What follows belongs to an exercise in optimizing a design on an open flow for small area; a production flow would make more cautious choices. Where RTL was checked, it was by simulation tests only, not by an equivalence proof against the original. Not every run is shown, and edits may drop behaviour that the tests do not exercise. No functional check of the RTL was part of runs 2 to 4.

## design/flow/design.v

```verilog
`timescale 1ns / 1ps
module ram72bit(
    input clk,
    input we,               
    input [3:0] wa,         
    input [71:0] wd,        
    input [3:0] pa,         
    input adv,              
    output [71:0] douta
    );
    reg [15*72-1:0] ring;    
    reg [3:0] q;
    reg pend;
    reg [71:0] w0, cur, nxt;
    reg byp;
    wire ins = pend && (q == wa);
    wire [71:0] x = ins ? wd : ring[71:0];
    always @ (posedge clk) begin
        ring <= {x, ring[15*72-1:72]};
        q <= (q == 4'd15) ? 4'd1 : q + 4'd1;
    end
    always @ (posedge clk) begin
        if (we && wa != 0) pend <= 1'b1;
        else if (ins)      pend <= 1'b0;
        if (we && wa == 0) w0 <= wd;
        if (q == pa + 4'd1) nxt <= x;
        if (pa == 0)        cur <= w0;
        else if (q == pa)   cur <= x;
        else if (adv)       cur <= nxt;
        byp <= we || (pend && wa == pa);
    end
    assign douta = byp ? wd : cur;
endmodule
`timescale 1ns / 1ps
module serial(
    input clk,
    input rst,
    input rx,                    
    output tx,
    output [3:0] wa,             
    output reg [71:0] d,         
    output reg we,               
    output reg [1:0] mode,       
    output reg [71:0] ind        
    );
    reg [2:0] tdiv7;
    always @ (posedge clk)
        if (rst)                tdiv7 <= 3'd7;
        else if (tdiv7 == 3'd6) tdiv7 <= 3'd0;
        else if (tdiv7 == 3'd7) tdiv7 <= 3'd1;
        else                    tdiv7 <= tdiv7 + 3'd1;
    wire tick = (tdiv7 == 3'd0);
    reg [2:0] rdiv;
    reg rrst;
    reg [3:0] rcnt;
    reg [7:0] rsh;               
    reg dr;                      
    wire rgo = !rrst && tick && rdiv == 3'd7;
    always @ (posedge clk) begin
        if (rst)       rdiv <= 3'd0;
        else if (rrst) rdiv <= 3'd4;
        else if (tick) rdiv <= rdiv + 3'd1;
    end
    always @ (posedge clk) begin
        dr <= 1'b0;
        rrst <= 1'b0;
        if (rst) begin
            rcnt <= 4'd0;
        end else if (rcnt == 4'd1) begin
            if (rx) rcnt <= 4'd0;
        end else if (rcnt != 4'd0) begin
            if (rgo) begin
                if (rcnt != 4'd2) rsh <= {rx, rsh[7:1]};
                else              dr <= 1'b1;
                rcnt <= rcnt - 4'd1;
            end
        end else if (!rx) begin
            rrst <= 1'b1;
            rcnt <= 4'd11;
        end
    end
    reg xmit;
    reg [2:0] tdiv;
    reg trst;
    reg [3:0] tcnt;
    reg [8:0] tsh;               
    wire [7:0] src;              
    assign tx = tsh[0];
    wire tgo = !trst && tick && tdiv == 3'd7;
    wire busy = xmit || tcnt != 4'd0;
    always @ (posedge clk) begin
        if (rst || trst) tdiv <= 3'd0;
        else if (tick)   tdiv <= tdiv + 3'd1;
    end
    always @ (posedge clk) begin
        trst <= 1'b0;
        if (rst) begin
            tcnt <= 4'd0;
            tsh <= 9'h1ff;
        end else if (xmit) begin
            trst <= 1'b1;
            tcnt <= 4'd10;
            tsh <= {src, 1'b0};
        end else if (tcnt != 4'd0 && tgo) begin
            tsh <= {1'b1, tsh[8:1]};
            tcnt <= tcnt - 4'd1;
        end
    end
    localparam [4:0] IDLE = 5'd0, IDLE_D = 5'd1, IDLE_M = 5'd2, IDLE_I = 5'd3,
                     RA = 5'd4, RD0 = 5'd5, RD8 = 5'd13,
                     RB0 = 5'd14, RB1 = 5'd15, RB2 = 5'd16, RB10 = 5'd24,
                     SM = 5'd25, IND = 5'd26, IND1 = 5'd27, IND2 = 5'd28;
    reg [4:0] s;
    reg [7:0] a;
    reg [4:0] led;
    reg [2:0] lb;
    assign wa = a[3:0];
    wire in_rd = s >= RD0 && s <= RD8;
    wire in_rbd = s >= RB2 && s <= RB10;
    wire idle = s <= IDLE_I;
    assign src = (s == RB0)    ? 8'h6f :
                 (s == RB1)    ? a :
                 in_rbd        ? d[71:64] :
                 (s == IDLE_D) ? 8'h64 :
                 (s == IDLE_M) ? rsh :
                 (s == IDLE_I) ? {5'd0, lb} :
                                 {3'd0, led};
    always @ (posedge clk)
        if ((dr && in_rd) || (xmit && in_rbd)) d <= {d[63:0], rsh};
    integer c;
    always @ (posedge clk) begin
        xmit <= 1'b0;
        we <= 1'b0;
        if (rst) begin
            mode <= 2'd0;
            ind <= 72'd0;
            s <= IDLE;
        end else if (idle) begin
            if (dr) begin
                if (rsh == "w")      s <= RA;
                else if (rsh == "m") s <= SM;
                else if (rsh == "i") s <= IND;
                else                 s <= IDLE;
            end
        end else if (s == RA) begin
            if (dr) begin a <= rsh; s <= RD0; end
        end else if (in_rd) begin
            if (dr) begin
                s <= s + 5'd1;
                if (s == RD8) begin xmit <= 1'b1; we <= 1'b1; end
            end
        end else if (s >= RB0 && s <= RB10) begin
            if (!busy) begin
                xmit <= 1'b1;
                s <= (s == RB10) ? IDLE_D : s + 5'd1;
            end
        end else if (s == SM) begin
            if (dr) begin mode <= rsh[1:0]; xmit <= 1'b1; s <= IDLE_M; end
        end else if (s == IND) begin
            if (dr) begin led <= rsh[4:0]; s <= IND1; end
        end else if (s == IND1) begin
            if (dr) begin lb <= rsh[2:0]; xmit <= 1'b1; s <= IND2; end
        end else if (s == IND2) begin
            if (!busy) begin
                for (c = 0; c < 24; c = c + 1)
                    if (led == c) ind[3*c +: 3] <= lb;
                xmit <= 1'b1;
                s <= IDLE_I;
            end
        end else begin
            s <= IDLE;
        end
    end
endmodule
`timescale 1ns / 1ps
module lights(
    input clk,
    input rst,
    input rx,
    output tx,
    output [2*12-1:0] leds
    );
    reg [4:0] rx_sync;
    always @ (posedge clk)
        if (rst) rx_sync <= 5'b11111;
        else     rx_sync <= {rx_sync[3:0], rx};
    reg [20:0] clk_div;
    always @ (posedge clk)
        if (rst) clk_div <= 21'd0;
        else     clk_div <= clk_div + 21'd1;
    wire step = clk_div[11:0] == 12'h801;
    wire adv  = clk_div[11:0] == 12'h802;    
    reg [3:0] pa;
    always @ (posedge clk)
        if (rst)       pa <= 4'd0;
        else if (step) pa <= pa + 4'd1;
    wire [3:0] wa;
    wire [71:0] wd, leds_i, leds_p;
    wire we;
    wire [1:0] mode;
    serial s(.clk(clk), .rst(rst), .rx(rx_sync[4]), .tx(tx),
             .wa(wa), .d(wd), .we(we), .mode(mode), .ind(leds_i));
    ram72bit p(.clk(clk), .we(we), .wa(wa), .wd(wd), .pa(pa), .adv(adv),
               .douta(leds_p));
    reg [7:0] r;
    always @ (posedge clk)
        if (rst)       r <= 8'd5;
        else if (step) r <= {r[6:0], r[7] ^ r[5] ^ r[4] ^ r[3]};
    wire [23:0] go;
    assign go[0] = (r[3]) & (r[4]) & (r[5]) & (r[6]) & (r[7]);
    assign go[1] = (r[0] ^ r[1] ^ r[2] ^ r[4] ^ r[6] ^ r[7]) & (r[0] ^ r[1] ^ r[2] ^ r[3] ^ r[4] ^ r[6] ^ r[7]) & (r[0] ^ r[1] ^ r[2] ^ r[3] ^ r[6] ^ r[7]) & (r[0] ^ r[1] ^ r[2] ^ r[3] ^ r[5] ^ r[6] ^ r[7]) & (r[0] ^ r[1] ^ r[2] ^ r[3] ^ r[5] ^ r[7]);
    assign go[2] = (r[1] ^ r[4] ^ r[7]) & (r[0] ^ r[2] ^ r[4] ^ r[6]) & (r[1] ^ r[3] ^ r[5] ^ r[7]) & (r[0] ^ r[2] ^ r[5]) & (r[1] ^ r[3] ^ r[6]);
    assign go[3] = (r[1] ^ r[2] ^ r[3] ^ r[4] ^ r[7]) & (r[0] ^ r[2] ^ r[3] ^ r[6]) & (r[1] ^ r[3] ^ r[4] ^ r[7]) & (r[0] ^ r[2] ^ r[6]) & (r[1] ^ r[3] ^ r[7]);
    assign go[4] = (r[1] ^ r[2] ^ r[4] ^ r[7]) & (r[0] ^ r[2] ^ r[3] ^ r[4] ^ r[6]) & (r[1] ^ r[3] ^ r[4] ^ r[5] ^ r[7]) & (r[0] ^ r[2]) & (r[1] ^ r[3]);
    assign go[5] = (r[0] ^ r[3] ^ r[6]) & (r[1] ^ r[4] ^ r[7]) & (r[0] ^ r[2] ^ r[4] ^ r[6]) & (r[1] ^ r[3] ^ r[5] ^ r[7]) & (r[0] ^ r[2] ^ r[5]);
    assign go[6] = (r[2] ^ r[3]) & (r[3] ^ r[4]) & (r[4] ^ r[5]) & (r[5] ^ r[6]) & (r[6] ^ r[7]);
    assign go[7] = (r[1] ^ r[3]) & (r[2] ^ r[4]) & (r[3] ^ r[5]) & (r[4] ^ r[6]) & (r[5] ^ r[7]);
    assign go[8] = (r[1]) & (r[2]) & (r[3]) & (r[4]) & (r[5]);
    assign go[9] = (r[0] ^ r[2] ^ r[3] ^ r[4] ^ r[6] ^ r[7]) & (r[0] ^ r[1] ^ r[3] ^ r[6] ^ r[7]) & (r[0] ^ r[1] ^ r[2] ^ r[5] ^ r[6] ^ r[7]) & (r[0] ^ r[1] ^ r[2] ^ r[3] ^ r[4] ^ r[5] ^ r[7]) & (r[0] ^ r[1] ^ r[2] ^ r[3]);
    assign go[10] = (r[3] ^ r[4] ^ r[7]) & (r[0] ^ r[6]) & (r[1] ^ r[7]) & (r[0] ^ r[2] ^ r[4] ^ r[5] ^ r[6]) & (r[1] ^ r[3] ^ r[5] ^ r[6] ^ r[7]);
    assign go[11] = (r[2] ^ r[4] ^ r[7]) & (r[0] ^ r[3] ^ r[4] ^ r[6]) & (r[1] ^ r[4] ^ r[5] ^ r[7]) & (r[0] ^ r[2] ^ r[4]) & (r[1] ^ r[3] ^ r[5]);
    assign go[12] = (r[2] ^ r[3] ^ r[4] ^ r[7]) & (r[0] ^ r[3] ^ r[6]) & (r[1] ^ r[4] ^ r[7]) & (r[0] ^ r[2] ^ r[4] ^ r[6]) & (r[1] ^ r[3] ^ r[5] ^ r[7]);
    assign go[13] = (r[0] ^ r[1] ^ r[6]) & (r[1] ^ r[2] ^ r[7]) & (r[0] ^ r[2] ^ r[3] ^ r[4] ^ r[5] ^ r[6]) & (r[1] ^ r[3] ^ r[4] ^ r[5] ^ r[6] ^ r[7]) & (r[0] ^ r[2] ^ r[7]);
    assign go[14] = (r[1] ^ r[2]) & (r[2] ^ r[3]) & (r[3] ^ r[4]) & (r[4] ^ r[5]) & (r[5] ^ r[6]);
    assign go[15] = (r[6]) & (r[7]) & (r[0] ^ r[4] ^ r[5] ^ r[6]) & (r[1] ^ r[5] ^ r[6] ^ r[7]) & (r[0] ^ r[2] ^ r[4] ^ r[5] ^ r[7]);
    assign go[16] = (r[3] ^ r[6]) & (r[4] ^ r[7]) & (r[0] ^ r[4] ^ r[6]) & (r[1] ^ r[5] ^ r[7]) & (r[0] ^ r[2] ^ r[4] ^ r[5]);
    assign go[17] = (r[0] ^ r[1] ^ r[2] ^ r[4] ^ r[7]) & (r[0] ^ r[1] ^ r[2] ^ r[3] ^ r[4] ^ r[6]) & (r[1] ^ r[2] ^ r[3] ^ r[4] ^ r[5] ^ r[7]) & (r[0] ^ r[2] ^ r[3]) & (r[1] ^ r[3] ^ r[4]);
    assign go[18] = (r[1] ^ r[4] ^ r[6] ^ r[7]) & (r[0] ^ r[2] ^ r[4] ^ r[6] ^ r[7]) & (r[0] ^ r[1] ^ r[3] ^ r[4] ^ r[6] ^ r[7]) & (r[0] ^ r[1] ^ r[2] ^ r[6] ^ r[7]) & (r[0] ^ r[1] ^ r[2] ^ r[3] ^ r[4] ^ r[5] ^ r[6] ^ r[7]);
    assign go[19] = (r[1] ^ r[2] ^ r[3] ^ r[4] ^ r[6] ^ r[7]) & (r[0] ^ r[2] ^ r[3] ^ r[6] ^ r[7]) & (r[0] ^ r[1] ^ r[3] ^ r[5] ^ r[6] ^ r[7]) & (r[0] ^ r[1] ^ r[2] ^ r[5] ^ r[7]) & (r[0] ^ r[1] ^ r[2] ^ r[3] ^ r[4] ^ r[5]);
    assign go[20] = (r[1] ^ r[2] ^ r[4] ^ r[6] ^ r[7]) & (r[0] ^ r[2] ^ r[3] ^ r[4] ^ r[6] ^ r[7]) & (r[0] ^ r[1] ^ r[3] ^ r[6] ^ r[7]) & (r[0] ^ r[1] ^ r[2] ^ r[5] ^ r[6] ^ r[7]) & (r[0] ^ r[1] ^ r[2] ^ r[3] ^ r[4] ^ r[5] ^ r[7]);
    assign go[21] = (r[0] ^ r[3]) & (r[1] ^ r[4]) & (r[2] ^ r[5]) & (r[3] ^ r[6]) & (r[4] ^ r[7]);
    assign go[22] = (r[2] ^ r[3] ^ r[6]) & (r[3] ^ r[4] ^ r[7]) & (r[0] ^ r[6]) & (r[1] ^ r[7]) & (r[0] ^ r[2] ^ r[4] ^ r[5] ^ r[6]);
    assign go[23] = (r[1] ^ r[3] ^ r[6]) & (r[2] ^ r[4] ^ r[7]) & (r[0] ^ r[3] ^ r[4] ^ r[6]) & (r[1] ^ r[4] ^ r[5] ^ r[7]) & (r[0] ^ r[2] ^ r[4]);
    reg [2:0] tw_i [0:23];
    reg [23:0] tw_d;
    wire [71:0] leds_r;
    genvar k;
    generate
        for (k = 0; k < 24; k = k + 1) begin : tw
            always @ (posedge clk)
                if (rst) begin
                    tw_i[k] <= 3'd0;
                    tw_d[k] <= 1'b0;
                end else if (step) begin
                    if (tw_i[k] == 3'd0) begin
                        if (go[k]) tw_i[k] <= 3'd1;
                    end else if (!tw_d[k]) begin
                        tw_i[k] <= tw_i[k] + 3'd1;
                        if (tw_i[k] == 3'd6) tw_d[k] <= 1'b1;
                    end else begin
                        tw_i[k] <= tw_i[k] - 3'd1;
                        if (tw_i[k] == 3'd1) tw_d[k] <= 1'b0;
                    end
                end
            assign leds_r[3*k +: 3] = tw_i[k];
        end
    endgenerate
    wire [7:0] pc = clk_div[7:0];
    wire [2:0] lvl = (pc < 8'd15)  ? 3'd0 :
                     (pc < 8'd35)  ? 3'd1 :
                     (pc < 8'd63)  ? 3'd2 :
                     (pc < 8'd99)  ? 3'd3 :
                     (pc < 8'd143) ? 3'd4 :
                     (pc < 8'd195) ? 3'd5 :
                     (pc < 8'd255) ? 3'd6 : 3'd7;
    wire sel_r = mode == 2'd2 || (mode == 2'd0 && clk_div[20]);
    wire sel_i = mode == 2'd3;
    wire [71:0] v = sel_i ? leds_i : sel_r ? leds_r : leds_p;
    generate
        for (k = 0; k < 24; k = k + 1) begin : pwm
            assign leds[k] = v[3*k +: 3] > lvl;
        end
    endgenerate
endmodule
```

## design/flow/run.sh

```bash
#!/bin/bash
# synth_recipe.tcl (not shown) runs the flow's synth.tcl, then flattens the netlist and writes it again
# the make line also repeats each setting of config.mk as NAME=value (left out here)
make -C /OpenROAD-flow-scripts/flow DESIGN_CONFIG=/design/flow/config.mk WORK_HOME=/design/flow/orfs CLKGATE_MAP_FILE= SYNTH_SCRIPT=/design/flow/synth_recipe.tcl finish
```

## design/flow/config.mk

```make
export PLATFORM = sky130hd
export DESIGN_NAME = lights
export DESIGN_NICKNAME = lights
export VERILOG_FILES = /design/flow/design.v
export SDC_FILE = /design/flow/constraint.sdc
export NUM_CORES = 4
export LEC_CHECK = 0
export CAP_MARGIN = 20
export CORE_MARGIN = 2
export CORE_UTILIZATION = 45
export SLEW_MARGIN = 20
```

## design/flow/constraint.sdc

```tcl
create_clock -name core_clock -period 10.0 [get_ports {clk}]
set_input_delay 2.0000 -clock core_clock [delete_from_list [all_inputs] [get_ports {clk}]]
set_output_delay 2.0000 -clock core_clock [all_outputs]
set_load 0.01 [all_outputs]
```

**Run 1: placed cells, one color a class**

Fill, decap, tap and diode cells in gray.
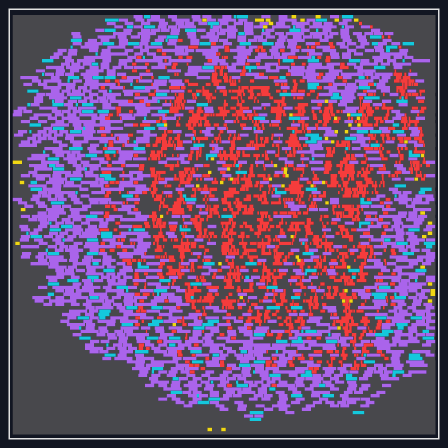
color	class	cells	share of their area
yellow	other buffers and delay cells	69	1.0%
purple	flip-flops	1642	63%
red	all other logic	2188	27%
cyan	clock drivers and dummy loads	284	9.1%

**Run 1: I/O nets highlighted**

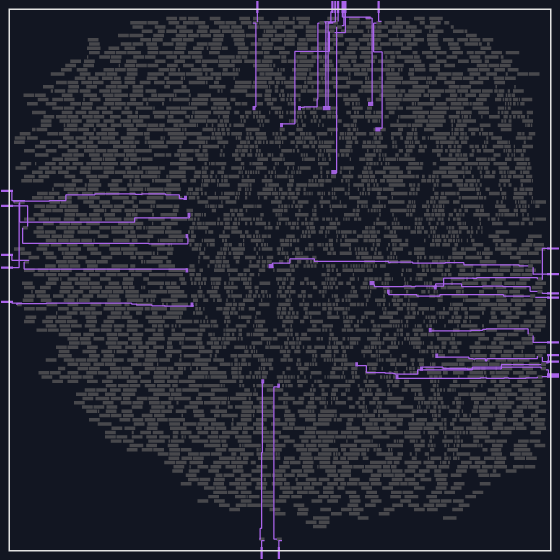
color	port	direction	edge	end cells	buffers	wire
purple	leds	output	9 east, 8 north, 5 west, 2 south	24	24	2550 um

==> flow_summary.ini, run 1 <==
[run_status]
status = complete, no violations

[final_layout]
fin_area_mm2 = 0.0590
multi_input_area_mm2 = 0.0150
fillers = 9755
syn_to_final_growth_pct = 13.3
layout_commonest_cell = dfxtp_1
seq_area_mm2 = 0.0360
fin_nets = 4253

[clock_network]
root_buffer = clkbuf_16
htree_num_levels = 4
cts_buffers = 154

[synthesis]
ys_warn_count = 4
synth_common_cells = dfxtp_1, edfxtp_1, nand2_1
synth_mux_area_share_pct = 6.21
synth_ff_type = dfxtp_1
yosysMostFrequentCell = dfxtp_1
ys_seq_elements = 1642
synth-simple-area-share_pct = 7.45
ys_async_sr_fraction_pct = 0
synth_xor_area_share_pct = 2.15
synth_adder_area_share_pct = 4.80
syn_area_per_cell_um2 = 12.9
ys_seq_area_share_pct = 69.2
yosysTopAreaCellShare_pct = 51.2
syn-num-nets = 4225

[min_path]
worstHoldPathCells = 0
min-delay-start = p.ring[92]
hold_path_class = reg2reg
min_to = p.ring[20]

[sta]
fin_setup_tns_ps = 0
tightest_slew_ps = 1150
rsz0062_at_grt = false
slew-limit-headroom_pct = 22.4
timing.final.hold_violations = 0
holdWs_ps = 312
timing.fmax_ghz = 0.155
fin_crit_sh_pct = 64.5

[routing]
wl_per_cell_um = 18.3
drt_iter0_drc = 2029
vias_per_cell = 5.09
wirelength_um = 104000
drc = 0
first_pass_iters = 5
met3_wirelength_um = 4680
route.met2.wl_um = 44900

[floorplan]
fp.dieH_um = 344
core_area_mm2 = 0.115
start_util_pct = 45.4
die_w_um = 344
ios = 28

[global_route]
grt_pass1_wl_um = 162000
antenna_found_initial = 1
grt.overflow.total = 0
grt_usage_pct = 17.6
grt_pass1_vias = 27900

[setup_path]
reg2reg_to = p.cur[33]
critPathArrivalTime_ps = 4450
crit_fanout = 32
worstSetupPathType = reg2out
crit_path_end = leds[7]
worstReg2RegStart = pa[2]
cp-end-kind = primary output
rr_worst_depth = 6

[placed_design]
placed_cell_area_mm2 = 0.0538

[run]
cap_violations = 0
**Run 1: routing congestion**

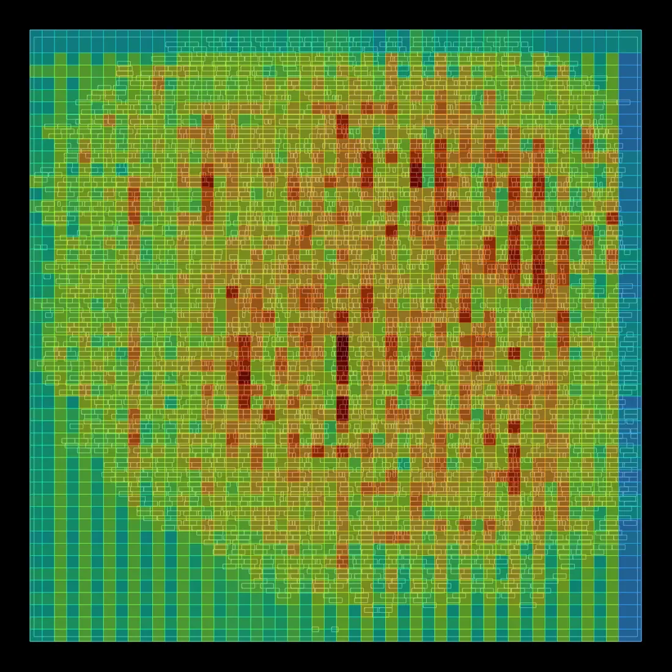
GRT met1 Usage: 25.7%
final core utilization: 51.5%
global-route track usage on met2: 26.4%
global route hottest layer: met2

-- run 1: sequential cells by signal (all words and copies together), names as in the netlist, 8 cells and up --
register / count
p.w0: 72
s.tsh: 9
s.ind: 72
tw_i: 72
clk_div: 21
r: 8
tw_d: 24
s.a: 8
s.d: 72
p.cur: 72
p.ring: 1080
s.rsh: 8
p.nxt: 72
-- run 1: critical path, cell delays in order, from the launching register on --
cell	delay, ps
dfxtp_1	300
buf_4	420
and2_2	600
buf_4	400
o21ai_0	160
ha_1	310
o21ai_0	120
o21ba_2	240
o21ai_0	450
clkdlybuf4s50_1	650
-- run 1: layout make-up --
type	count	area share, %
well taps	1512	3.21
inverters	86	0.548
clock inverters	63	0.991
repair buffers	69	0.995
multi-input cells	2102	25.4
diodes	1	0.00424
clock buffers	221	7.78
flip-flops and latches	1642	61.1
-- run 1: routing by layer --
| metal | vias up | track usage [%] |
|---|---|---|
| li1 | 14100 | - |
| met1 | 14000 | 25.7 |
| met2 | 635 | 26.4 |
| met3 | 197 | 3.04 |
| met4 | 0 | 5.93 |
| met5 | - | 0 |
==> inputs of run 2 (changes only) <==
--- a/design/flow/design.v
+++ b/design/flow/design.v
@@ -7,13 +7,17 @@
     input [3:0] pa,         
     input adv,              
-    output [71:0] douta
+    output reg [71:0] w0,
+    output reg [71:0] cur,
+    output reg [71:0] nxt,
+    output reg byp,         
+    output reg pz,          
+    output reg nsel         
     );
     reg [15*72-1:0] ring;    
     reg [3:0] q;
     reg pend;
-    reg [71:0] w0, cur, nxt;
-    reg byp;
     wire ins = pend && (q == wa);
     wire [71:0] x = ins ? wd : ring[71:0];
+    wire stale = adv || nsel;
     always @ (posedge clk) begin
         ring <= {x, ring[15*72-1:72]};
@@ -24,11 +28,10 @@
         else if (ins)      pend <= 1'b0;
         if (we && wa == 0) w0 <= wd;
-        if (q == pa + 4'd1) nxt <= x;
-        if (pa == 0)        cur <= w0;
-        else if (q == pa)   cur <= x;
-        else if (adv)       cur <= nxt;
+        if (q == pa) cur <= x;
+        if (q == pa + 4'd1 && !stale) nxt <= x;
+        nsel <= stale && q != pa && pa != 0;
+        pz <= pa == 0;
         byp <= we || (pend && wa == pa);
     end
-    assign douta = byp ? wd : cur;
 endmodule
 `timescale 1ns / 1ps
@@ -196,5 +199,6 @@
         else if (step) pa <= pa + 4'd1;
     wire [3:0] wa;
-    wire [71:0] wd, leds_i, leds_p;
+    wire [71:0] wd, leds_i, w0, cur, nxt;
+    wire byp, pz, nsel;
     wire we;
     wire [1:0] mode;
@@ -202,5 +206,5 @@
              .wa(wa), .d(wd), .we(we), .mode(mode), .ind(leds_i));
     ram72bit p(.clk(clk), .we(we), .wa(wa), .wd(wd), .pa(pa), .adv(adv),
-               .douta(leds_p));
+               .w0(w0), .cur(cur), .nxt(nxt), .byp(byp), .pz(pz), .nsel(nsel));
     reg [7:0] r;
     always @ (posedge clk)
@@ -232,26 +236,33 @@
     assign go[22] = (r[2] ^ r[3] ^ r[6]) & (r[3] ^ r[4] ^ r[7]) & (r[0] ^ r[6]) & (r[1] ^ r[7]) & (r[0] ^ r[2] ^ r[4] ^ r[5] ^ r[6]);
     assign go[23] = (r[1] ^ r[3] ^ r[6]) & (r[2] ^ r[4] ^ r[7]) & (r[0] ^ r[3] ^ r[4] ^ r[6]) & (r[1] ^ r[4] ^ r[5] ^ r[7]) & (r[0] ^ r[2] ^ r[4]);
-    reg [2:0] tw_i [0:23];
-    reg [23:0] tw_d;
     wire [71:0] leds_r;
     genvar k;
     generate
         for (k = 0; k < 24; k = k + 1) begin : tw
+            reg [3:0] st;
+            reg f;
+            reg [2:0] o;
+            always @ (*)
+                case (st)
+                    4'b0000: begin f = go[k]; o = 3'd0; end
+                    4'b0001: begin f = 1'b0;  o = 3'd1; end
+                    4'b0010: begin f = 1'b0;  o = 3'd2; end
+                    4'b0100: begin f = 1'b1;  o = 3'd3; end
+                    4'b1001: begin f = 1'b1;  o = 3'd4; end
+                    4'b0011: begin f = 1'b1;  o = 3'd5; end
+                    4'b0111: begin f = 1'b1;  o = 3'd6; end
+                    4'b1111: begin f = 1'b0;  o = 3'd7; end
+                    4'b1110: begin f = 1'b1;  o = 3'd6; end
+                    4'b1101: begin f = 1'b1;  o = 3'd5; end
+                    4'b1011: begin f = 1'b0;  o = 3'd4; end
+                    4'b0110: begin f = 1'b0;  o = 3'd3; end
+                    4'b1100: begin f = 1'b0;  o = 3'd2; end
+                    4'b1000: begin f = 1'b0;  o = 3'd1; end
+                    default: begin f = 1'b0;  o = 3'd0; end
+                endcase
             always @ (posedge clk)
-                if (rst) begin
-                    tw_i[k] <= 3'd0;
-                    tw_d[k] <= 1'b0;
-                end else if (step) begin
-                    if (tw_i[k] == 3'd0) begin
-                        if (go[k]) tw_i[k] <= 3'd1;
-                    end else if (!tw_d[k]) begin
-                        tw_i[k] <= tw_i[k] + 3'd1;
-                        if (tw_i[k] == 3'd6) tw_d[k] <= 1'b1;
-                    end else begin
-                        tw_i[k] <= tw_i[k] - 3'd1;
-                        if (tw_i[k] == 3'd1) tw_d[k] <= 1'b0;
-                    end
-                end
-            assign leds_r[3*k +: 3] = tw_i[k];
+                if (rst)       st <= 4'b0000;
+                else if (step) st <= {st[2:0], f};
+            assign leds_r[3*k +: 3] = o;
         end
     endgenerate
@@ -266,5 +277,11 @@
     wire sel_r = mode == 2'd2 || (mode == 2'd0 && clk_div[20]);
     wire sel_i = mode == 2'd3;
-    wire [71:0] v = sel_i ? leds_i : sel_r ? leds_r : leds_p;
+    wire sel_p = !sel_r && !sel_i;
+    wire e_wd = sel_p && byp;
+    wire e_w0 = sel_p && !byp && pz;
+    wire e_n  = sel_p && !byp && !pz && nsel;
+    wire e_c  = sel_p && !byp && !pz && !nsel;
+    wire [71:0] v = ({72{e_wd}} & wd) | ({72{e_w0}} & w0) | ({72{e_n}} & nxt) |
+                    ({72{e_c}} & cur) | ({72{sel_r}} & leds_r) | ({72{sel_i}} & leds_i);
     generate
         for (k = 0; k < 24; k = k + 1) begin : pwm
--- a/design/flow/config.mk
+++ b/design/flow/config.mk
@@ -6,6 +6,7 @@
 export NUM_CORES = 4
 export LEC_CHECK = 0
-export CAP_MARGIN = 20
+export CAP_MARGIN = 0
 export CORE_MARGIN = 2
-export CORE_UTILIZATION = 45
-export SLEW_MARGIN = 20
+export CORE_UTILIZATION = 70
+export CTS_BUF_LIST = sky130_fd_sc_hd__clkbuf_4
+export SLEW_MARGIN = 0
**Run 2: wiring heat map**

27 x 27 tiles, from white (low) to dark blue (high), scaled to the fullest tile. Values are wire area over tile area, all layers added.
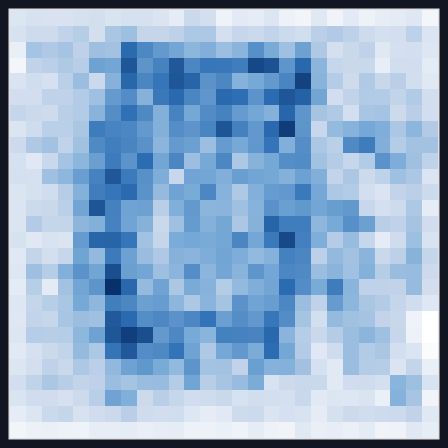
mean over tiles	0.25
fullest tile	0.65
emptiest ninth of the die	south-east
tiles over half the peak	31%
nearly empty tiles	0.30%

==> flow_summary.ini, run 2 <==
[final_layout]
fillers = 4106
largest_register = p.ring
buf_share_pct = 0.947
syn_to_final_growth_pct = 11.2
num-nonclk-inverters = 77
fin_area_mm2 = 0.0557
largest_class = sequential cells
fin_nets = 4206
clkCellAreaFrac_pct = 8.47
num-nonclk-buffers = 61
design.seq.count = 1644
multi_input_area_share_pct = 23.2
utilization_pct = 78.3
seq_share_pct = 64.8
largest_register_ffs = 1080
antenna_cells = 5
nClkBuffers = 575

[clock_network]
cts_buffers = 383
htree_num_levels = 5
root_buffer = clkbuf_4

[floorplan]
core_area_mm2 = 0.0711
die_w_um = 271
tapCellCount = 950
ios = 28
start_util_pct = 70.4

[setup_path]
critPathArrivalTime_ps = 4870
cp_slowest_cell = and2_2
worstPathCellList = and2_2 > nor3b_2 > buf_4 > a222oi_1 > nand2_1 > ha_1 > a21o_1 > a21oi_1 > a31oi_1 > clkdlybuf4s50_1
rr_worst_depth = 7
crit_family = simple AND/OR/NAND/NOR gates
reg2reg_to = s.d[71]
path_buf_inv = 2
worstSetupPathType = reg2out
cpPeakStageDelay_ps = 890
crit_path_end = leds[14]

[sta]
tightest_slew_ps = 1220
finalCriticalPeriod_ps = 6870
timing.fmax_ghz = 0.146
rsz0062_at_grt = false
slew-limit-headroom_pct = 17.2
fin_setup_tns_ps = 0
timing.final.hold_violations = 0

[synthesis]
ys_async_sr_fraction_pct = 0
netlist_area_mm2 = 0.0500
ys_warn_count = 3
yosysTopAreaCellShare_pct = 53.3
synth_common_cells = dfxtp_1, nand2_1, edfxtp_1
syn-num-nets = 3989
ys_seq_area_share_pct = 72.0
yosysMostFrequentCell = dfxtp_1
ys_seq_elements = 1644

[global_route]
grt_pass1_wl_um = 176000
grt.overflow.total = 0
grt_pass1_vias = 32300
antenna_found_initial = 1

[min_path]
hold_path_class = reg2reg

[routing]
vias = 31100
wirelength_um = 113000
wl_per_cell_um = 21.2
vias_per_cell = 5.82
drt_iter0_drc = 2728

[placed_design]
placed_cell_area_mm2 = 0.0509

[run]
cap_violations = 0

[run_status]
status = complete, no violations
**Run 2: logic cells by family**

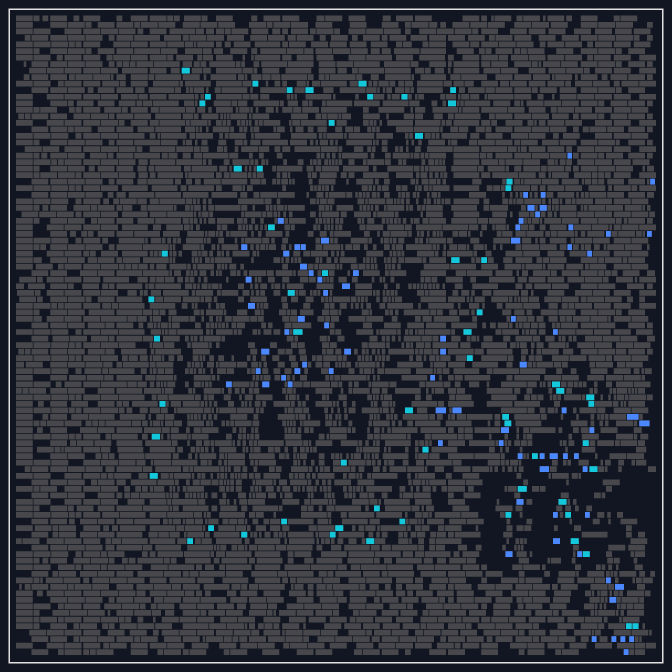
color	family	cells	most used
cyan	AND-OR and OR-AND gates	61	a21o_1
blue	AND and OR gates	78	or3_1

-- run 2: how the worst min path moves through the flow --
stage,start,to,depth (start not counted)
after floorplan,p.ring[72],p.ring[0],0
after global placement,p.ring[822],p.ring[750],0
after detailed placement,p.ring[135],p.ring[63],0
after CTS,p.ring[162],p.ring[90],0
after global routing,p.ring[1032],p.ring[960],0
final,p.ring[207],p.ring[135],0
-- run 2: cells by family (layout without fill, tap and decap cells) --
family / after synthesis / count (layout) / share of synthesized area, %
buffers and inverters: 306 / 800 / 2.45
and+or+nand+nor: 811 / 811 / 7.74
xor gates and xnor gates: 119 / 119 / 2.17
other: 0 / 5 / 0
DFF: 1644 / 1644 / 72.0
muxes: 196 / 196 / 4.26
AOI/OAI and AO/OA: 712 / 712 / 8.91
adders and majority gates: 99 / 99 / 2.48
-- run 2: per-layer routing --
metal / share of wire (%) / track usage (%)
met5: 0 / 0
met4: 4.1 / 16.1
met3: 7.6 / 7.32
met2: 48 / 50.3
met1: 40 / 38.6
==> inputs of run 3 (changes only) <==
--- a/design/flow/design.v
+++ b/design/flow/design.v
@@ -275,4 +275,8 @@
                      (pc < 8'd195) ? 3'd5 :
                      (pc < 8'd255) ? 3'd6 : 3'd7;
+    function gt3(input [2:0] a, input [2:0] b);
+        gt3 = (a[2] & ~b[2]) |
+              (~(a[2] ^ b[2]) & ((a[1] & ~b[1]) | (~(a[1] ^ b[1]) & a[0] & ~b[0])));
+    endfunction
     wire sel_r = mode == 2'd2 || (mode == 2'd0 && clk_div[20]);
     wire sel_i = mode == 2'd3;
@@ -286,5 +290,5 @@
     generate
         for (k = 0; k < 24; k = k + 1) begin : pwm
-            assign leds[k] = v[3*k +: 3] > lvl;
+            assign leds[k] = gt3(v[3*k +: 3], lvl);
         end
     endgenerate
==> design/flow/flow/run.sh (new file) <==
#!/bin/bash
# Standard ORFS layout (standard.sh) with clock tree synthesis
# arguments of our own: one clock buffer type, sized sink clusters and no
# dummy loads. The make output goes to flow.log; ORFS keeps each step's log
# under orfs/logs.
set -euo pipefail
export CTS_ARGS="-sink_clustering_enable -repair_clock_nets -dont_use_dummy_load -buf_list sky130_fd_sc_hd__clkbuf_8 -sink_clustering_size 18 -sink_clustering_max_diameter 50"
bash standard.sh > flow.log 2>&1
==> design/flow/standard.sh (new file) <==
#!/bin/bash
# synth_recipe.tcl (not shown) runs the flow's synth.tcl, then flattens the netlist and writes it again
# the make line also repeats each setting of config.mk as NAME=value (left out here)
make -C /OpenROAD-flow-scripts/flow DESIGN_CONFIG=/design/flow/config.mk WORK_HOME=/design/flow/orfs CLKGATE_MAP_FILE= SYNTH_SCRIPT=/design/flow/synth_recipe.tcl "${@:-finish}"
--- a/design/flow/config.mk
+++ b/design/flow/config.mk
@@ -6,7 +6,6 @@
 export NUM_CORES = 4
 export LEC_CHECK = 0
-export CAP_MARGIN = 0
+export CAP_MARGIN = 20
 export CORE_MARGIN = 2
 export CORE_UTILIZATION = 70
-export CTS_BUF_LIST = sky130_fd_sc_hd__clkbuf_4
-export SLEW_MARGIN = 0
+export SLEW_MARGIN = 20
removed: design/flow/run.sh
**Run 3: routing congestion**

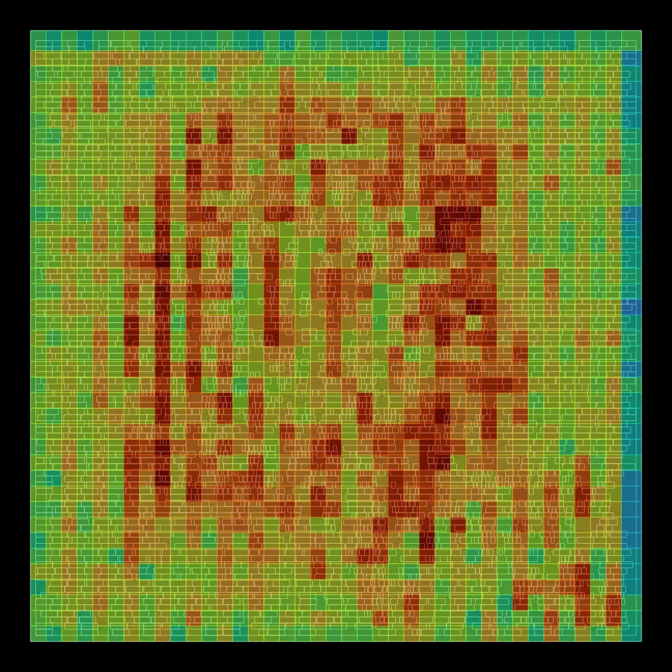
global-route track usage on met2: 44.4%
GRT met1 Usage: 37.2%
routing usage on met3: 4.48%

==> flow_summary.ini, run 3 <==
[run_status]
status = complete, no violations

[final_layout]
multi_input_area_mm2 = 0.0126
largest_register = p.ring
fin_nets = 3863
largest_register_ffs = 1080
fillers = 4318
seq_area_mm2 = 0.0360
layout_commonest_cell = dfxtp_1

[synthesis]
synth-simple-area-share_pct = 7.61
synth_common_cells = dfxtp_1, nand2_1, edfxtp_1
yosysMostFrequentCell = dfxtp_1
syn_area_per_cell_um2 = 12.9
synth_adder_area_share_pct = 1.88
ys_seq_area_share_pct = 72.2
synth_mux_area_share_pct = 4.21
netlist_area_mm2 = 0.0499
ys_async_sr_fraction_pct = 0
synth_compound_area_share_pct = 8.95
syn-num-nets = 3952

[global_route]
antenna_found_initial = 1
grt.overflow.total = 0

[routing]
vias_per_cell = 5.97
drc = 0
vias = 28200
wl_per_cell_um = 21.4
drt_iter0_drc = 2695

[clock_network]
htree_num_levels = 3

[sta]
holdWs_ps = 262
finalCriticalPeriod_ps = 6570
slew-limit-headroom_pct = 22.3
fin_crit_sh_pct = 65.7
timing.final.hold_violations = 0
tightest_slew_ps = 1160
rsz0062_at_grt = false
fin_setup_tns_ps = 0

[floorplan]
ios = 28
fp.dieH_um = 271
start_util_pct = 71.0

[min_path]
hold_path_class = reg2reg

[setup_path]
critPathArrivalTime_ps = 4570
path_buf_inv = 2
crit_fanout = 42
cp_slowest_cell = nor2_4
cpPeakStageDelay_ps = 800
worstPathCellList = nor2_1 > nor2_4 > nor4b_4 > buf_4 > a222oi_1 > nand2_1 > ha_1 > nand2_1 > o31ai_1 > clkdlybuf4s50_1
worstSetupPathType = reg2out
**Run 3: placed cells, one color a class**

Fill, decap, tap and diode cells in gray.
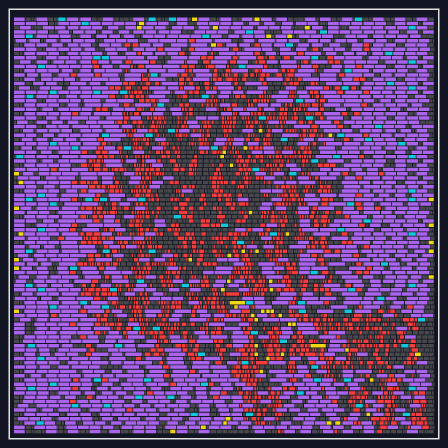
color	class	cells	share of their area
purple	flip-flops	1644	71%
yellow	other buffers and delay cells	63	1.1%
cyan	cells driving clock nets	118	3.2%
red	all other logic	1958	25%

[run 3: area by class of cell]
type / instances / area share (%)
Tap cell: 940 / 2.25
Timing Repair Buffer: 63 / 1.11
Inverter: 57 / 0.410
Multi-Input combinational cell: 1901 / 24.1
Clock buffer: 118 / 3.11
Antenna cell: 1 / 0.00479
Sequential cell: 1644 / 69.0
[run 3: worst register-to-register path, delay by kind of cell (launching register included)]
family / cells / cell delay [ps]
flops: 1 / 610
buf+inv: 1 / 150
compound gates: 1 / 170
simple gates: 5 / 1670
fa+ha+maj: 1 / 360
[run 3: worst paths after layout]
check | from | endpoint | slack (ps)
setup / recovery | s.mode[1] | leds[21] | 3430
hold / removal | p.ring[1009] | p.ring[937] | 260
setup reg to reg | s.s[1] | s.led[2] | 6640
hold reg to reg | p.ring[1009] | p.ring[937] | 260
[run 3: per-layer routing]
layer | GRT usage, % | up-vias | wire [um]
li1 | - | 13200 | -
met2 | 44.4 | 1108 | 47500
met5 | 0 | - | 0
met3 | 4.48 | 254 | 6790
met4 | 10.5 | 0 | 3900
met1 | 37.2 | 13600 | 42800
==> inputs of run 4 (changes only) <==
==> design/flow/flow/run.sh (replaced) <==
#!/bin/bash
# Standard ORFS layout (standard.sh) with clock tree synthesis
# arguments of our own: one clock buffer type, sized sink clusters and no
# dummy loads. The make output goes to flow.log; ORFS keeps each step's log
# under orfs/logs.
set -euo pipefail
export CTS_ARGS="-sink_clustering_enable -repair_clock_nets -dont_use_dummy_load -buf_list sky130_fd_sc_hd__clkbuf_16 -sink_clustering_size 30 -sink_clustering_max_diameter 60"
bash standard.sh > flow.log 2>&1
**Run 4: wiring heat map**

27 x 27 tiles, from white (low) to dark blue (high), scaled to the fullest tile. Values are wire area over tile area, all layers added.
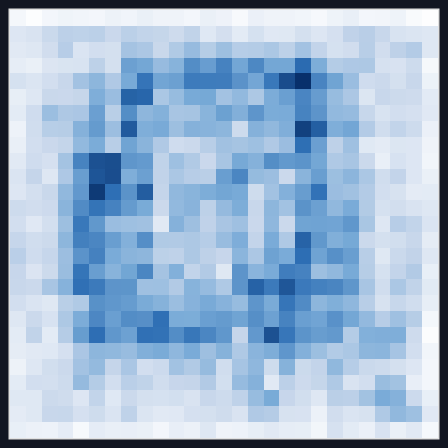
tiles over half the peak	21%
densest ninth of the die	west
nearly empty tiles	0.30%
fullest tile	0.69
mean over tiles	0.24

==> flow_summary.ini, run 4 <==
[setup_path]
cpPeakStageDelay_ps = 740
reg2reg_setup_slack_ps = 6600
startpoint = p.nsel
worstPathCellList = buf_4 > mux2_2 > a221oi_1 > nand2_1 > ha_1 > nand2_1 > o31ai_1 > clkdlybuf4s50_1
cp-end-kind = primary output
rr_worst_depth = 8
cp_common_cell = nand2_1
reg2reg_to = s.led[2]
crit_family = buffers and inverters
crit_cells = 8
worstReg2RegStart = s.s[1]
worstSetupPathType = reg2out
critPathArrivalTime_ps = 4560
cp_slowest_cell = dfxtp_4

[floorplan]
ios = 28
die_w_um = 271
fp.dieH_um = 271
start_util_pct = 71.0
core_area_mm2 = 0.0703
tapCellCount = 940

[final_layout]
multi_input_gates = 1901
design.seq.count = 1644
multi_input_area_mm2 = 0.0126
fillers = 4204
seq_share_pct = 68.5
seq_area_mm2 = 0.0360
layout_commonest_cell = dfxtp_1
nClkBuffers = 81
buf_share_pct = 1.13
clkCellAreaFrac_pct = 3.85
fin_nets = 3827
num-nonclk-inverters = 57
largest_register = p.ring
largest_register_ffs = 1080
num-nonclk-buffers = 64
fin_area_mm2 = 0.0526
largest_class = sequential cells
syn_to_final_growth_pct = 5.47
utilization_pct = 74.9
antenna_cells = 0
multi_input_area_share_pct = 23.9

[sta]
rsz0062_at_grt = false
timing.fmax_ghz = 0.152
finalCriticalPeriod_ps = 6560
fin_setup_tns_ps = 0
tightest_slew_ps = 1240
slew-limit-headroom_pct = 17.6
timing.final.hold_violations = 0
holdWs_ps = 281
fin_crit_sh_pct = 65.6

[global_route]
grt_pass1_wl_um = 165000
antenna_found_initial = 2
grt_pass1_vias = 28400
grt.overflow.total = 0
grt_usage_pct = 29.0

[synthesis]
yosysTopAreaCellShare_pct = 53.4
netlist_area_mm2 = 0.0499
syn-num-nets = 3952
synth_top_area_cell = dfxtp_1
syn_area_per_cell_um2 = 12.9
yosysMostFrequentCell = dfxtp_1
ys_seq_elements = 1644
ys_warn_count = 3
synth_common_cells = dfxtp_1, nand2_1, edfxtp_1
synth_ff_type = dfxtp_1
ys_async_sr_fraction_pct = 0

[min_path]
min_to = p.ring[937]
worstHoldPathCells = 0
hold_path_class = reg2reg

[routing]
drc = 0
vias_per_cell = 6.09
wl_per_cell_um = 22.8
vias = 28500
wirelength_um = 107000

[clock_network]
worstSkewPairLatency_ps = 690
cts_buffers = 81
htree_num_levels = 3

[run]
cap_violations = 0

[run_status]
status = complete, no violations

[placed_design]
placed_cell_area_mm2 = 0.0505
**Run 4: I/O nets highlighted**

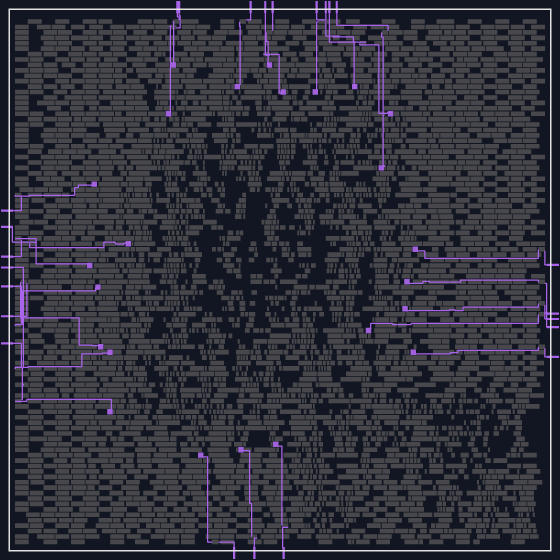
color	port	direction	edge	end cells	buffers	wire
purple	leds	output	9 north, 7 west, 5 east, 3 south	24	24	1670 um

[run 4: through the flow]
| stage | cells |
|---|---|
| 5_1_grt | 4687 |
| 3_5_place_dp | 4603 |
| 2_1_floorplan | 3874 |
| 3_3_place_gp | 4603 |
| 6_report | 4687 |
| 4_1_cts | 4684 |
[run 4: layer usage]
layer | vias to the layer above | part of all wire, % | global-route usage, %
li1 | 13200 | - | -
met1 | 13900 | 41 | 39.1
met2 | 1192 | 47 | 47.3
met3 | 286 | 6.9 | 4.41
met4 | 2 | 4.3 | 12.0
met5 | - | 0.012 | 0
[run 4: kinds of logic (layout without fill, tap and decap cells)]
logic type	after synthesis	after routing	share of synthesized area (%)
AOI/OAI and AO/OA	684	684	8.95
xor gates and xnor gates	130	130	2.34
adders and majority gates	75	75	1.88
buffers and inverters	329	202	2.79
DFF	1644	1644	72.2
muxes	195	195	4.21
and+or+nand+nor	817	817	7.61
[run 4: worst register-to-register path: stages (launching register included)]
cell      delay, ps
dfxtp_1         610
inv_1           160
ha_1            360
or4_4           460
o211ai_2        170
nand2_1         260
nor2_1          190
nand2_1         100
nor3_1          680
==> inputs of run 5 (changes only) <==
--- a/design/flow/design.v
+++ b/design/flow/design.v
@@ -131,5 +131,10 @@
     always @ (posedge clk)
         if ((dr && in_rd) || (xmit && in_rbd)) d <= {d[63:0], rsh};
+    wire upd = s == IND2 && !busy;
+    wire [2:0] lbr = lb & {3{~rst}};
     integer c;
+    always @ (posedge clk)
+        for (c = 0; c < 24; c = c + 1)
+            if (rst || (upd && led == c)) ind[3*c +: 3] <= lbr;
     always @ (posedge clk) begin
         xmit <= 1'b0;
@@ -137,5 +142,4 @@
         if (rst) begin
             mode <= 2'd0;
-            ind <= 72'd0;
             s <= IDLE;
         end else if (idle) begin
@@ -166,6 +170,4 @@
         end else if (s == IND2) begin
             if (!busy) begin
-                for (c = 0; c < 24; c = c + 1)
-                    if (led == c) ind[3*c +: 3] <= lb;
                 xmit <= 1'b1;
                 s <= IDLE_I;
@@ -196,6 +198,5 @@
     reg [3:0] pa;
     always @ (posedge clk)
-        if (rst)       pa <= 4'd0;
-        else if (step) pa <= pa + 4'd1;
+        if (rst || step) pa <= (pa + 4'd1) & {4{~rst}};
     wire [3:0] wa;
     wire [71:0] wd, leds_i, w0, cur, nxt;
@@ -209,6 +210,5 @@
     reg [7:0] r;
     always @ (posedge clk)
-        if (rst)       r <= 8'd5;
-        else if (step) r <= {r[6:0], r[7] ^ r[5] ^ r[4] ^ r[3]};
+        if (rst || step) r <= rst ? 8'd5 : {r[6:0], r[7] ^ r[5] ^ r[4] ^ r[3]};
     wire [23:0] go;
     assign go[0] = (r[3]) & (r[4]) & (r[5]) & (r[6]) & (r[7]);
@@ -262,6 +262,5 @@
                 endcase
             always @ (posedge clk)
-                if (rst)       st <= 4'b0000;
-                else if (step) st <= {st[2:0], f};
+                if (rst || step) st <= {st[2:0], f} & {4{~rst}};
             assign leds_r[3*k +: 3] = o;
         end
==> design/flow/flow/run.sh (replaced) <==
#!/bin/bash
# Standard ORFS layout (standard.sh) with clock tree synthesis
# arguments of our own: one clock buffer type, sized sink clusters and no
# dummy loads. The make output goes to flow.log; ORFS keeps each step's log
# under orfs/logs.
set -euo pipefail
export CTS_ARGS="-sink_clustering_enable -repair_clock_nets -dont_use_dummy_load -buf_list sky130_fd_sc_hd__clkbuf_8 -sink_clustering_size 22 -sink_clustering_max_diameter 55"
bash standard.sh > flow.log 2>&1
**Run 5: wiring heat map**

27 x 27 tiles, from white (low) to dark blue (high), scaled to the fullest tile. Values are wire area over tile area, all layers added.
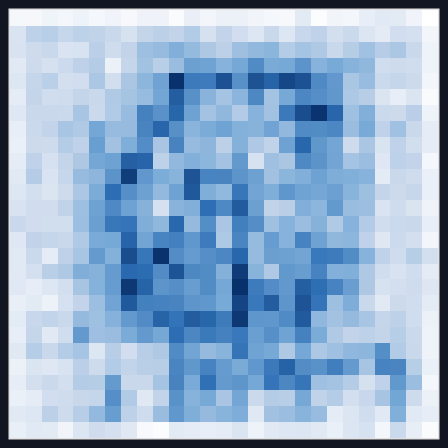
mean over tiles	0.21
fullest tile	0.55
nearly empty tiles	0.10%
tiles over half the peak	31%

==> flow_summary.ini, run 5 <==
[setup_path]
crit_fanout = 32
cpPeakStageDelay_ps = 630
worstSetupPathType = reg2out
cp-end-kind = primary output
cp_slowest_cell = clkdlybuf4s50_1
worstPathCellList = nor2b_1 > or4_2 > buf_4 > o21ai_0 > a221oi_1 > o21ai_0 > ha_1 > nand2_1 > o31ai_1 > clkdlybuf4s50_1
critPathArrivalTime_ps = 4650
path_buf_inv = 2
cp_common_cell = o21ai_0

[placed_design]
dp_cells = 4238
placed_cell_area_mm2 = 0.0509

[global_route]
use_met3_pct = 4.11
grt_usage_pct = 26.0
busiest_layer = met2
antenna_found_initial = 2
grt.overflow.total = 0
grt_use_met2_pct = 41.0
grt_pass1_vias = 25800
grt_pass1_wl_um = 148000

[clock_network]
cts_buffers = 98
htree_num_levels = 3
worstSkewPairLatency_ps = 760

[min_path]
hold_path_class = reg2reg

[routing]
vias = 26100
met1Wirelength_um = 42200
met3_wirelength_um = 6790
drt_iter0_drc = 2418
route.met2.wl_um = 44100
drc = 0
wl_per_cell_um = 22.2
vias_per_cell = 6.01

[final_layout]
fillers = 4202
largest_register = p.ring
syn_to_final_growth_pct = 4.58
top_regs = p.ring x1080, tw.st x96
largest_register_ffs = 1080
fin_cells = 4339
utilization_pct = 74.3
fin_area_mm2 = 0.0523

[synthesis]
ys_warn_count = 3
synth_common_cells = dfxtp_1, edfxtp_1, nand2_1
ys_seq_elements = 1644
synth_adder_area_share_pct = 1.88
ys_async_sr_fraction_pct = 0
synth_mux_area_share_pct = 3.76
synth_top_family_by_area = compound AO/OA/AOI/OAI gates
yosysMostFrequentCell = dfxtp_1
synth_xor_area_share_pct = 1.85
ys_seq_area_share_pct = 75.7
synth_compound_area_share_pct = 7.75
syn_area_per_cell_um2 = 14.6
yosysTopAreaCellShare_pct = 46.1
synth_edf_count = 492
synth-simple-area-share_pct = 7.01
netlist_area_mm2 = 0.0500

[run_status]
status = complete, no violations

[sta]
slew-limit-headroom_pct = 24.9
timing.final.hold_violations = 0
finalCriticalPeriod_ps = 6650
fin_crit_sh_pct = 66.5
tightest_slew_ps = 1120
holdWs_ps = 255

[floorplan]
ios = 28
start_util_pct = 71.0
core_area_mm2 = 0.0704

[run]
cap_violations = 0
**Run 5: logic cells by family**

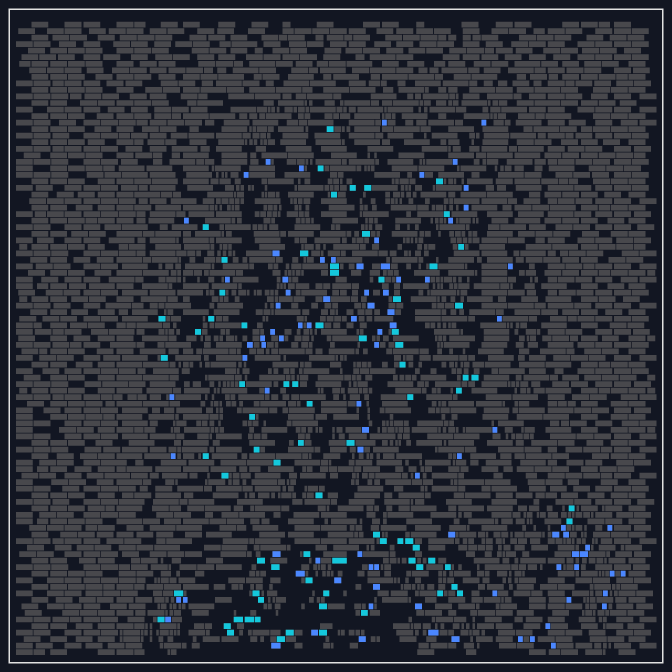
color	family	cells	most used
cyan	AND-OR and OR-AND gates	79	a21o_1
blue	AND and OR gates	89	and3_1

run 5: cell types whose count changed in the layout (fill, tap and decap cells not counted), moves of 38 or more:
cell       delta
nor2b_1     +124
xor2_1       -38
nand3_1      -48
clkbuf_8     +98
o21ai_0      +39
a21oi_1     -173
dfxtp_1     -180
edfxtp_1    +180
clkbuf_16    -81
nand2_1     -201
run 5: cell type report:
type                    count  area [um^2]  area share, %
diodes                      1         2.50        0.00479
clock buffers              98         1350           2.58
inverters                  49          184          0.352
multi-input cells        1552        11200           21.4
flip-flops and latches   1644        37800           72.4
well taps                 940         1180           2.25
repair buffers             55          529           1.01
run 5: final timing paths:
check	start	to	slack, ps	cells after the start
setup reg to reg	clk_div[6]	r[1]	6460	5
setup / recovery	clk_div[20]	leds[20]	3350	10
hold reg to reg	p.ring[1048]	p.ring[976]	250	0
hold / removal	p.ring[1048]	p.ring[976]	250	0
==> inputs of run 6 (changes only) <==
==> design/flow/flow/run.sh (replaced) <==
#!/bin/bash
# Standard ORFS layout (standard.sh) with clock tree synthesis
# arguments of our own: one clock buffer type, sized sink clusters and no
# dummy loads. The make output goes to flow.log; ORFS keeps each step's log
# under orfs/logs.
set -euo pipefail
export CTS_ARGS="-sink_clustering_enable -repair_clock_nets -dont_use_dummy_load -buf_list sky130_fd_sc_hd__clkbuf_8 -sink_clustering_size 18 -sink_clustering_max_diameter 50"
bash standard.sh > flow.log 2>&1
--- a/design/flow/config.mk
+++ b/design/flow/config.mk
@@ -6,4 +6,5 @@
 export NUM_CORES = 4
 export LEC_CHECK = 0
+export ABC_AREA = 1
 export CAP_MARGIN = 20
 export CORE_MARGIN = 2
**Run 6: logic cells by family**

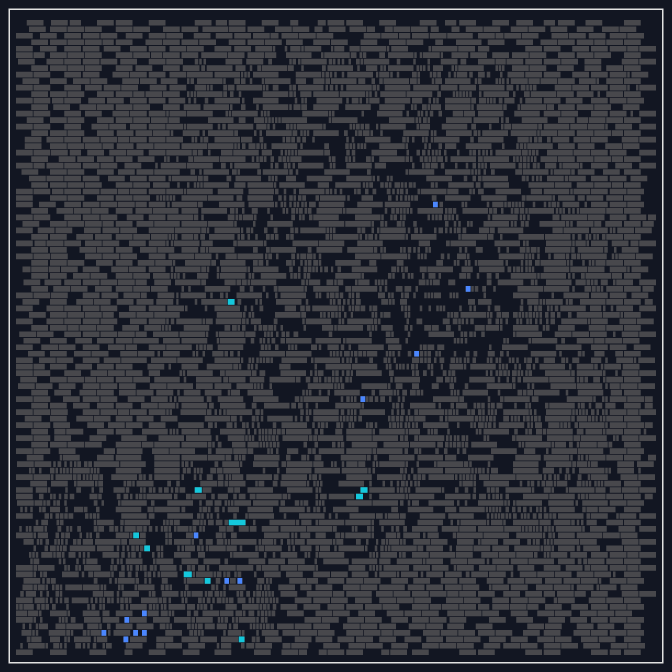
color	family	cells	most used
blue	AND and OR gates	13	or2_2
cyan	AND-OR and OR-AND gates	10	a22o_1

==> flow_summary.ini, run 6 <==
[synthesis]
yosysMostFrequentCell = dfxtp_1
synth_top_area_cell = dfxtp_1
synth_xor_area_share_pct = 1.02
ys_async_sr_fraction_pct = 0
netlist_area_mm2 = 0.0508
synth-simple-area-share_pct = 13.0
yosysTopAreaCellShare_pct = 45.4
synth_top_family_by_area = simple AND/OR/NAND/NOR gates
synth_compound_area_share_pct = 5.19
ys_warn_count = 3
synth_ff_type = dfxtp_1
synth_common_cells = dfxtp_1, nand2_1, edfxtp_1
ys_seq_elements = 1644
syn_area_per_cell_um2 = 11.8

[floorplan]
fp.dieH_um = 273
ios = 28
start_util_pct = 70.9

[clock_network]
worstSkewPairLatency_ps = 850
htree_num_levels = 4

[final_layout]
multi_input_area_mm2 = 0.0108
utilization_pct = 74.8
syn_to_final_growth_pct = 5.54
fin_area_mm2 = 0.0536
top_regs = p.ring x1080, tw.st x96
largest_register = p.ring
fin_nets = 4437

[setup_path]
cp_slowest_cell = a21oi_4
worstSetupPathType = reg2out
worstPathCellList = inv_2 > a21oi_4 > nand3_4 > clkinv_2 > buf_4 > nand2_1 > o21ai_0 > a21oi_1 > nand4_1 > ha_1 > inv_1 > nor2_1 > nand2_1 > nand2_1 > nand2_1 > nand2_1 > clkdlybuf4s50_1
cp_common_cell = nand2_1
cpPeakStageDelay_ps = 710
crit_family = buffers and inverters
critPathArrivalTime_ps = 4920

[sta]
slew-limit-headroom_pct = 18.4
finalCriticalPeriod_ps = 6920
holdWs_ps = 286
timing.final.hold_violations = 0
fin_crit_sh_pct = 69.2

[global_route]
grt_pass1_vias = 28600
grt_pass1_wl_um = 163000
grt_usage_pct = 29.1

[run]
cap_violations = 0

[routing]
wirelength_um = 108000
wl_per_cell_um = 20.2
first_pass_iters = 8
vias = 29900
drt_iter0_drc = 3349

[placed_design]
placed_cell_area_mm2 = 0.0517

[min_path]
hold_path_class = reg2reg

[run_status]
status = complete, no violations
**Run 6: I/O nets highlighted**

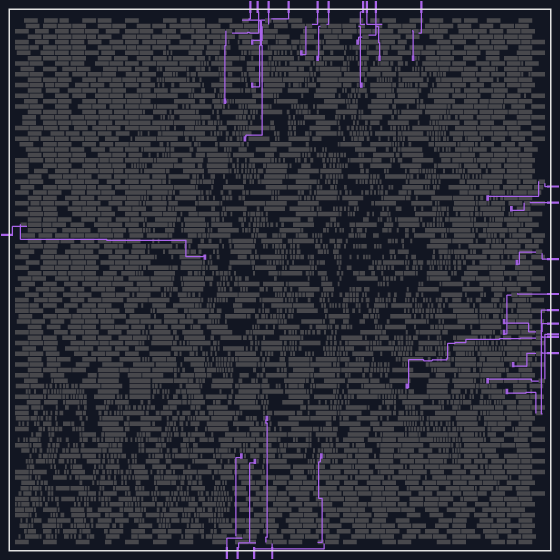
color	port	direction	edge	end cells	buffers	wire
purple	leds	output	10 north, 9 east, 4 south, 1 west	24	24	1170 um

## run 6: changes by cell type in the layout (fill, tap and decap cells not counted), sizes merged, moves of 101 or more
| cell | change |
|---|---|
| inv | +344 |
| mux2 | -101 |
| nand2 | +675 |
| nand3 | +181 |
| nor2 | +202 |
| nor2b | -141 |
## run 6: path summary, 6_finish.rpt
check,startpoint,end,cells past startpoint
setup / recovery,s.mode[0],leds[21],17
hold / removal,p.ring[985],p.ring[913],0
setup reg to reg,s.s[2],s.d[45],6
hold reg to reg,p.ring[985],p.ring[913],0
## run 6: cell type report
class,instances,share of cell area (%)
antenna,7,0.0327
clock buffer,131,3.37
inverter,395,2.77
multi-input combinational,2133,20.1
sequential,1644,70.6
tap,950,2.22
timing repair buffer,54,0.878
## run 6: routing by layer
| layer | wire [um] | vias up | track usage, % |
|---|---|---|---|
| met1 | 45200 | 14000 | 40.8 |
| met2 | 48300 | 1403 | 45.2 |
| met3 | 10100 | 261 | 5.54 |
| li1 | - | 14200 | - |
| met4 | 3910 | 0 | 11.8 |
| met5 | 0 | - | 0 |
==> inputs of run 7 (changes only) <==
--- a/design/flow/config.mk
+++ b/design/flow/config.mk
@@ -6,5 +6,4 @@
 export NUM_CORES = 4
 export LEC_CHECK = 0
-export ABC_AREA = 1
 export CAP_MARGIN = 20
 export CORE_MARGIN = 2
**Run 7: wiring heat map**

27 x 27 tiles, from white (low) to dark blue (high), scaled to the fullest tile. Values are wire area over tile area, all layers added.
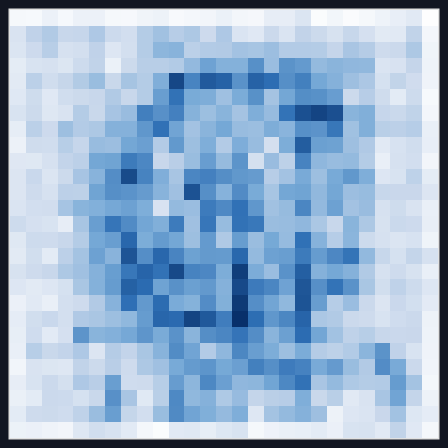
fullest tile	0.58
tiles over half the peak	27%
mean over tiles	0.21
densest ninth of the die	center

==> flow_summary.ini, run 7 <==
[placed_design]
placed_cell_area_mm2 = 0.0509
dp_cells = 4238

[sta]
fin_crit_sh_pct = 66.7
holdWs_ps = 263
timing.final.hold_violations = 0
fin_setup_tns_ps = 0
rsz0062_at_grt = false
tightest_slew_ps = 1140
finalCriticalPeriod_ps = 6670
timing.fmax_ghz = 0.150

[routing]
route.met2.wl_um = 44300
wirelength_um = 96400
met3_wirelength_um = 6480
vias = 26200
top_layer = met4
vias_per_cell = 6.01
wl_per_cell_um = 22.1
met1Wirelength_um = 42700

[global_route]
grt_pass1_wl_um = 149000
met1_usage_pct = 37.4
busiest_layer = met2
grt_use_met2_pct = 41.3

[synthesis]
synth_common_cells = dfxtp_1, edfxtp_1, nand2_1
synth_xor_area_share_pct = 1.85
netlist_area_mm2 = 0.0500
synth_mux_area_share_pct = 3.76
synth_adder_area_share_pct = 1.88
ys_async_sr_fraction_pct = 0
yosysMostFrequentCell = dfxtp_1
synth_compound_area_share_pct = 7.75
synth-simple-area-share_pct = 7.01
yosysTopAreaCellShare_pct = 46.1
synth_ff_type = dfxtp_1
synth_top_area_cell = dfxtp_1

[final_layout]
top_regs = p.ring x1080, tw.st x96
syn_to_final_growth_pct = 5.09
fin_nets = 3496
largest_register_ffs = 1080
fin_area_mm2 = 0.0525
layout_commonest_cell = dfxtp_1

[run_status]
status = complete, no violations

[floorplan]
die_w_um = 271
core_area_mm2 = 0.0704
start_util_pct = 71.0
ios = 28

[setup_path]
cp_slowest_cell = clkdlybuf4s50_1
worstPathCellList = nor2b_1 > or4_2 > buf_4 > o21ai_0 > a221oi_1 > o21ai_0 > ha_1 > nand2_1 > o31ai_1 > clkdlybuf4s50_1
worstSetupPathType = reg2out
cp-end-kind = primary output
crit_fanout = 32
critPathArrivalTime_ps = 4670

[clock_network]
htree_num_levels = 3
root_buffer = clkbuf_8
**Run 7: I/O nets highlighted**

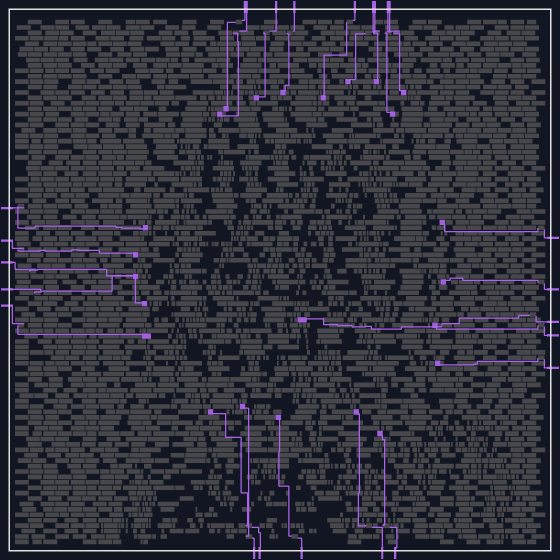
color	port	direction	edge	end cells	buffers	wire
purple	leds	output	9 north, 5 east, 5 south, 5 west	24	24	1620 um

run 7: path summary, 6_finish.rpt:
kind | start | endpoint | slack, ps | cells past startpoint
worst min register to register | p.ring[1002] | p.ring[930] | 260 | 0
worst max-delay path | clk_div[20] | leds[20] | 3330 | 10
worst max register to register | clk_div[6] | r[0] | 6430 | 5
worst min-delay path | p.ring[1002] | p.ring[930] | 260 | 0
run 7: worst max-delay path: cells and delay by family, from the launching register on:
family | cells | cell delay (ps)
compound gates | 4 | 990
flops | 1 | 450
buf+inv | 2 | 1080
simple gates | 3 | 1020
fa+ha+maj | 1 | 370
run 7: final cells by class:
cell class                 instances  area, um^2
clock buffer                     116        1600
fill                            4161       17900
sequential                      1644       37800
inverter                          49         184
tap                              940        1180
multi-input combinational       1552       11200
timing repair buffer              55         529
antenna                            2        5.00
==> inputs of run 8 (changes only) <==
--- a/design/flow/design.v
+++ b/design/flow/design.v
@@ -190,13 +190,12 @@
         if (rst) rx_sync <= 5'b11111;
         else     rx_sync <= {rx_sync[3:0], rx};
-    reg [20:0] clk_div;
-    always @ (posedge clk)
-        if (rst) clk_div <= 21'd0;
-        else     clk_div <= clk_div + 21'd1;
-    wire step = clk_div[11:0] == 12'h801;
-    wire adv  = clk_div[11:0] == 12'h802;    
-    reg [3:0] pa;
-    always @ (posedge clk)
-        if (rst || step) pa <= (pa + 4'd1) & {4{~rst}};
+    reg [20:0] cd;
+    always @ (posedge clk)
+        if (rst) cd <= 21'h7fe;
+        else     cd <= cd + 21'd1;
+    wire step = &cd[11:0];
+    wire adv  = ~|cd[11:0];                  
+    wire [3:0] pa = cd[15:12];
+    wire cd20 = cd[20] ^ (cd[19:0] < 20'h7fe);    
     wire [3:0] wa;
     wire [71:0] wd, leds_i, w0, cur, nxt;
@@ -266,17 +265,18 @@
         end
     endgenerate
-    wire [7:0] pc = clk_div[7:0];
-    wire [2:0] lvl = (pc < 8'd15)  ? 3'd0 :
-                     (pc < 8'd35)  ? 3'd1 :
-                     (pc < 8'd63)  ? 3'd2 :
-                     (pc < 8'd99)  ? 3'd3 :
-                     (pc < 8'd143) ? 3'd4 :
-                     (pc < 8'd195) ? 3'd5 :
-                     (pc < 8'd255) ? 3'd6 : 3'd7;
+    wire [7:0] pc = cd[7:0];
+    wire [2:0] lvl = (pc >= 8'd254) ? 3'd0 :
+                     (pc < 8'd13)   ? 3'd0 :
+                     (pc < 8'd33)   ? 3'd1 :
+                     (pc < 8'd61)   ? 3'd2 :
+                     (pc < 8'd97)   ? 3'd3 :
+                     (pc < 8'd141)  ? 3'd4 :
+                     (pc < 8'd193)  ? 3'd5 :
+                     (pc < 8'd253)  ? 3'd6 : 3'd7;
     function gt3(input [2:0] a, input [2:0] b);
         gt3 = (a[2] & ~b[2]) |
               (~(a[2] ^ b[2]) & ((a[1] & ~b[1]) | (~(a[1] ^ b[1]) & a[0] & ~b[0])));
     endfunction
-    wire sel_r = mode == 2'd2 || (mode == 2'd0 && clk_div[20]);
+    wire sel_r = mode == 2'd2 || (mode == 2'd0 && cd20);
     wire sel_i = mode == 2'd3;
     wire sel_p = !sel_r && !sel_i;
==> design/flow/flow/run.sh (replaced) <==
#!/bin/bash
# The standard layout (standard.sh) with two changes:
#  - synthesis maps the logic with an area-oriented ABC script (flow/area.abc)
#    in place of ORFS's speed script; the standard flow's synthesis script is otherwise
#    used as is (same flip-flop mapping and register names);
#  - clock tree synthesis uses clkbuf_8 leaf clusters of at most 18 sinks and
#    no dummy loads.
# The make output goes to flow.log; ORFS keeps each step's log in orfs/logs.
set -euo pipefail
here=$(pwd)
cat > "$here/area_synth.tcl" <<TCL
proc abc {args} {
    set i [lsearch -exact \$args -script]
    if {\$i >= 0} { lset args [expr {\$i + 1}] $here/flow/area.abc }
    yosys abc {*}\$args
}
source $here/synth_recipe.tcl
TCL
sed "s#SYNTH_SCRIPT=[^ ]*#SYNTH_SCRIPT=$here/area_synth.tcl#" standard.sh > area_standard.sh
export CTS_ARGS="-sink_clustering_enable -repair_clock_nets -dont_use_dummy_load -buf_list sky130_fd_sc_hd__clkbuf_8 -sink_clustering_size 18 -sink_clustering_max_diameter 50"
bash area_standard.sh > flow.log 2>&1
==> design/flow/flow/area.abc (new file) <==
strash
dch -f
map -a
mfs2
strash
dch -f
map -a
mfs2
strash
dch -f
map -a
topo
**Run 8: routing congestion**

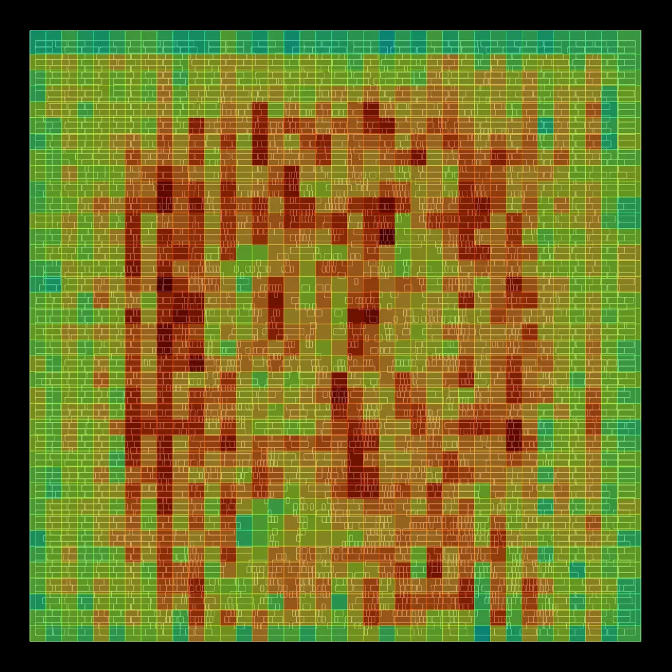
routing usage on met3: 4.58%
DR WL/cell: 23.1 um
GRT met1 Usage: 40.3%
final core utilization: 75.7%

==> flow_summary.ini, run 8 <==
[final_layout]
seq_area_mm2 = 0.0377
syn_to_final_growth_pct = 6.53
fin_nets = 3699
drive_gt1_share_pct = 6.02
multi_input_area_share_pct = 17.5
largest_register_ffs = 1080
num-nonclk-inverters = 302
largest_class = sequential cells
design.seq.count = 1640
fin_area_mm2 = 0.0510
buf_share_pct = 0.979
fillers = 3751
fin_cells = 4494
clkCellAreaFrac_pct = 3.18
largest_register = p.ring
nClkBuffers = 118
multi_input_gates = 1506
seq_share_pct = 73.9
layout_commonest_cell = dfxtp_1
num-nonclk-buffers = 54
top_regs = p.ring x1080, tw.st x96
multi_input_area_mm2 = 0.00894
antenna_cells = 1

[placed_design]
placed_cell_area_mm2 = 0.0494
finalWeightedCongestion = 0.897
dp_cells = 4375

[routing]
vias_per_cell = 6.07
wirelength_um = 104000
vias = 27300
first_pass_iters = 8
drt_iter0_drc = 3208

[synthesis]
synth_edf_count = 488
syn-num-nets = 3549
ys_warn_count = 3
yosysMostFrequentCell = dfxtp_1
ys_async_sr_fraction_pct = 0
netlist_area_mm2 = 0.0479
yosysTopAreaCellShare_pct = 48.2
synth_ff_type = dfxtp_1
ys_seq_elements = 1640
synth_top_area_cell = dfxtp_1
ys_seq_area_share_pct = 78.8
syn_area_per_cell_um2 = 13.8

[floorplan]
die_w_um = 266
core_area_mm2 = 0.0674
tapCellCount = 873
start_util_pct = 71.0
fp.dieH_um = 266
ios = 28

[sta]
maxSlewViolCount = 0
slew-limit-headroom_pct = 29.4
holdWs_ps = 265
timing.final.hold_violations = 0
tightest_slew_ps = 1060
fin_setup_tns_ps = 0
finalCriticalPeriod_ps = 7880
rsz0062_at_grt = false
fin_crit_sh_pct = 78.8

[setup_path]
rr_worst_depth = 12
cp-end-kind = primary output
crit_fanout = 38
cp_slowest_cell = clkdlybuf4s50_1
path_buf_inv = 9
worstPathCellList = clkinv_1 > nor2_1 > clkinv_1 > nor2_1 > clkinv_1 > nor2_1 > clkinv_1 > o2111ai_1 > or2_2 > a31oi_4 > buf_4 > inv_2 > buf_4 > a211oi_1 > a221oi_1 > o211ai_1 > ha_1 > clkinv_1 > o21bai_1 > clkdlybuf4s50_1
cpPeakStageDelay_ps = 600
critPathArrivalTime_ps = 5880
reg2reg_setup_slack_ps = 6000
reg2reg_to = s.d[60]
worstReg2RegStart = s.s[3]
crit_family = buffers and inverters
cp_common_cell = clkinv_1
worstSetupPathType = reg2out

[min_path]
worstHoldPathCells = 0
min_to = p.ring[20]
min-delay-start = p.ring[92]
hold_path_class = reg2reg

[run]
cap_violations = 0

[global_route]
grt_usage_pct = 29.6
grt_pass1_wl_um = 158000
grt.overflow.total = 0
grt_pass1_vias = 27100
antenna_found_initial = 2

[run_status]
status = complete, no violations

[clock_network]
htree_num_levels = 3
root_buffer = clkbuf_8
cts_buffers = 118
postCtsResizedCells = 0
worstSkewPairLatency_ps = 810
**Run 8: I/O nets highlighted**

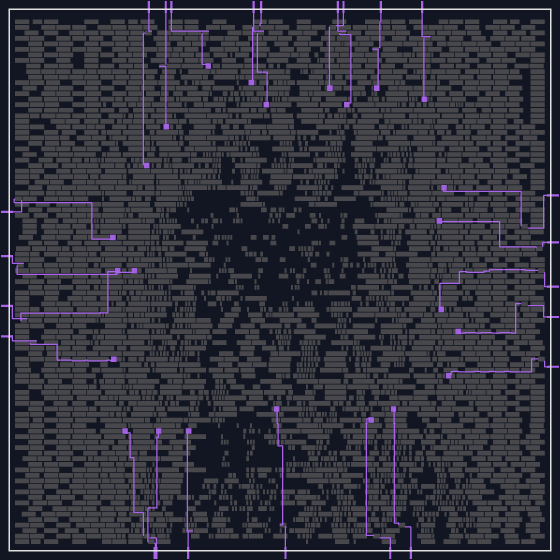
color	port	direction	edge	end cells	buffers	wire
purple	leds	output	9 north, 6 south, 5 east, 4 west	24	24	1540 um

==> run 8: changes by cell type in the layout (fill, tap and decap cells not counted), sizes merged, moves of 74 or more <==
cell | before | now
a21oi | 73 | 152
a22oi | 19 | 156
clkinv | 2 | 298
mux2i | 74 | 0
nor2 | 117 | 302
nor2b | 141 | 0
==> run 8: routing by layer <==
metal / vias up / track usage [%] / wire length (um)
met4: 0 / 12.4 / 4440
met3: 301 / 4.58 / 7900
met5: - / 0 / 0
met2: 1420 / 47.9 / 49000
met1: 13200 / 40.3 / 42300
li1: 12300 / - / -
==> run 8: worst max-delay path by stage <==
stage                       from       end  cells after the start
after global placement     cd[6]   leds[7]                     20
after detailed placement   cd[6]   leds[5]                     20
after CTS                  cd[6]   leds[7]                     20
final                      cd[6]   leds[7]                     20
after floorplan           s.a[2]  p.cur[0]                      6
after global routing       cd[6]  leds[12]                     22
==> run 8: cells by family after synthesis <==
kind of cell             synth area share (%)
AO/OA/AOI/OAI                            8.70
XOR/XNOR                                0.878
adder cells (fa/ha/maj)                  1.93
buffers and inverters                    2.74
flip-flops                               78.8
multiplexers                             1.06
AND/OR/NAND/NOR                          5.91
==> inputs of run 9 (changes only) <==
==> design/flow/flow/area.abc (replaced) <==
strash
&get -n
&deepsyn -T 60
&put
dc2
strash
dch -f
map -a
mfs2
strash
dc2
strash
dch -f
map -a
mfs2
strash
dc2
dch -f
map -a
topo
**Run 9: routing congestion**

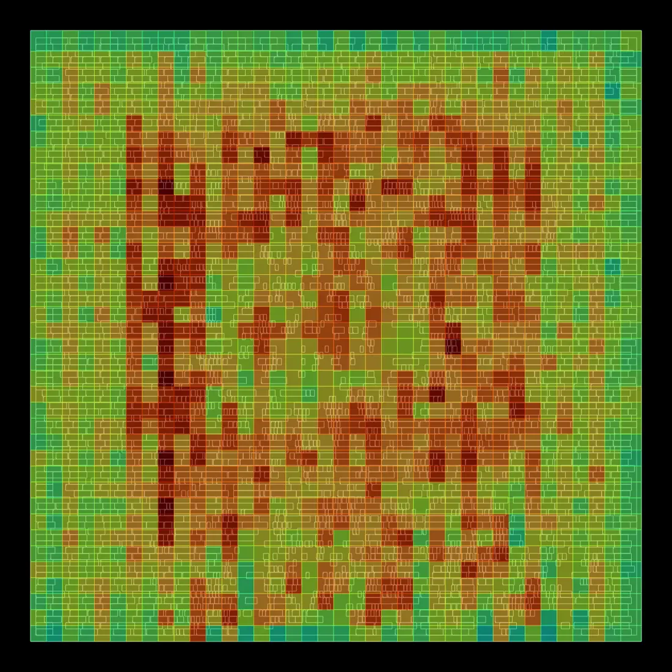
routing usage on met3: 5.13%
DR WL/cell: 22.3 um
GRT met1 Usage: 38.4%

==> flow_summary.ini, run 9 <==
[run_status]
status = complete, no violations

[setup_path]
rr_worst_depth = 10
reg2reg_to = s.d[71]
cp_slowest_cell = buf_4
worstPathCellList = clkinv_2 > nor3_2 > clkinv_1 > a21oi_2 > nand2_1 > nor2_1 > nor4_1 > xor2_1 > nand2_2 > nand2_8 > clkinv_8 > nor2_1 > nand3_1 > nor2_4 > buf_4 > nand2_1 > nand3_1 > ha_1 > clkinv_1 > o21bai_1 > clkdlybuf4s50_1
crit_fanout = 63
cpPeakStageDelay_ps = 770
crit_family = simple AND/OR/NAND/NOR gates
critPathArrivalTime_ps = 6170
path_buf_inv = 6
reg2reg_setup_slack_ps = 6230
worstSetupPathType = reg2out
worstReg2RegStart = s.s[2]
cp-end-kind = primary output

[synthesis]
synth_ff_type = dfxtp_1
synth_common_cells = dfxtp_1, edfxtp_1, nor2_1
synth-simple-area-share_pct = 6.23
synth_xor_area_share_pct = 0.683
syn-num-nets = 3457
synth_top_area_cell = dfxtp_1
ys_warn_count = 3
synth_top_family_by_area = compound AO/OA/AOI/OAI gates
synth_edf_count = 488
ys_async_sr_fraction_pct = 0
synth_mux_area_share_pct = 1.42
synth_compound_area_share_pct = 7.63
netlist_area_mm2 = 0.0474
synth_adder_area_share_pct = 1.95
yosysMostFrequentCell = dfxtp_1
ys_seq_elements = 1640
synthTopCellsByArea = dfxtp_1, edfxtp_1, nor2_1
yosys.cell_types.count = 43
syn_area_per_cell_um2 = 14.0
ys_seq_area_share_pct = 79.5
yosysTopAreaCellShare_pct = 48.6

[final_layout]
utilization_pct = 75.3
top_regs = p.ring x1080, tw.st x96
syn_to_final_growth_pct = 6.69
largest_register = p.ring
drive_gt1_share_pct = 6.89
most-common-layout-cells = dfxtp_1, edfxtp_1, nor2_1
largest_register_ffs = 1080
fin_nets = 3607
fillers = 3824
layout_commonest_cell = dfxtp_1

[clock_network]
cts_tree = yes
postCtsResizedCells = 0
worstSkewPairLatency_ps = 750
root_buffer = clkbuf_8
htree_num_levels = 3
hold_buffers = 0
cts_buffers = 116
post_cts_buffers = 0

[routing]
drc = 0
drt_iter0_drc = 2852
vias = 26300
vias_per_cell = 5.97
first_pass_iters = 6
wirelength_um = 98100

[floorplan]
fp.dieH_um = 264
die_w_um = 264
fp-row-count = 95
ios = 28
core_area_mm2 = 0.0672
dieArea_mm2 = 0.0698
start_util_pct = 70.6

[sta]
slew-limit-headroom_pct = 27.2
fin_setup_tns_ps = 0
rsz0062_at_grt = false
finalCriticalPeriod_ps = 8170
fin_crit_sh_pct = 81.7
timing.fmax_ghz = 0.122
maxSlewViolCount = 0
setup_viol = 0
timing.final.hold_violations = 0
tightest_slew_ps = 1080

[global_route]
grt_use_met2_pct = 45.5
grt_pass1_wl_um = 151000
antenna_found_initial = 2
grt_pass1_vias = 26500
grt_usage_pct = 28.3
busiest_layer = met2
grt.overflow.total = 0

[run]
cap_violations = 0

[min_path]
min-delay-start = p.ring[498]
min_to = p.ring[426]
worstHoldPathCells = 0
hold_path_class = reg2reg

[placed_design]
finalWeightedCongestion = 0.940
**Run 9: logic cells by family**

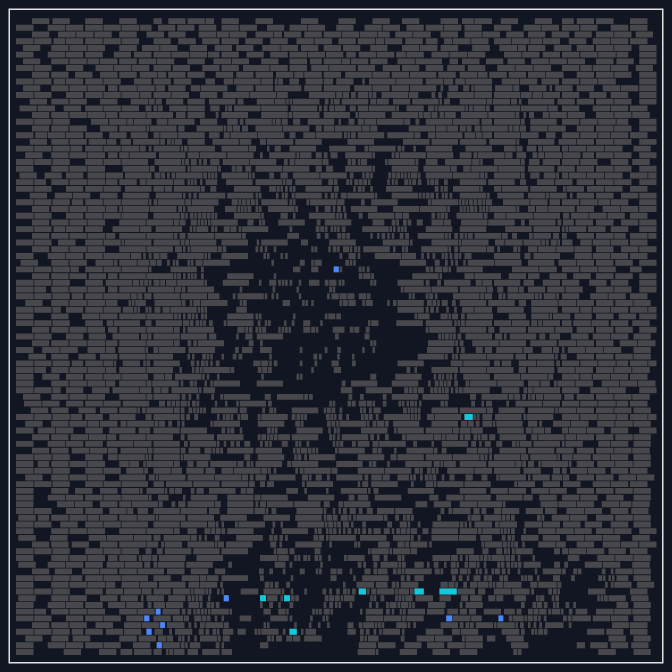
color	family	cells	most used
blue	AND and OR gates	9	or2_2
cyan	AND-OR and OR-AND gates	7	o21a_1

run 9: per-layer routing:
layer,vias up,routed length (um)
met4,0,3930
met1,12700,40200
li1,12000,-
met5,-,0
met3,296,7920
met2,1339,46000
run 9: worst max path at each step:
stage,startpoint,end,slack [ps],cells past startpoint
2_1_floorplan,cd[6],leds[12],-190,18
3_3_place_gp,cd[7],leds[21],2880,21
3_5_place_dp,cd[7],leds[7],2750,21
4_1_cts,cd[7],leds[6],1930,21
5_1_grt,cd[7],leds[6],1380,21
6_report,cd[7],leds[6],1830,21
run 9: per-stage QoR:
stage               hold slack (ps)  cell area (um^2)  instances  setup WS [ps]
floorplan                       310             47500       3380           -185
global placement                310             48900       4284           2880
detailed placement              312             49000       4285           2750
CTS                             276             50600       4401           1930
global route                    276             50600       4404           1380
finish                          286             50600       4404           1830
run 9: layout make-up:
type / instances / area, um^2 / share of cell area (%)
Sequential cell: 1640 / 37700 / 74.6
Multi-Input combinational cell: 1444 / 8630 / 17.1
Clock buffer: 116 / 1600 / 3.16
Tap cell: 873 / 1090 / 2.16
Inverter: 272 / 1040 / 2.05
Timing Repair Buffer: 56 / 505 / 0.999
Antenna cell: 3 / 7.51 / 0.0148
==> inputs of run 10 (changes only) <==
--- a/design/flow/flow/run.sh
+++ b/design/flow/flow/run.sh
@@ -19,3 +19,4 @@
 sed "s#SYNTH_SCRIPT=[^ ]*#SYNTH_SCRIPT=$here/area_synth.tcl#" standard.sh > area_standard.sh
 export CTS_ARGS="-sink_clustering_enable -repair_clock_nets -dont_use_dummy_load -buf_list sky130_fd_sc_hd__clkbuf_8 -sink_clustering_size 18 -sink_clustering_max_diameter 50"
+export BUFFER_PORTS_ARGS="-buffer_cell sky130_fd_sc_hd__buf_1"
 bash area_standard.sh > flow.log 2>&1
**Run 10: I/O nets highlighted**

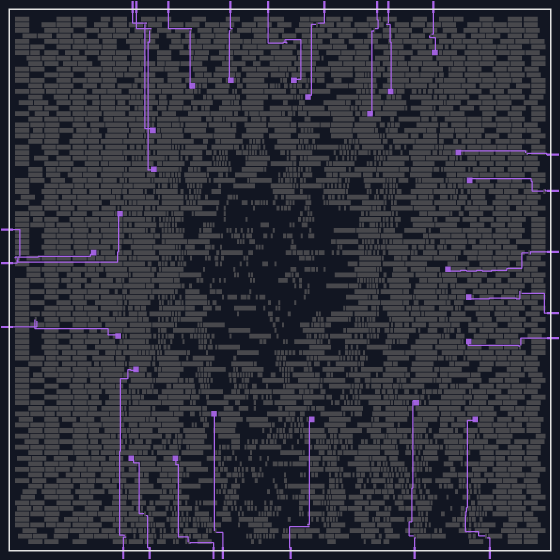
color	port	direction	edge	end cells	buffers	wire
purple	leds	output	9 north, 7 south, 5 east, 3 west	24	24	1420 um

==> flow_summary.ini, run 10 <==
[final_layout]
syn_to_final_growth_pct = 6.28
seq_share_pct = 74.8
fillers = 3855
layout_commonest_cell = dfxtp_1
buf_share_pct = 0.633
multi_input_area_share_pct = 17.1
seq_area_mm2 = 0.0377
most-common-layout-cells = dfxtp_1, edfxtp_1, nor2_1
drive_gt1_share_pct = 6.83
antenna_cells = 3
clkCellAreaFrac_pct = 3.17
utilization_pct = 75.0
largest_class = sequential cells

[sta]
timing.final.hold_violations = 0
setup_viol = 0
holdWs_ps = 273
fin_crit_sh_pct = 79.8
tightest_slew_ps = 1120
finalCriticalPeriod_ps = 7980

[synthesis]
netlist_area_mm2 = 0.0474
ys_async_sr_fraction_pct = 0
synth_edf_count = 488
yosys.cell_types.count = 43
synth-simple-area-share_pct = 6.23
synth_mux_area_share_pct = 1.42
yosysTopAreaCellShare_pct = 48.6
syn_area_per_cell_um2 = 14.0
syn-num-nets = 3457
synth_adder_area_share_pct = 1.95
yosysMostFrequentCell = dfxtp_1
synthTopCellsByArea = dfxtp_1, edfxtp_1, nor2_1
synth_top_area_cell = dfxtp_1
ys_seq_area_share_pct = 79.5
ys_seq_elements = 1640
synth_compound_area_share_pct = 7.63

[clock_network]
cts_buffers = 116
cts_tree = yes
post_cts_buffers = 0
htree_num_levels = 3
hold_buffers = 0

[setup_path]
worstPathCellList = clkinv_2 > nor3_2 > clkinv_1 > a21oi_2 > nand2_1 > nor2_1 > nor4_1 > xor2_1 > nand2_2 > nand2_8 > clkinv_8 > nor4_2 > buf_4 > buf_4 > a221oi_1 > nand3_1 > ha_1 > a31oi_1 > o21bai_1 > buf_1
path_buf_inv = 6
crit_family = simple AND/OR/NAND/NOR gates
cp_common_cell = buf_4
cpPeakStageDelay_ps = 650

[routing]
wl_per_cell_um = 22.6
met3_wirelength_um = 8030
wirelength_um = 99500
drt_iter0_drc = 2728

[global_route]
grt_pass1_wl_um = 152000
grt_usage_pct = 28.7
grt.overflow.total = 0
grt_pass1_vias = 26200

[run_status]
status = complete, no violations

[floorplan]
dieArea_mm2 = 0.0698
fp.dieH_um = 264
fp-row-count = 95

[min_path]
hold_path_class = reg2reg

[placed_design]
finalWeightedCongestion = 0.898
placed_cell_area_mm2 = 0.0488
**Run 10: wiring heat map**

26 x 26 tiles, from white (low) to dark blue (high), scaled to the fullest tile. Values are wire area over tile area, all layers added.
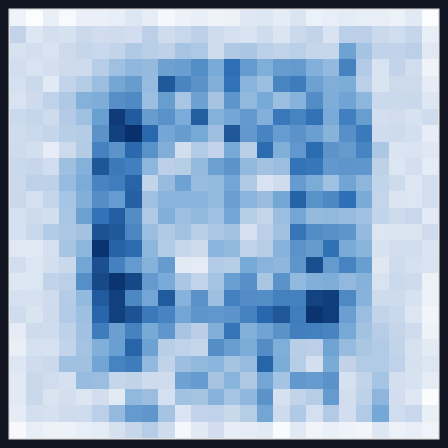
nearly empty tiles	0.30%
fullest tile	0.62
tiles over half the peak	29%
densest ninth of the die	west

-- run 10: cell counts after synthesis --
No cell type changed its count.
-- run 10: worst paths after layout --
kind	from	endpoint	slack [ps]	depth (start not counted)
min reg2reg	p.ring[1054]	p.ring[982]	270	0
min	p.ring[1054]	p.ring[982]	270	0
max reg2reg	s.s[2]	s.d[58]	6100	10
max	cd[6]	leds[17]	2020	20
-- run 10: cells by family (layout without fill, tap and decap cells) --
| logic type | after synthesis | count (layout) |
|---|---|---|
| and+or+nand+nor | 706 | 706 |
| muxes | 60 | 60 |
| other | 0 | 3 |
| buffers and inverters | 296 | 443 |
| DFF | 1640 | 1640 |
| AOI/OAI and AO/OA | 567 | 567 |
| adders and majority gates | 74 | 74 |
| xor gates and xnor gates | 37 | 37 |
-- run 10: per-layer routing --
metal | track usage [%] | vias up
li1 | - | 12000
met1 | 39.2 | 12600
met2 | 46.7 | 1372
met3 | 4.46 | 285
met4 | 11.5 | 0
met5 | 0 | -
-- run 10: per-stage QoR --
step                      worst slack, ps
after floorplan                      -185
after global placement               3170
after detailed placement             2940
after CTS                            2090
after global routing                 1610
final                                2020
==> inputs of run 11 (changes only) <==
--- a/design/flow/flow/run.sh
+++ b/design/flow/flow/run.sh
@@ -4,4 +4,5 @@
 #    in place of ORFS's speed script; the standard flow's synthesis script is otherwise
 #    used as is (same flip-flop mapping and register names);
+#  - ports are buffered with buf_1 (BUFFER_PORTS_ARGS);
 #  - clock tree synthesis uses clkbuf_8 leaf clusters of at most 18 sinks and
 #    no dummy loads.
**Run 11: placed cells, one color a class**

Fill, decap, tap and diode cells in gray.
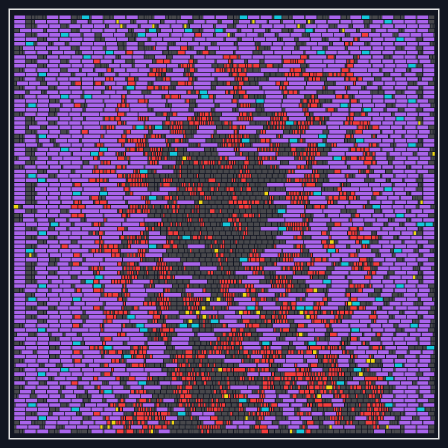
color	class	cells	share of their area
yellow	other buffers and delay cells	55	0.65%
cyan	cells driving clock nets	116	3.2%
purple	flip-flops	1640	77%
red	all other logic	1716	20%

==> flow_summary.ini, run 11 <==
[synthesis]
synth_xor_area_share_pct = 0.683
yosys.cell_types.count = 43
ys_warn_count = 3
synth_ff_type = dfxtp_1
synth_common_cells = dfxtp_1, edfxtp_1, nor2_1
synthTopCellsByArea = dfxtp_1, edfxtp_1, nor2_1
syn-num-nets = 3457
synth_top_area_cell = dfxtp_1
yosysTopAreaCellShare_pct = 48.6
yosysMostFrequentCell = dfxtp_1
ys_seq_elements = 1640
ys_seq_area_share_pct = 79.5
synth_mux_area_share_pct = 1.42
synth_compound_area_share_pct = 7.63
netlist_area_mm2 = 0.0474
synth_adder_area_share_pct = 1.95
synth_top_family_by_area = compound AO/OA/AOI/OAI gates
synth_edf_count = 488

[global_route]
busiest_layer = met2
grt_use_met2_pct = 46.7
grt_usage_pct = 28.7
antenna_found_initial = 2
grt_pass1_vias = 26200
grt_pass1_wl_um = 152000
grt.overflow.total = 0

[sta]
fin_setup_tns_ps = 0
holdWs_ps = 273
timing.fmax_ghz = 0.125
slew-limit-headroom_pct = 24.9
finalCriticalPeriod_ps = 7980
rsz0062_at_grt = false
timing.final.hold_violations = 0
maxSlewViolCount = 0

[floorplan]
fp.dieH_um = 264
start_util_pct = 70.6
dieArea_mm2 = 0.0698
fp-row-count = 95
die_w_um = 264

[clock_network]
postCtsResizedCells = 0
hold_buffers = 0
htree_num_levels = 3
root_buffer = clkbuf_8
worstSkewPairLatency_ps = 770

[setup_path]
crit_fanout = 42
worstPathCellList = clkinv_2 > nor3_2 > clkinv_1 > a21oi_2 > nand2_1 > nor2_1 > nor4_1 > xor2_1 > nand2_2 > nand2_8 > clkinv_8 > nor4_2 > buf_4 > buf_4 > a221oi_1 > nand3_1 > ha_1 > a31oi_1 > o21bai_1 > buf_1
cp_slowest_cell = nor4_2
cp_common_cell = buf_4
worstSetupPathType = reg2out
critPathArrivalTime_ps = 5980
rr_worst_depth = 10
cp-end-kind = primary output

[final_layout]
utilization_pct = 75.0
largest_register = p.ring
fillers = 3855
largest_register_ffs = 1080
fin_area_mm2 = 0.0504
syn_to_final_growth_pct = 6.28
fin_cells = 4403
fin_nets = 3606
most-common-layout-cells = dfxtp_1, edfxtp_1, nor2_1
drive_gt1_share_pct = 6.83
top_regs = p.ring x1080, tw.st x96

[placed_design]
placed_cell_area_mm2 = 0.0488
dp_cells = 4284
place_ws_ps = 2940
finalWeightedCongestion = 0.898

[routing]
drt_iter0_drc = 2728
first_pass_iters = 7
vias_per_cell = 5.96
wl_per_cell_um = 22.6
drc = 0

[run]
cap_violations = 0

[run_status]
status = complete, no violations

[min_path]
worstHoldPathCells = 0
hold_path_class = reg2reg
**Run 11: routing congestion**

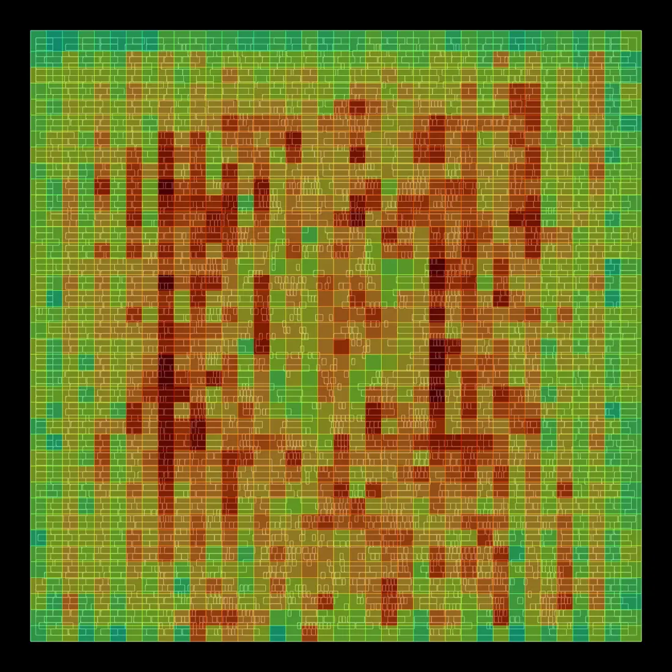
routing usage on met3: 4.46%
GRT met1 Usage: 39.2%

run 11: cell counts in the layout (fill, tap and decap cells not counted):
No cell type changed its count.
run 11: worst max-delay path: cells and delay by family, from the launching register on:
kind	cells	cell delay (ps)
xor+xnor	1	190
fa+ha+maj	1	240
compound gates	4	710
simple gates	8	1870
flops	1	390
buf+inv	6	1680
run 11: path summary, 6_finish.rpt:
kind,startpoint,end,slack [ps]
max,cd[6],leds[17],2020
min,p.ring[1054],p.ring[982],270
max reg2reg,s.s[2],s.d[58],6100
min reg2reg,p.ring[1054],p.ring[982],270
run 11: final cells by class:
class	instances	area, um^2	share of cell area (%)
Clock buffer	116	1600	3.17
Antenna cell	3	7.51	0.0149
Tap cell	873	1090	2.17
Multi-Input combinational cell	1444	8620	17.1
Sequential cell	1640	37700	74.8
Inverter	272	1040	2.06
Timing Repair Buffer	55	319	0.633
run 11: metal layers:
layer  vias to the layer above  wire length, um
li1                      12000                -
met1                     12600            40500
met4                         0             3920
met3                       285             8030
met2                      1372            47000
met5                         -                0
==> inputs of run 12 (changes only) <==
--- a/design/flow/flow/run.sh
+++ b/design/flow/flow/run.sh
@@ -19,5 +19,5 @@
 TCL
 sed "s#SYNTH_SCRIPT=[^ ]*#SYNTH_SCRIPT=$here/area_synth.tcl#" standard.sh > area_standard.sh
-export CTS_ARGS="-sink_clustering_enable -repair_clock_nets -dont_use_dummy_load -buf_list sky130_fd_sc_hd__clkbuf_8 -sink_clustering_size 18 -sink_clustering_max_diameter 50"
+export CTS_ARGS="-sink_clustering_enable -repair_clock_nets -dont_use_dummy_load -buf_list sky130_fd_sc_hd__clkbuf_8 -sink_clustering_size 16 -sink_clustering_max_diameter 65"
 export BUFFER_PORTS_ARGS="-buffer_cell sky130_fd_sc_hd__buf_1"
 bash area_standard.sh > flow.log 2>&1
**Run 12: placed cells, one color a class**

Fill, decap, tap and diode cells in gray.
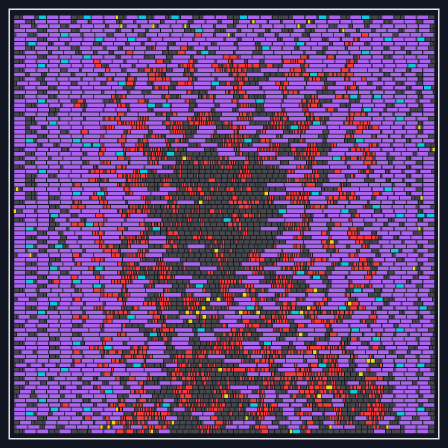
color	class	cells	share of their area
cyan	cells driving clock nets	113	3.2%
yellow	other buffers and delay cells	55	0.65%
purple	flip-flops	1640	77%
red	all other logic	1716	20%

==> flow_summary.ini, run 12 <==
[setup_path]
worstSetupPathType = reg2out
worstReg2RegStart = s.s[2]
cp_slowest_cell = nor4_2
path_buf_inv = 6
cp_common_cell = buf_4
crit_fanout = 42
crit_family = simple AND/OR/NAND/NOR gates
cpPeakStageDelay_ps = 630
startpoint = cd[7]
worstPathCellList = clkinv_2 > nor3_2 > clkinv_1 > a21oi_2 > nand2_1 > nor2_1 > nor4_1 > xor2_1 > nand2_2 > nand2_8 > clkinv_8 > nor4_2 > buf_4 > buf_4 > a221oi_1 > nand3_1 > ha_1 > a31oi_1 > o21bai_1 > buf_1

[final_layout]
largest_register_ffs = 1080
utilization_pct = 75.0
largest_register = p.ring
fin_nets = 3603
top_regs = p.ring x1080, tw.st x96
fin_cells = 4400
drive_gt1_share_pct = 6.75
syn_to_final_growth_pct = 6.20
layout_commonest_cell = dfxtp_1

[sta]
setup_viol = 0
slew-limit-headroom_pct = 24.8
timing.fmax_ghz = 0.125
fin_crit_sh_pct = 79.7
rsz0062_at_grt = false
fin_ws_ps = 2030

[placed_design]
dp_cells = 4284
finalWeightedCongestion = 0.898
place_ws_ps = 2940

[synthesis]
yosysMostFrequentCell = dfxtp_1
synth_ff_type = dfxtp_1
synth_top_area_cell = dfxtp_1
netlist_area_mm2 = 0.0474
ys_async_sr_fraction_pct = 0
yosysTopAreaCellShare_pct = 48.6
ys_seq_elements = 1640
ys_warn_count = 3
synth_common_cells = dfxtp_1, edfxtp_1, nor2_1
ys_seq_area_share_pct = 79.5
syn-num-nets = 3457
syn_area_per_cell_um2 = 14.0
yosys.cell_types.count = 43

[clock_network]
post_cts_buffers = 0
cts_max_path_buffers = 3
cts_tree = yes
hold_buffers = 0
htree_num_levels = 3
postCtsResizedCells = 0
worstSkewPairLatency_ps = 790
root_buffer = clkbuf_8
cts_buffers = 113

[min_path]
hold_path_class = reg2reg
min-delay-start = p.ring[74]

[run_status]
status = complete, no violations

[routing]
wl_per_cell_um = 22.6
wirelength_um = 99200
vias_per_cell = 5.98
vias = 26300
first_pass_iters = 6
met3_wirelength_um = 8350
drt_iter0_drc = 3057
drc = 0
met1Wirelength_um = 40100
route.met2.wl_um = 47000

[floorplan]
dieArea_mm2 = 0.0698
core_area_mm2 = 0.0672
die_w_um = 264
start_util_pct = 70.6
fp.dieH_um = 264
fp-row-count = 95
ios = 28

[global_route]
antenna_found_initial = 3
busiest_layer = met2
grt_pass1_vias = 26100
grt_pass1_wl_um = 151000
grt_usage_pct = 28.6
grt_use_met2_pct = 46.6
met1_usage_pct = 38.8
grt_max_degree = 84
grt.overflow.total = 0

[run]
cap_violations = 0
**Run 12: I/O nets highlighted**

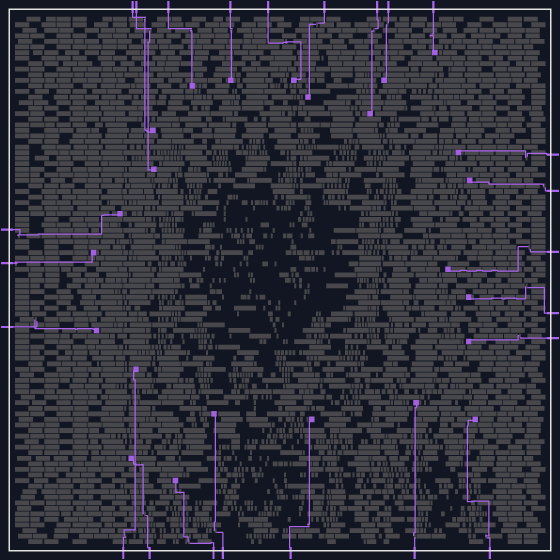
color	port	direction	edge	end cells	buffers	wire
purple	leds	output	9 north, 7 south, 5 east, 3 west	24	24	1360 um

## run 12: cell counts after synthesis
No cell type changed its count.
## run 12: path summary, 6_finish.rpt
kind	to	slack [ps]	depth (start not counted)
hold reg to reg	p.ring[2]	270	0
setup reg to reg	s.d[35]	6160	10
setup / recovery	leds[17]	2030	20
hold / removal	p.ring[2]	270	0
## run 12: logic make-up (layout without fill, tap and decap cells)
kind of cell	count (synthesis)	count (layout)	share of synthesized area [%]
and+or+nand+nor	706	706	6.23
AOI/OAI and AO/OA	567	567	7.63
adders and majority gates	74	74	1.95
other	0	3	0
muxes	60	60	1.42
DFF	1640	1640	79.5
xor gates and xnor gates	37	37	0.683
buffers and inverters	296	440	2.53
## run 12: through the flow
stage / area (um^2) / hold slack (ps)
2_1_floorplan: 47500 / 310
3_3_place_gp: 48800 / 310
3_5_place_dp: 48800 / 312
4_1_cts: 50300 / 253
5_1_grt: 50400 / 257
6_report: 50400 / 269
## run 12: layout make-up
type	count	area (um^2)
diodes	3	7.51
clock buffers	113	1560
fillers	3866	16800
inverters	272	1040
multi-input cells	1444	8620
flip-flops and latches	1640	37700
well taps	873	1090
repair buffers	55	319
==> inputs of run 13 (changes only) <==
--- a/design/flow/flow/run.sh
+++ b/design/flow/flow/run.sh
@@ -19,5 +19,5 @@
 TCL
 sed "s#SYNTH_SCRIPT=[^ ]*#SYNTH_SCRIPT=$here/area_synth.tcl#" standard.sh > area_standard.sh
-export CTS_ARGS="-sink_clustering_enable -repair_clock_nets -dont_use_dummy_load -buf_list sky130_fd_sc_hd__clkbuf_8 -sink_clustering_size 16 -sink_clustering_max_diameter 65"
+export CTS_ARGS="-sink_clustering_enable -repair_clock_nets -dont_use_dummy_load -buf_list sky130_fd_sc_hd__clkbuf_8 -sink_clustering_size 18 -sink_clustering_max_diameter 60"
 export BUFFER_PORTS_ARGS="-buffer_cell sky130_fd_sc_hd__buf_1"
 bash area_standard.sh > flow.log 2>&1
**Run 13: placed cells, one color a class**

Fill, decap, tap and diode cells in gray.
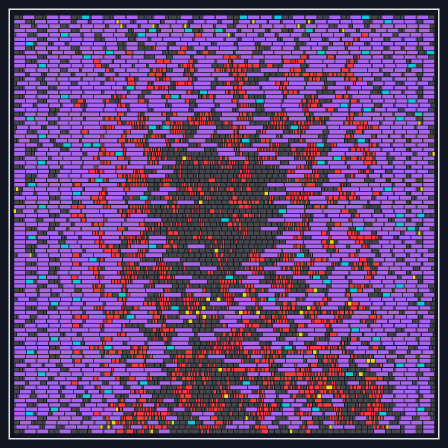
color	class	cells	share of their area
purple	flip-flops	1640	77%
yellow	other buffers and delay cells	55	0.65%
cyan	cells driving clock nets	103	2.9%
red	all other logic	1716	20%

==> flow_summary.ini, run 13 <==
[sta]
fin_setup_tns_ps = 0
timing.fmax_ghz = 0.126
slew-limit-headroom_pct = 24.3
maxSlewViolCount = 0
finalCriticalPeriod_ps = 7940
timing.final.hold_violations = 0
rsz0062_at_grt = false
setup_viol = 0

[routing]
drt_iter0_drc = 2627
wl_per_cell_um = 22.3
vias_per_cell = 5.97
met1Wirelength_um = 39600
route.met2.wl_um = 45600
wirelength_um = 98000
top_layer = met5
vias = 26200
drc = 0

[placed_design]
placed_cell_area_mm2 = 0.0488
finalWeightedCongestion = 0.898

[synthesis]
yosysTopAreaCellShare_pct = 48.6
synthTopCellsByArea = dfxtp_1, edfxtp_1, nor2_1
ys_async_sr_fraction_pct = 0
synth_compound_area_share_pct = 7.63
synth_common_cells = dfxtp_1, edfxtp_1, nor2_1
yosysMostFrequentCell = dfxtp_1
syn-num-nets = 3457
synth_mux_area_share_pct = 1.42
synth_edf_count = 488
ys_warn_count = 3
yosys.cell_types.count = 43
synth-simple-area-share_pct = 6.23
synth_top_family_by_area = compound AO/OA/AOI/OAI gates
synth_adder_area_share_pct = 1.95
ys_seq_area_share_pct = 79.5
ys_seq_elements = 1640
syn_area_per_cell_um2 = 14.0
synth_xor_area_share_pct = 0.683
synth_ff_type = dfxtp_1

[global_route]
use_met3_pct = 4.79
busiest_layer = met2
grt_pass1_wl_um = 150000
grt_max_degree = 84
grt.overflow.total = 0
grt_usage_pct = 28.2
antenna_found_initial = 3
grt_pass1_vias = 26100
met1_usage_pct = 38.6
grt_use_met2_pct = 45.5

[final_layout]
largest_register_ffs = 1080
fin_area_mm2 = 0.0502
drive_gt1_share_pct = 6.49
top_regs = p.ring x1080, tw.st x96
most-common-layout-cells = dfxtp_1, edfxtp_1, nor2_1
fin_nets = 3593
fin_cells = 4389
layout_commonest_cell = dfxtp_1
largest_register = p.ring
syn_to_final_growth_pct = 5.90

[floorplan]
die_w_um = 264
dieArea_mm2 = 0.0698
fp.dieH_um = 264
core_area_mm2 = 0.0672
fp-row-count = 95

[clock_network]
cts_tree = yes
post_cts_buffers = 0
root_buffer = clkbuf_8
cts_buffers = 103
worstSkewPairLatency_ps = 760
cts_max_path_buffers = 3
postCtsResizedCells = 0

[setup_path]
worstPathCellList = clkinv_2 > nor3_2 > clkinv_1 > a21oi_2 > nand2_1 > nor2_1 > nor4_1 > xor2_1 > nand2_2 > nand2_8 > clkinv_8 > nor4_2 > buf_4 > buf_4 > a221oi_1 > nand3_1 > ha_1 > a31oi_1 > o21bai_1 > buf_1
critPathArrivalTime_ps = 5940
cp-end-kind = primary output
crit_fanout = 42
cp_slowest_cell = nor4_2
rr_worst_depth = 10
cpPeakStageDelay_ps = 640
worstSetupPathType = reg2out
crit_cells = 20

[min_path]
worstHoldPathCells = 0
hold_path_class = reg2reg

[run]
cap_violations = 0

[run_status]
status = complete, no violations
**Run 13: logic cells by family**

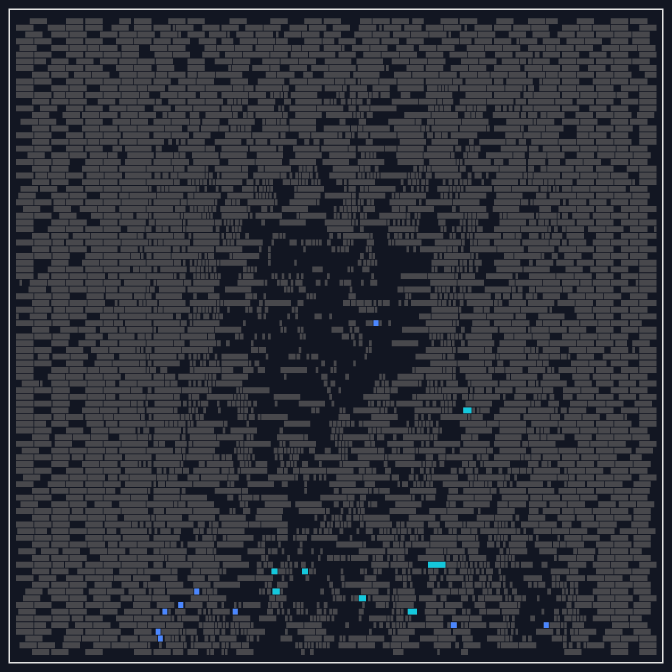
color	family	cells	most used
cyan	AND-OR and OR-AND gates	7	o21a_1
blue	AND and OR gates	9	or2_2

## run 13: cell counts after synthesis
Identical to the previous run, type by type.
## run 13: cell type report
| cell class | instances | area (um^2) |
|---|---|---|
| timing repair buffer | 55 | 319 |
| fill | 3874 | 16900 |
| inverter | 272 | 1040 |
| clock buffer | 103 | 1420 |
| antenna | 2 | 5.00 |
| multi-input combinational | 1444 | 8620 |
| tap | 873 | 1090 |
| sequential | 1640 | 37700 |
## run 13: per-stage QoR
stage          utilization [%]  setup WS [ps]  hold slack, ps
3_3_place_gp              72.6           3170             310
5_1_grt                   74.8           1660             293
3_5_place_dp              72.6           2940             312
6_report                  74.8           2060             290
4_1_cts                   74.8           2120             289
2_1_floorplan                -           -185             310
## run 13: worst paths after layout
| check | end | slack [ps] | start |
|---|---|---|---|
| max | leds[17] | 2060 | cd[7] |
| min | p.ring[921] | 290 | p.ring[993] |
| max reg2reg | s.d[48] | 6120 | s.s[2] |
| min reg2reg | p.ring[921] | 290 | p.ring[993] |
==> inputs of run 14 (changes only) <==
--- a/design/flow/flow/run.sh
+++ b/design/flow/flow/run.sh
@@ -1,10 +1,10 @@
 #!/bin/bash
-# The standard layout (standard.sh) with two changes:
+# The standard layout (standard.sh) with three changes:
 #  - synthesis maps the logic with an area-oriented ABC script (flow/area.abc)
 #    in place of ORFS's speed script; the standard flow's synthesis script is otherwise
 #    used as is (same flip-flop mapping and register names);
 #  - ports are buffered with buf_1 (BUFFER_PORTS_ARGS);
-#  - clock tree synthesis uses clkbuf_8 leaf clusters of at most 18 sinks and
-#    no dummy loads.
+#  - clock tree synthesis uses clkbuf_8 leaf clusters of at most 18 sinks
+#    within 60 um and no dummy loads.
 # The make output goes to flow.log; ORFS keeps each step's log in orfs/logs.
 set -euo pipefail
**Run 14: routing congestion**

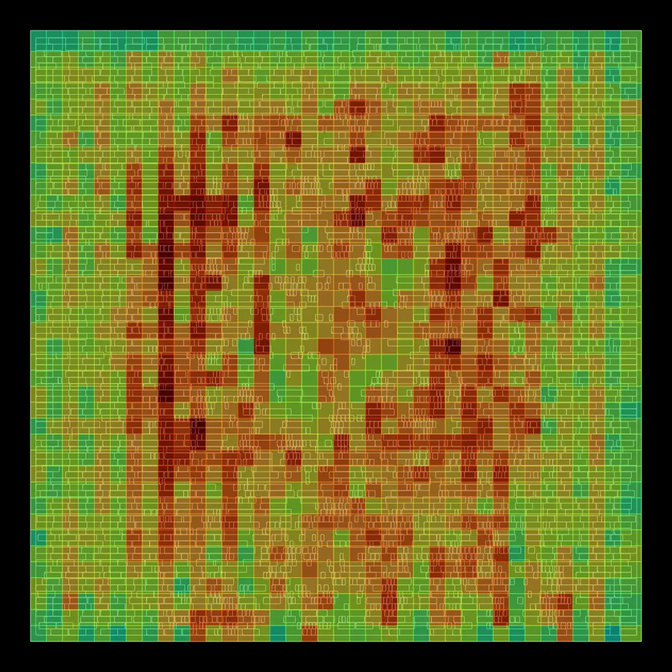
GRT met1 Usage: 38.6%
global-route usage over all layers: 28.2%
DR WL/cell: 22.3 um
global-route track usage on met2: 45.5%

==> flow_summary.ini, run 14 <==
[sta]
finalCriticalPeriod_ps = 7940
fin_ws_ps = 2060
rsz0062_at_grt = false
holdWs_ps = 290
tightest_slew_ps = 1120
timing.fmax_ghz = 0.126
fin_crit_sh_pct = 79.4
maxSlewViolCount = 0
fin_setup_tns_ps = 0

[clock_network]
root_buffer = clkbuf_8
htree_num_levels = 3
cts_tree = yes
postCtsResizedCells = 0
cts_buffers = 103
post_cts_buffers = 0
worstSkewPairLatency_ps = 760

[final_layout]
num-nonclk-inverters = 272
multi_input_gates = 1444
antenna_cells = 2
num-nonclk-buffers = 55
largest_register_ffs = 1080
multi_input_area_share_pct = 17.2
buf_share_pct = 0.635
multi_input_area_mm2 = 0.00862
drive_gt1_share_pct = 6.49
most-common-layout-cells = dfxtp_1, edfxtp_1, nor2_1
top_regs = p.ring x1080, tw.st x96
fillers = 3874
fin_cells = 4389
nClkBuffers = 103
clkCellAreaFrac_pct = 2.82
seq_share_pct = 75.1
seq_area_mm2 = 0.0377
largest_register = p.ring
design.seq.count = 1640
fin_area_mm2 = 0.0502
utilization_pct = 74.8
fin_nets = 3593
syn_to_final_growth_pct = 5.90

[setup_path]
cp-end-kind = primary output
worstPathCellList = clkinv_2 > nor3_2 > clkinv_1 > a21oi_2 > nand2_1 > nor2_1 > nor4_1 > xor2_1 > nand2_2 > nand2_8 > clkinv_8 > nor4_2 > buf_4 > buf_4 > a221oi_1 > nand3_1 > ha_1 > a31oi_1 > o21bai_1 > buf_1
worstSetupPathType = reg2out
startpoint = cd[7]
path_buf_inv = 6
cp_slowest_cell = nor4_2
crit_fanout = 42
critPathArrivalTime_ps = 5940
crit_family = simple AND/OR/NAND/NOR gates
worstReg2RegStart = s.s[2]

[synthesis]
yosysTopAreaCellShare_pct = 48.6
ys_async_sr_fraction_pct = 0
synth_xor_area_share_pct = 0.683
synth_edf_count = 488
synth_adder_area_share_pct = 1.95
ys_seq_elements = 1640
syn_area_per_cell_um2 = 14.0
synth_ff_type = dfxtp_1
synth_top_area_cell = dfxtp_1
netlist_area_mm2 = 0.0474
synth_top_family_by_area = compound AO/OA/AOI/OAI gates
synth_compound_area_share_pct = 7.63
yosys.cell_types.count = 43
synth_common_cells = dfxtp_1, edfxtp_1, nor2_1
synthTopCellsByArea = dfxtp_1, edfxtp_1, nor2_1
synth_mux_area_share_pct = 1.42
synth-simple-area-share_pct = 6.23

[floorplan]
tapCellCount = 873
die_w_um = 264
core_area_mm2 = 0.0672
fp-row-count = 95
dieArea_mm2 = 0.0698
fp.dieH_um = 264

[routing]
vias_per_cell = 5.97
vias = 26200
wirelength_um = 98000
drc = 0
first_pass_iters = 8
drt_iter0_drc = 2627

[min_path]
hold_path_class = reg2reg
min-delay-start = p.ring[993]

[global_route]
grt.overflow.total = 0
grt_pass1_wl_um = 150000
grt_max_degree = 84
grt_pass1_vias = 26100
antenna_found_initial = 3

[placed_design]
finalWeightedCongestion = 0.898
dp_cells = 4284
placed_cell_area_mm2 = 0.0488
place_ws_ps = 2940

[run_status]
status = complete, no violations
**Run 14: wiring heat map**

26 x 26 tiles, from white (low) to dark blue (high), scaled to the fullest tile. Values are wire area over tile area, all layers added.
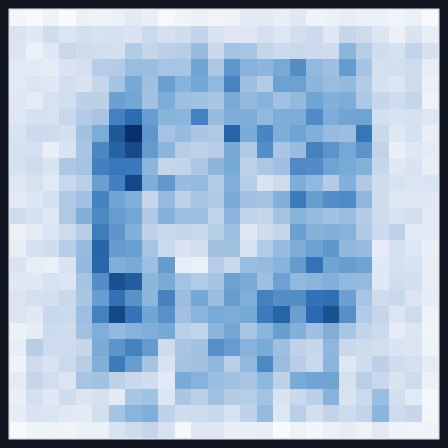
mean over tiles	0.24
tiles over half the peak	17%
fullest tile	0.72

## run 14: cell counts after synthesis
No cell type changed its count.
## run 14: worst paths after layout
kind / endpoint / slack (ps) / cells after the start
min: p.ring[921] / 290 / 0
max: leds[17] / 2060 / 20
max reg2reg: s.d[48] / 6120 / 10
min reg2reg: p.ring[921] / 290 / 0
## run 14: worst register-to-register path: cells and delay by family (launching register included)
family | cells | cell delay [ps]
AOI/OAI and AO/OA | 1 | 240
DFF | 1 | 390
and+or+nand+nor | 4 | 970
buffers and inverters | 5 | 1880
## run 14: routing by layer
| layer | vias up | part of all wire, % | GRT usage [%] |
|---|---|---|---|
| met5 | - | 0.037 | 0 |
| met4 | 2 | 4.3 | 11.5 |
| met3 | 285 | 8.7 | 4.79 |
| met2 | 1400 | 47 | 45.5 |
| met1 | 12500 | 40 | 38.6 |
| li1 | 12000 | - | - |

## Gallery

Routing congestion.
Plate I
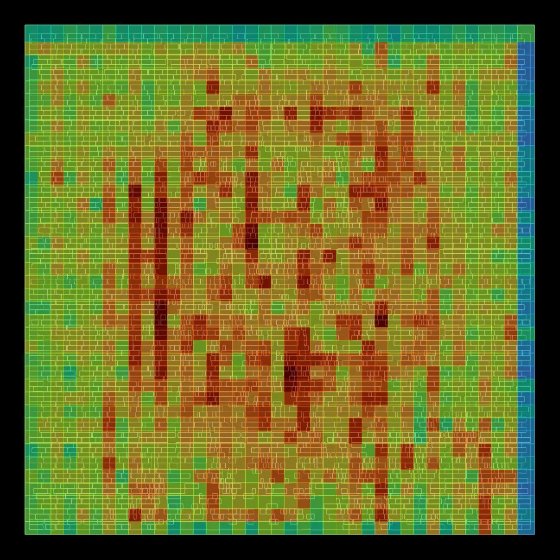
Plate II
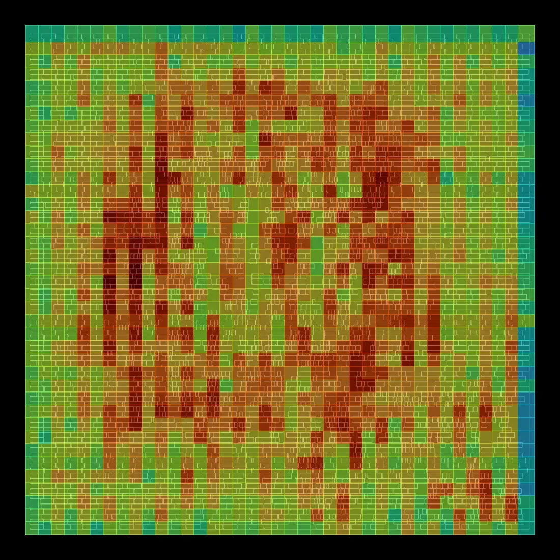
Plate III
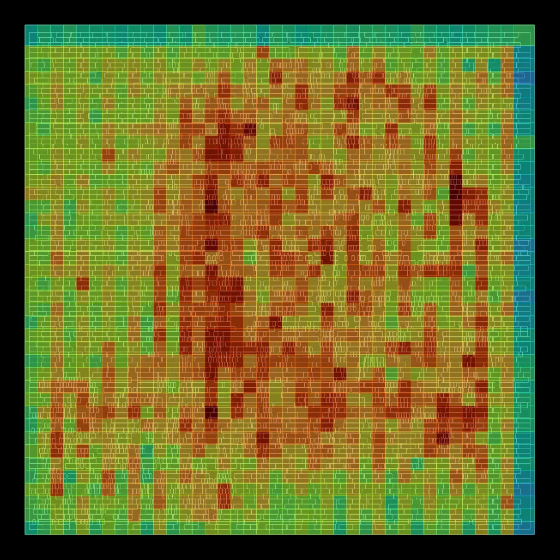
Plate IV
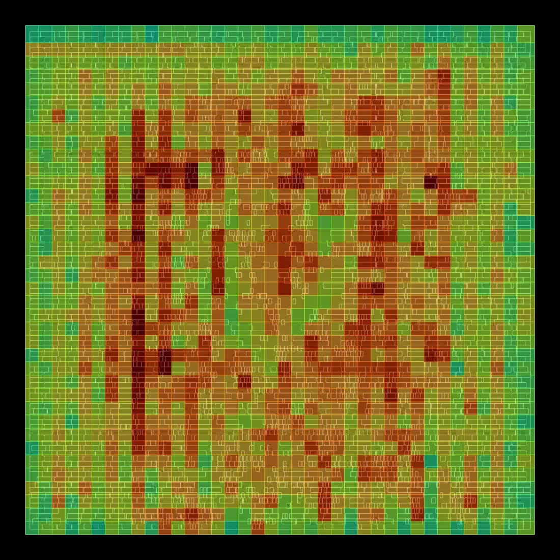
| from | picture |
|---|---|
| run 7 | Plate I |
| run 12 | Plate IV |
| run 4 | Plate II |
| run 6 | Plate III |


## Gallery

I/O nets highlighted.
image #1
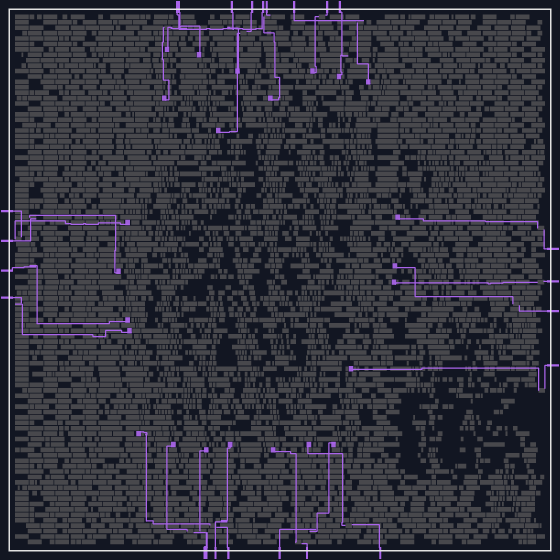
image #2
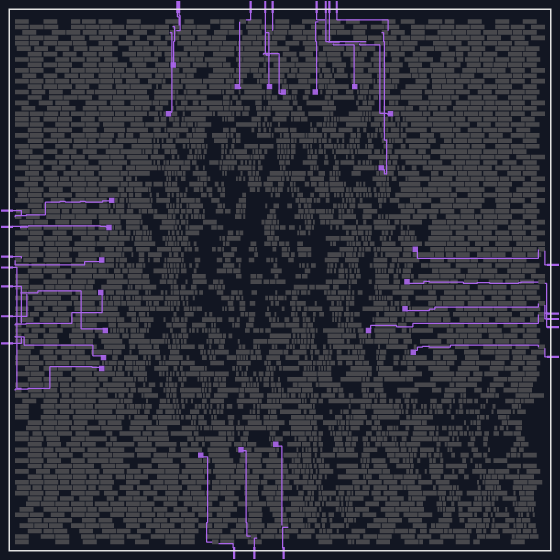
image #3
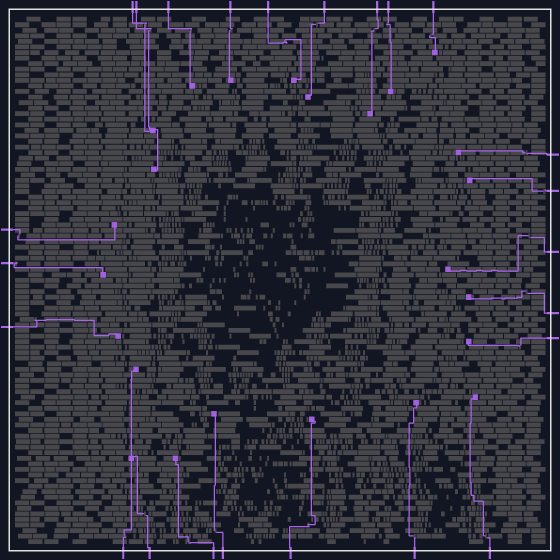
image #4
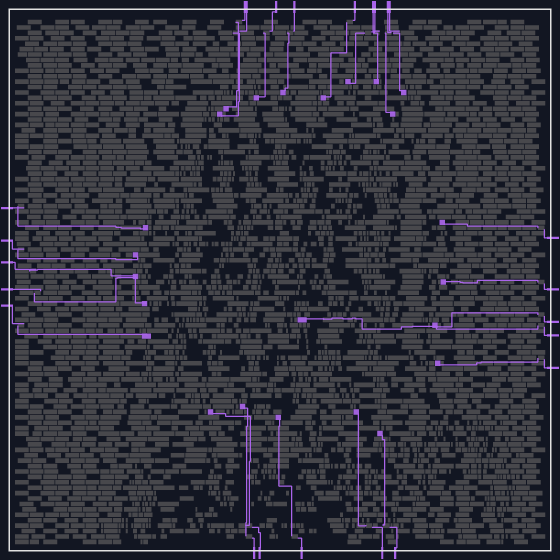
image #2: run 3
image #1: run 2
image #3: run 14
image #4: run 5

## what the ideal ports hide
How much do the figures lean on ideal ports? The routed layouts below were timed once more, with nothing changed but the port constraints.
Step 1 sets driving cells, clkbuf_16 on the clock port and buf_2 on the other inputs (assumed; they add their load-dependent delay and slew).
Step 2, shift: input delay + t, output delay - t, t = (earliest + latest rising clock arrival at the registers) / 2. This alone moves slack from input paths to output paths.
a / b / c = ideal ports / drivers / drivers and shift; a / b = the first two.
run	t (ns)	setup slack, ns	worst register clock-pin slew, ns	worst data-port slew with drivers (ns)
run 1	0.821	3.554 / 3.483 / 4.303	0.07 / 0.07	0.04
run 2	1.195	3.132 / 3.064 / 4.259	0.13 / 0.13	0.05
run 3	0.790	3.428 / 3.366 / 4.156	0.11 / 0.11	0.04
run 4	0.707	3.439 / 3.372 / 4.078	0.11 / 0.11	0.04
run 5	0.771	3.349 / 3.284 / 4.055	0.12 / 0.12	0.04
run 6	0.848	3.076 / 3.015 / 3.863	0.11 / 0.11	0.04
run 7	0.788	3.329 / 3.265 / 4.053	0.11 / 0.11	0.04
run 8	0.794	2.121 / 2.062 / 2.856	0.11 / 0.11	0.04
run 9	0.782	1.834 / 1.776 / 2.558	0.11 / 0.11	0.04
run 10	0.784	2.024 / 1.965 / 2.749	0.11 / 0.11	0.04
run 11	0.784	2.024 / 1.965 / 2.749	0.11 / 0.11	0.04
run 12	0.808	2.028 / 1.961 / 2.769	0.12 / 0.12	0.04
run 13	0.780	2.060 / 2.003 / 2.783	0.12 / 0.12	0.04
run 14	0.780	2.060 / 2.003 / 2.783	0.12 / 0.12	0.04
After both steps every run listed still meets setup and hold.
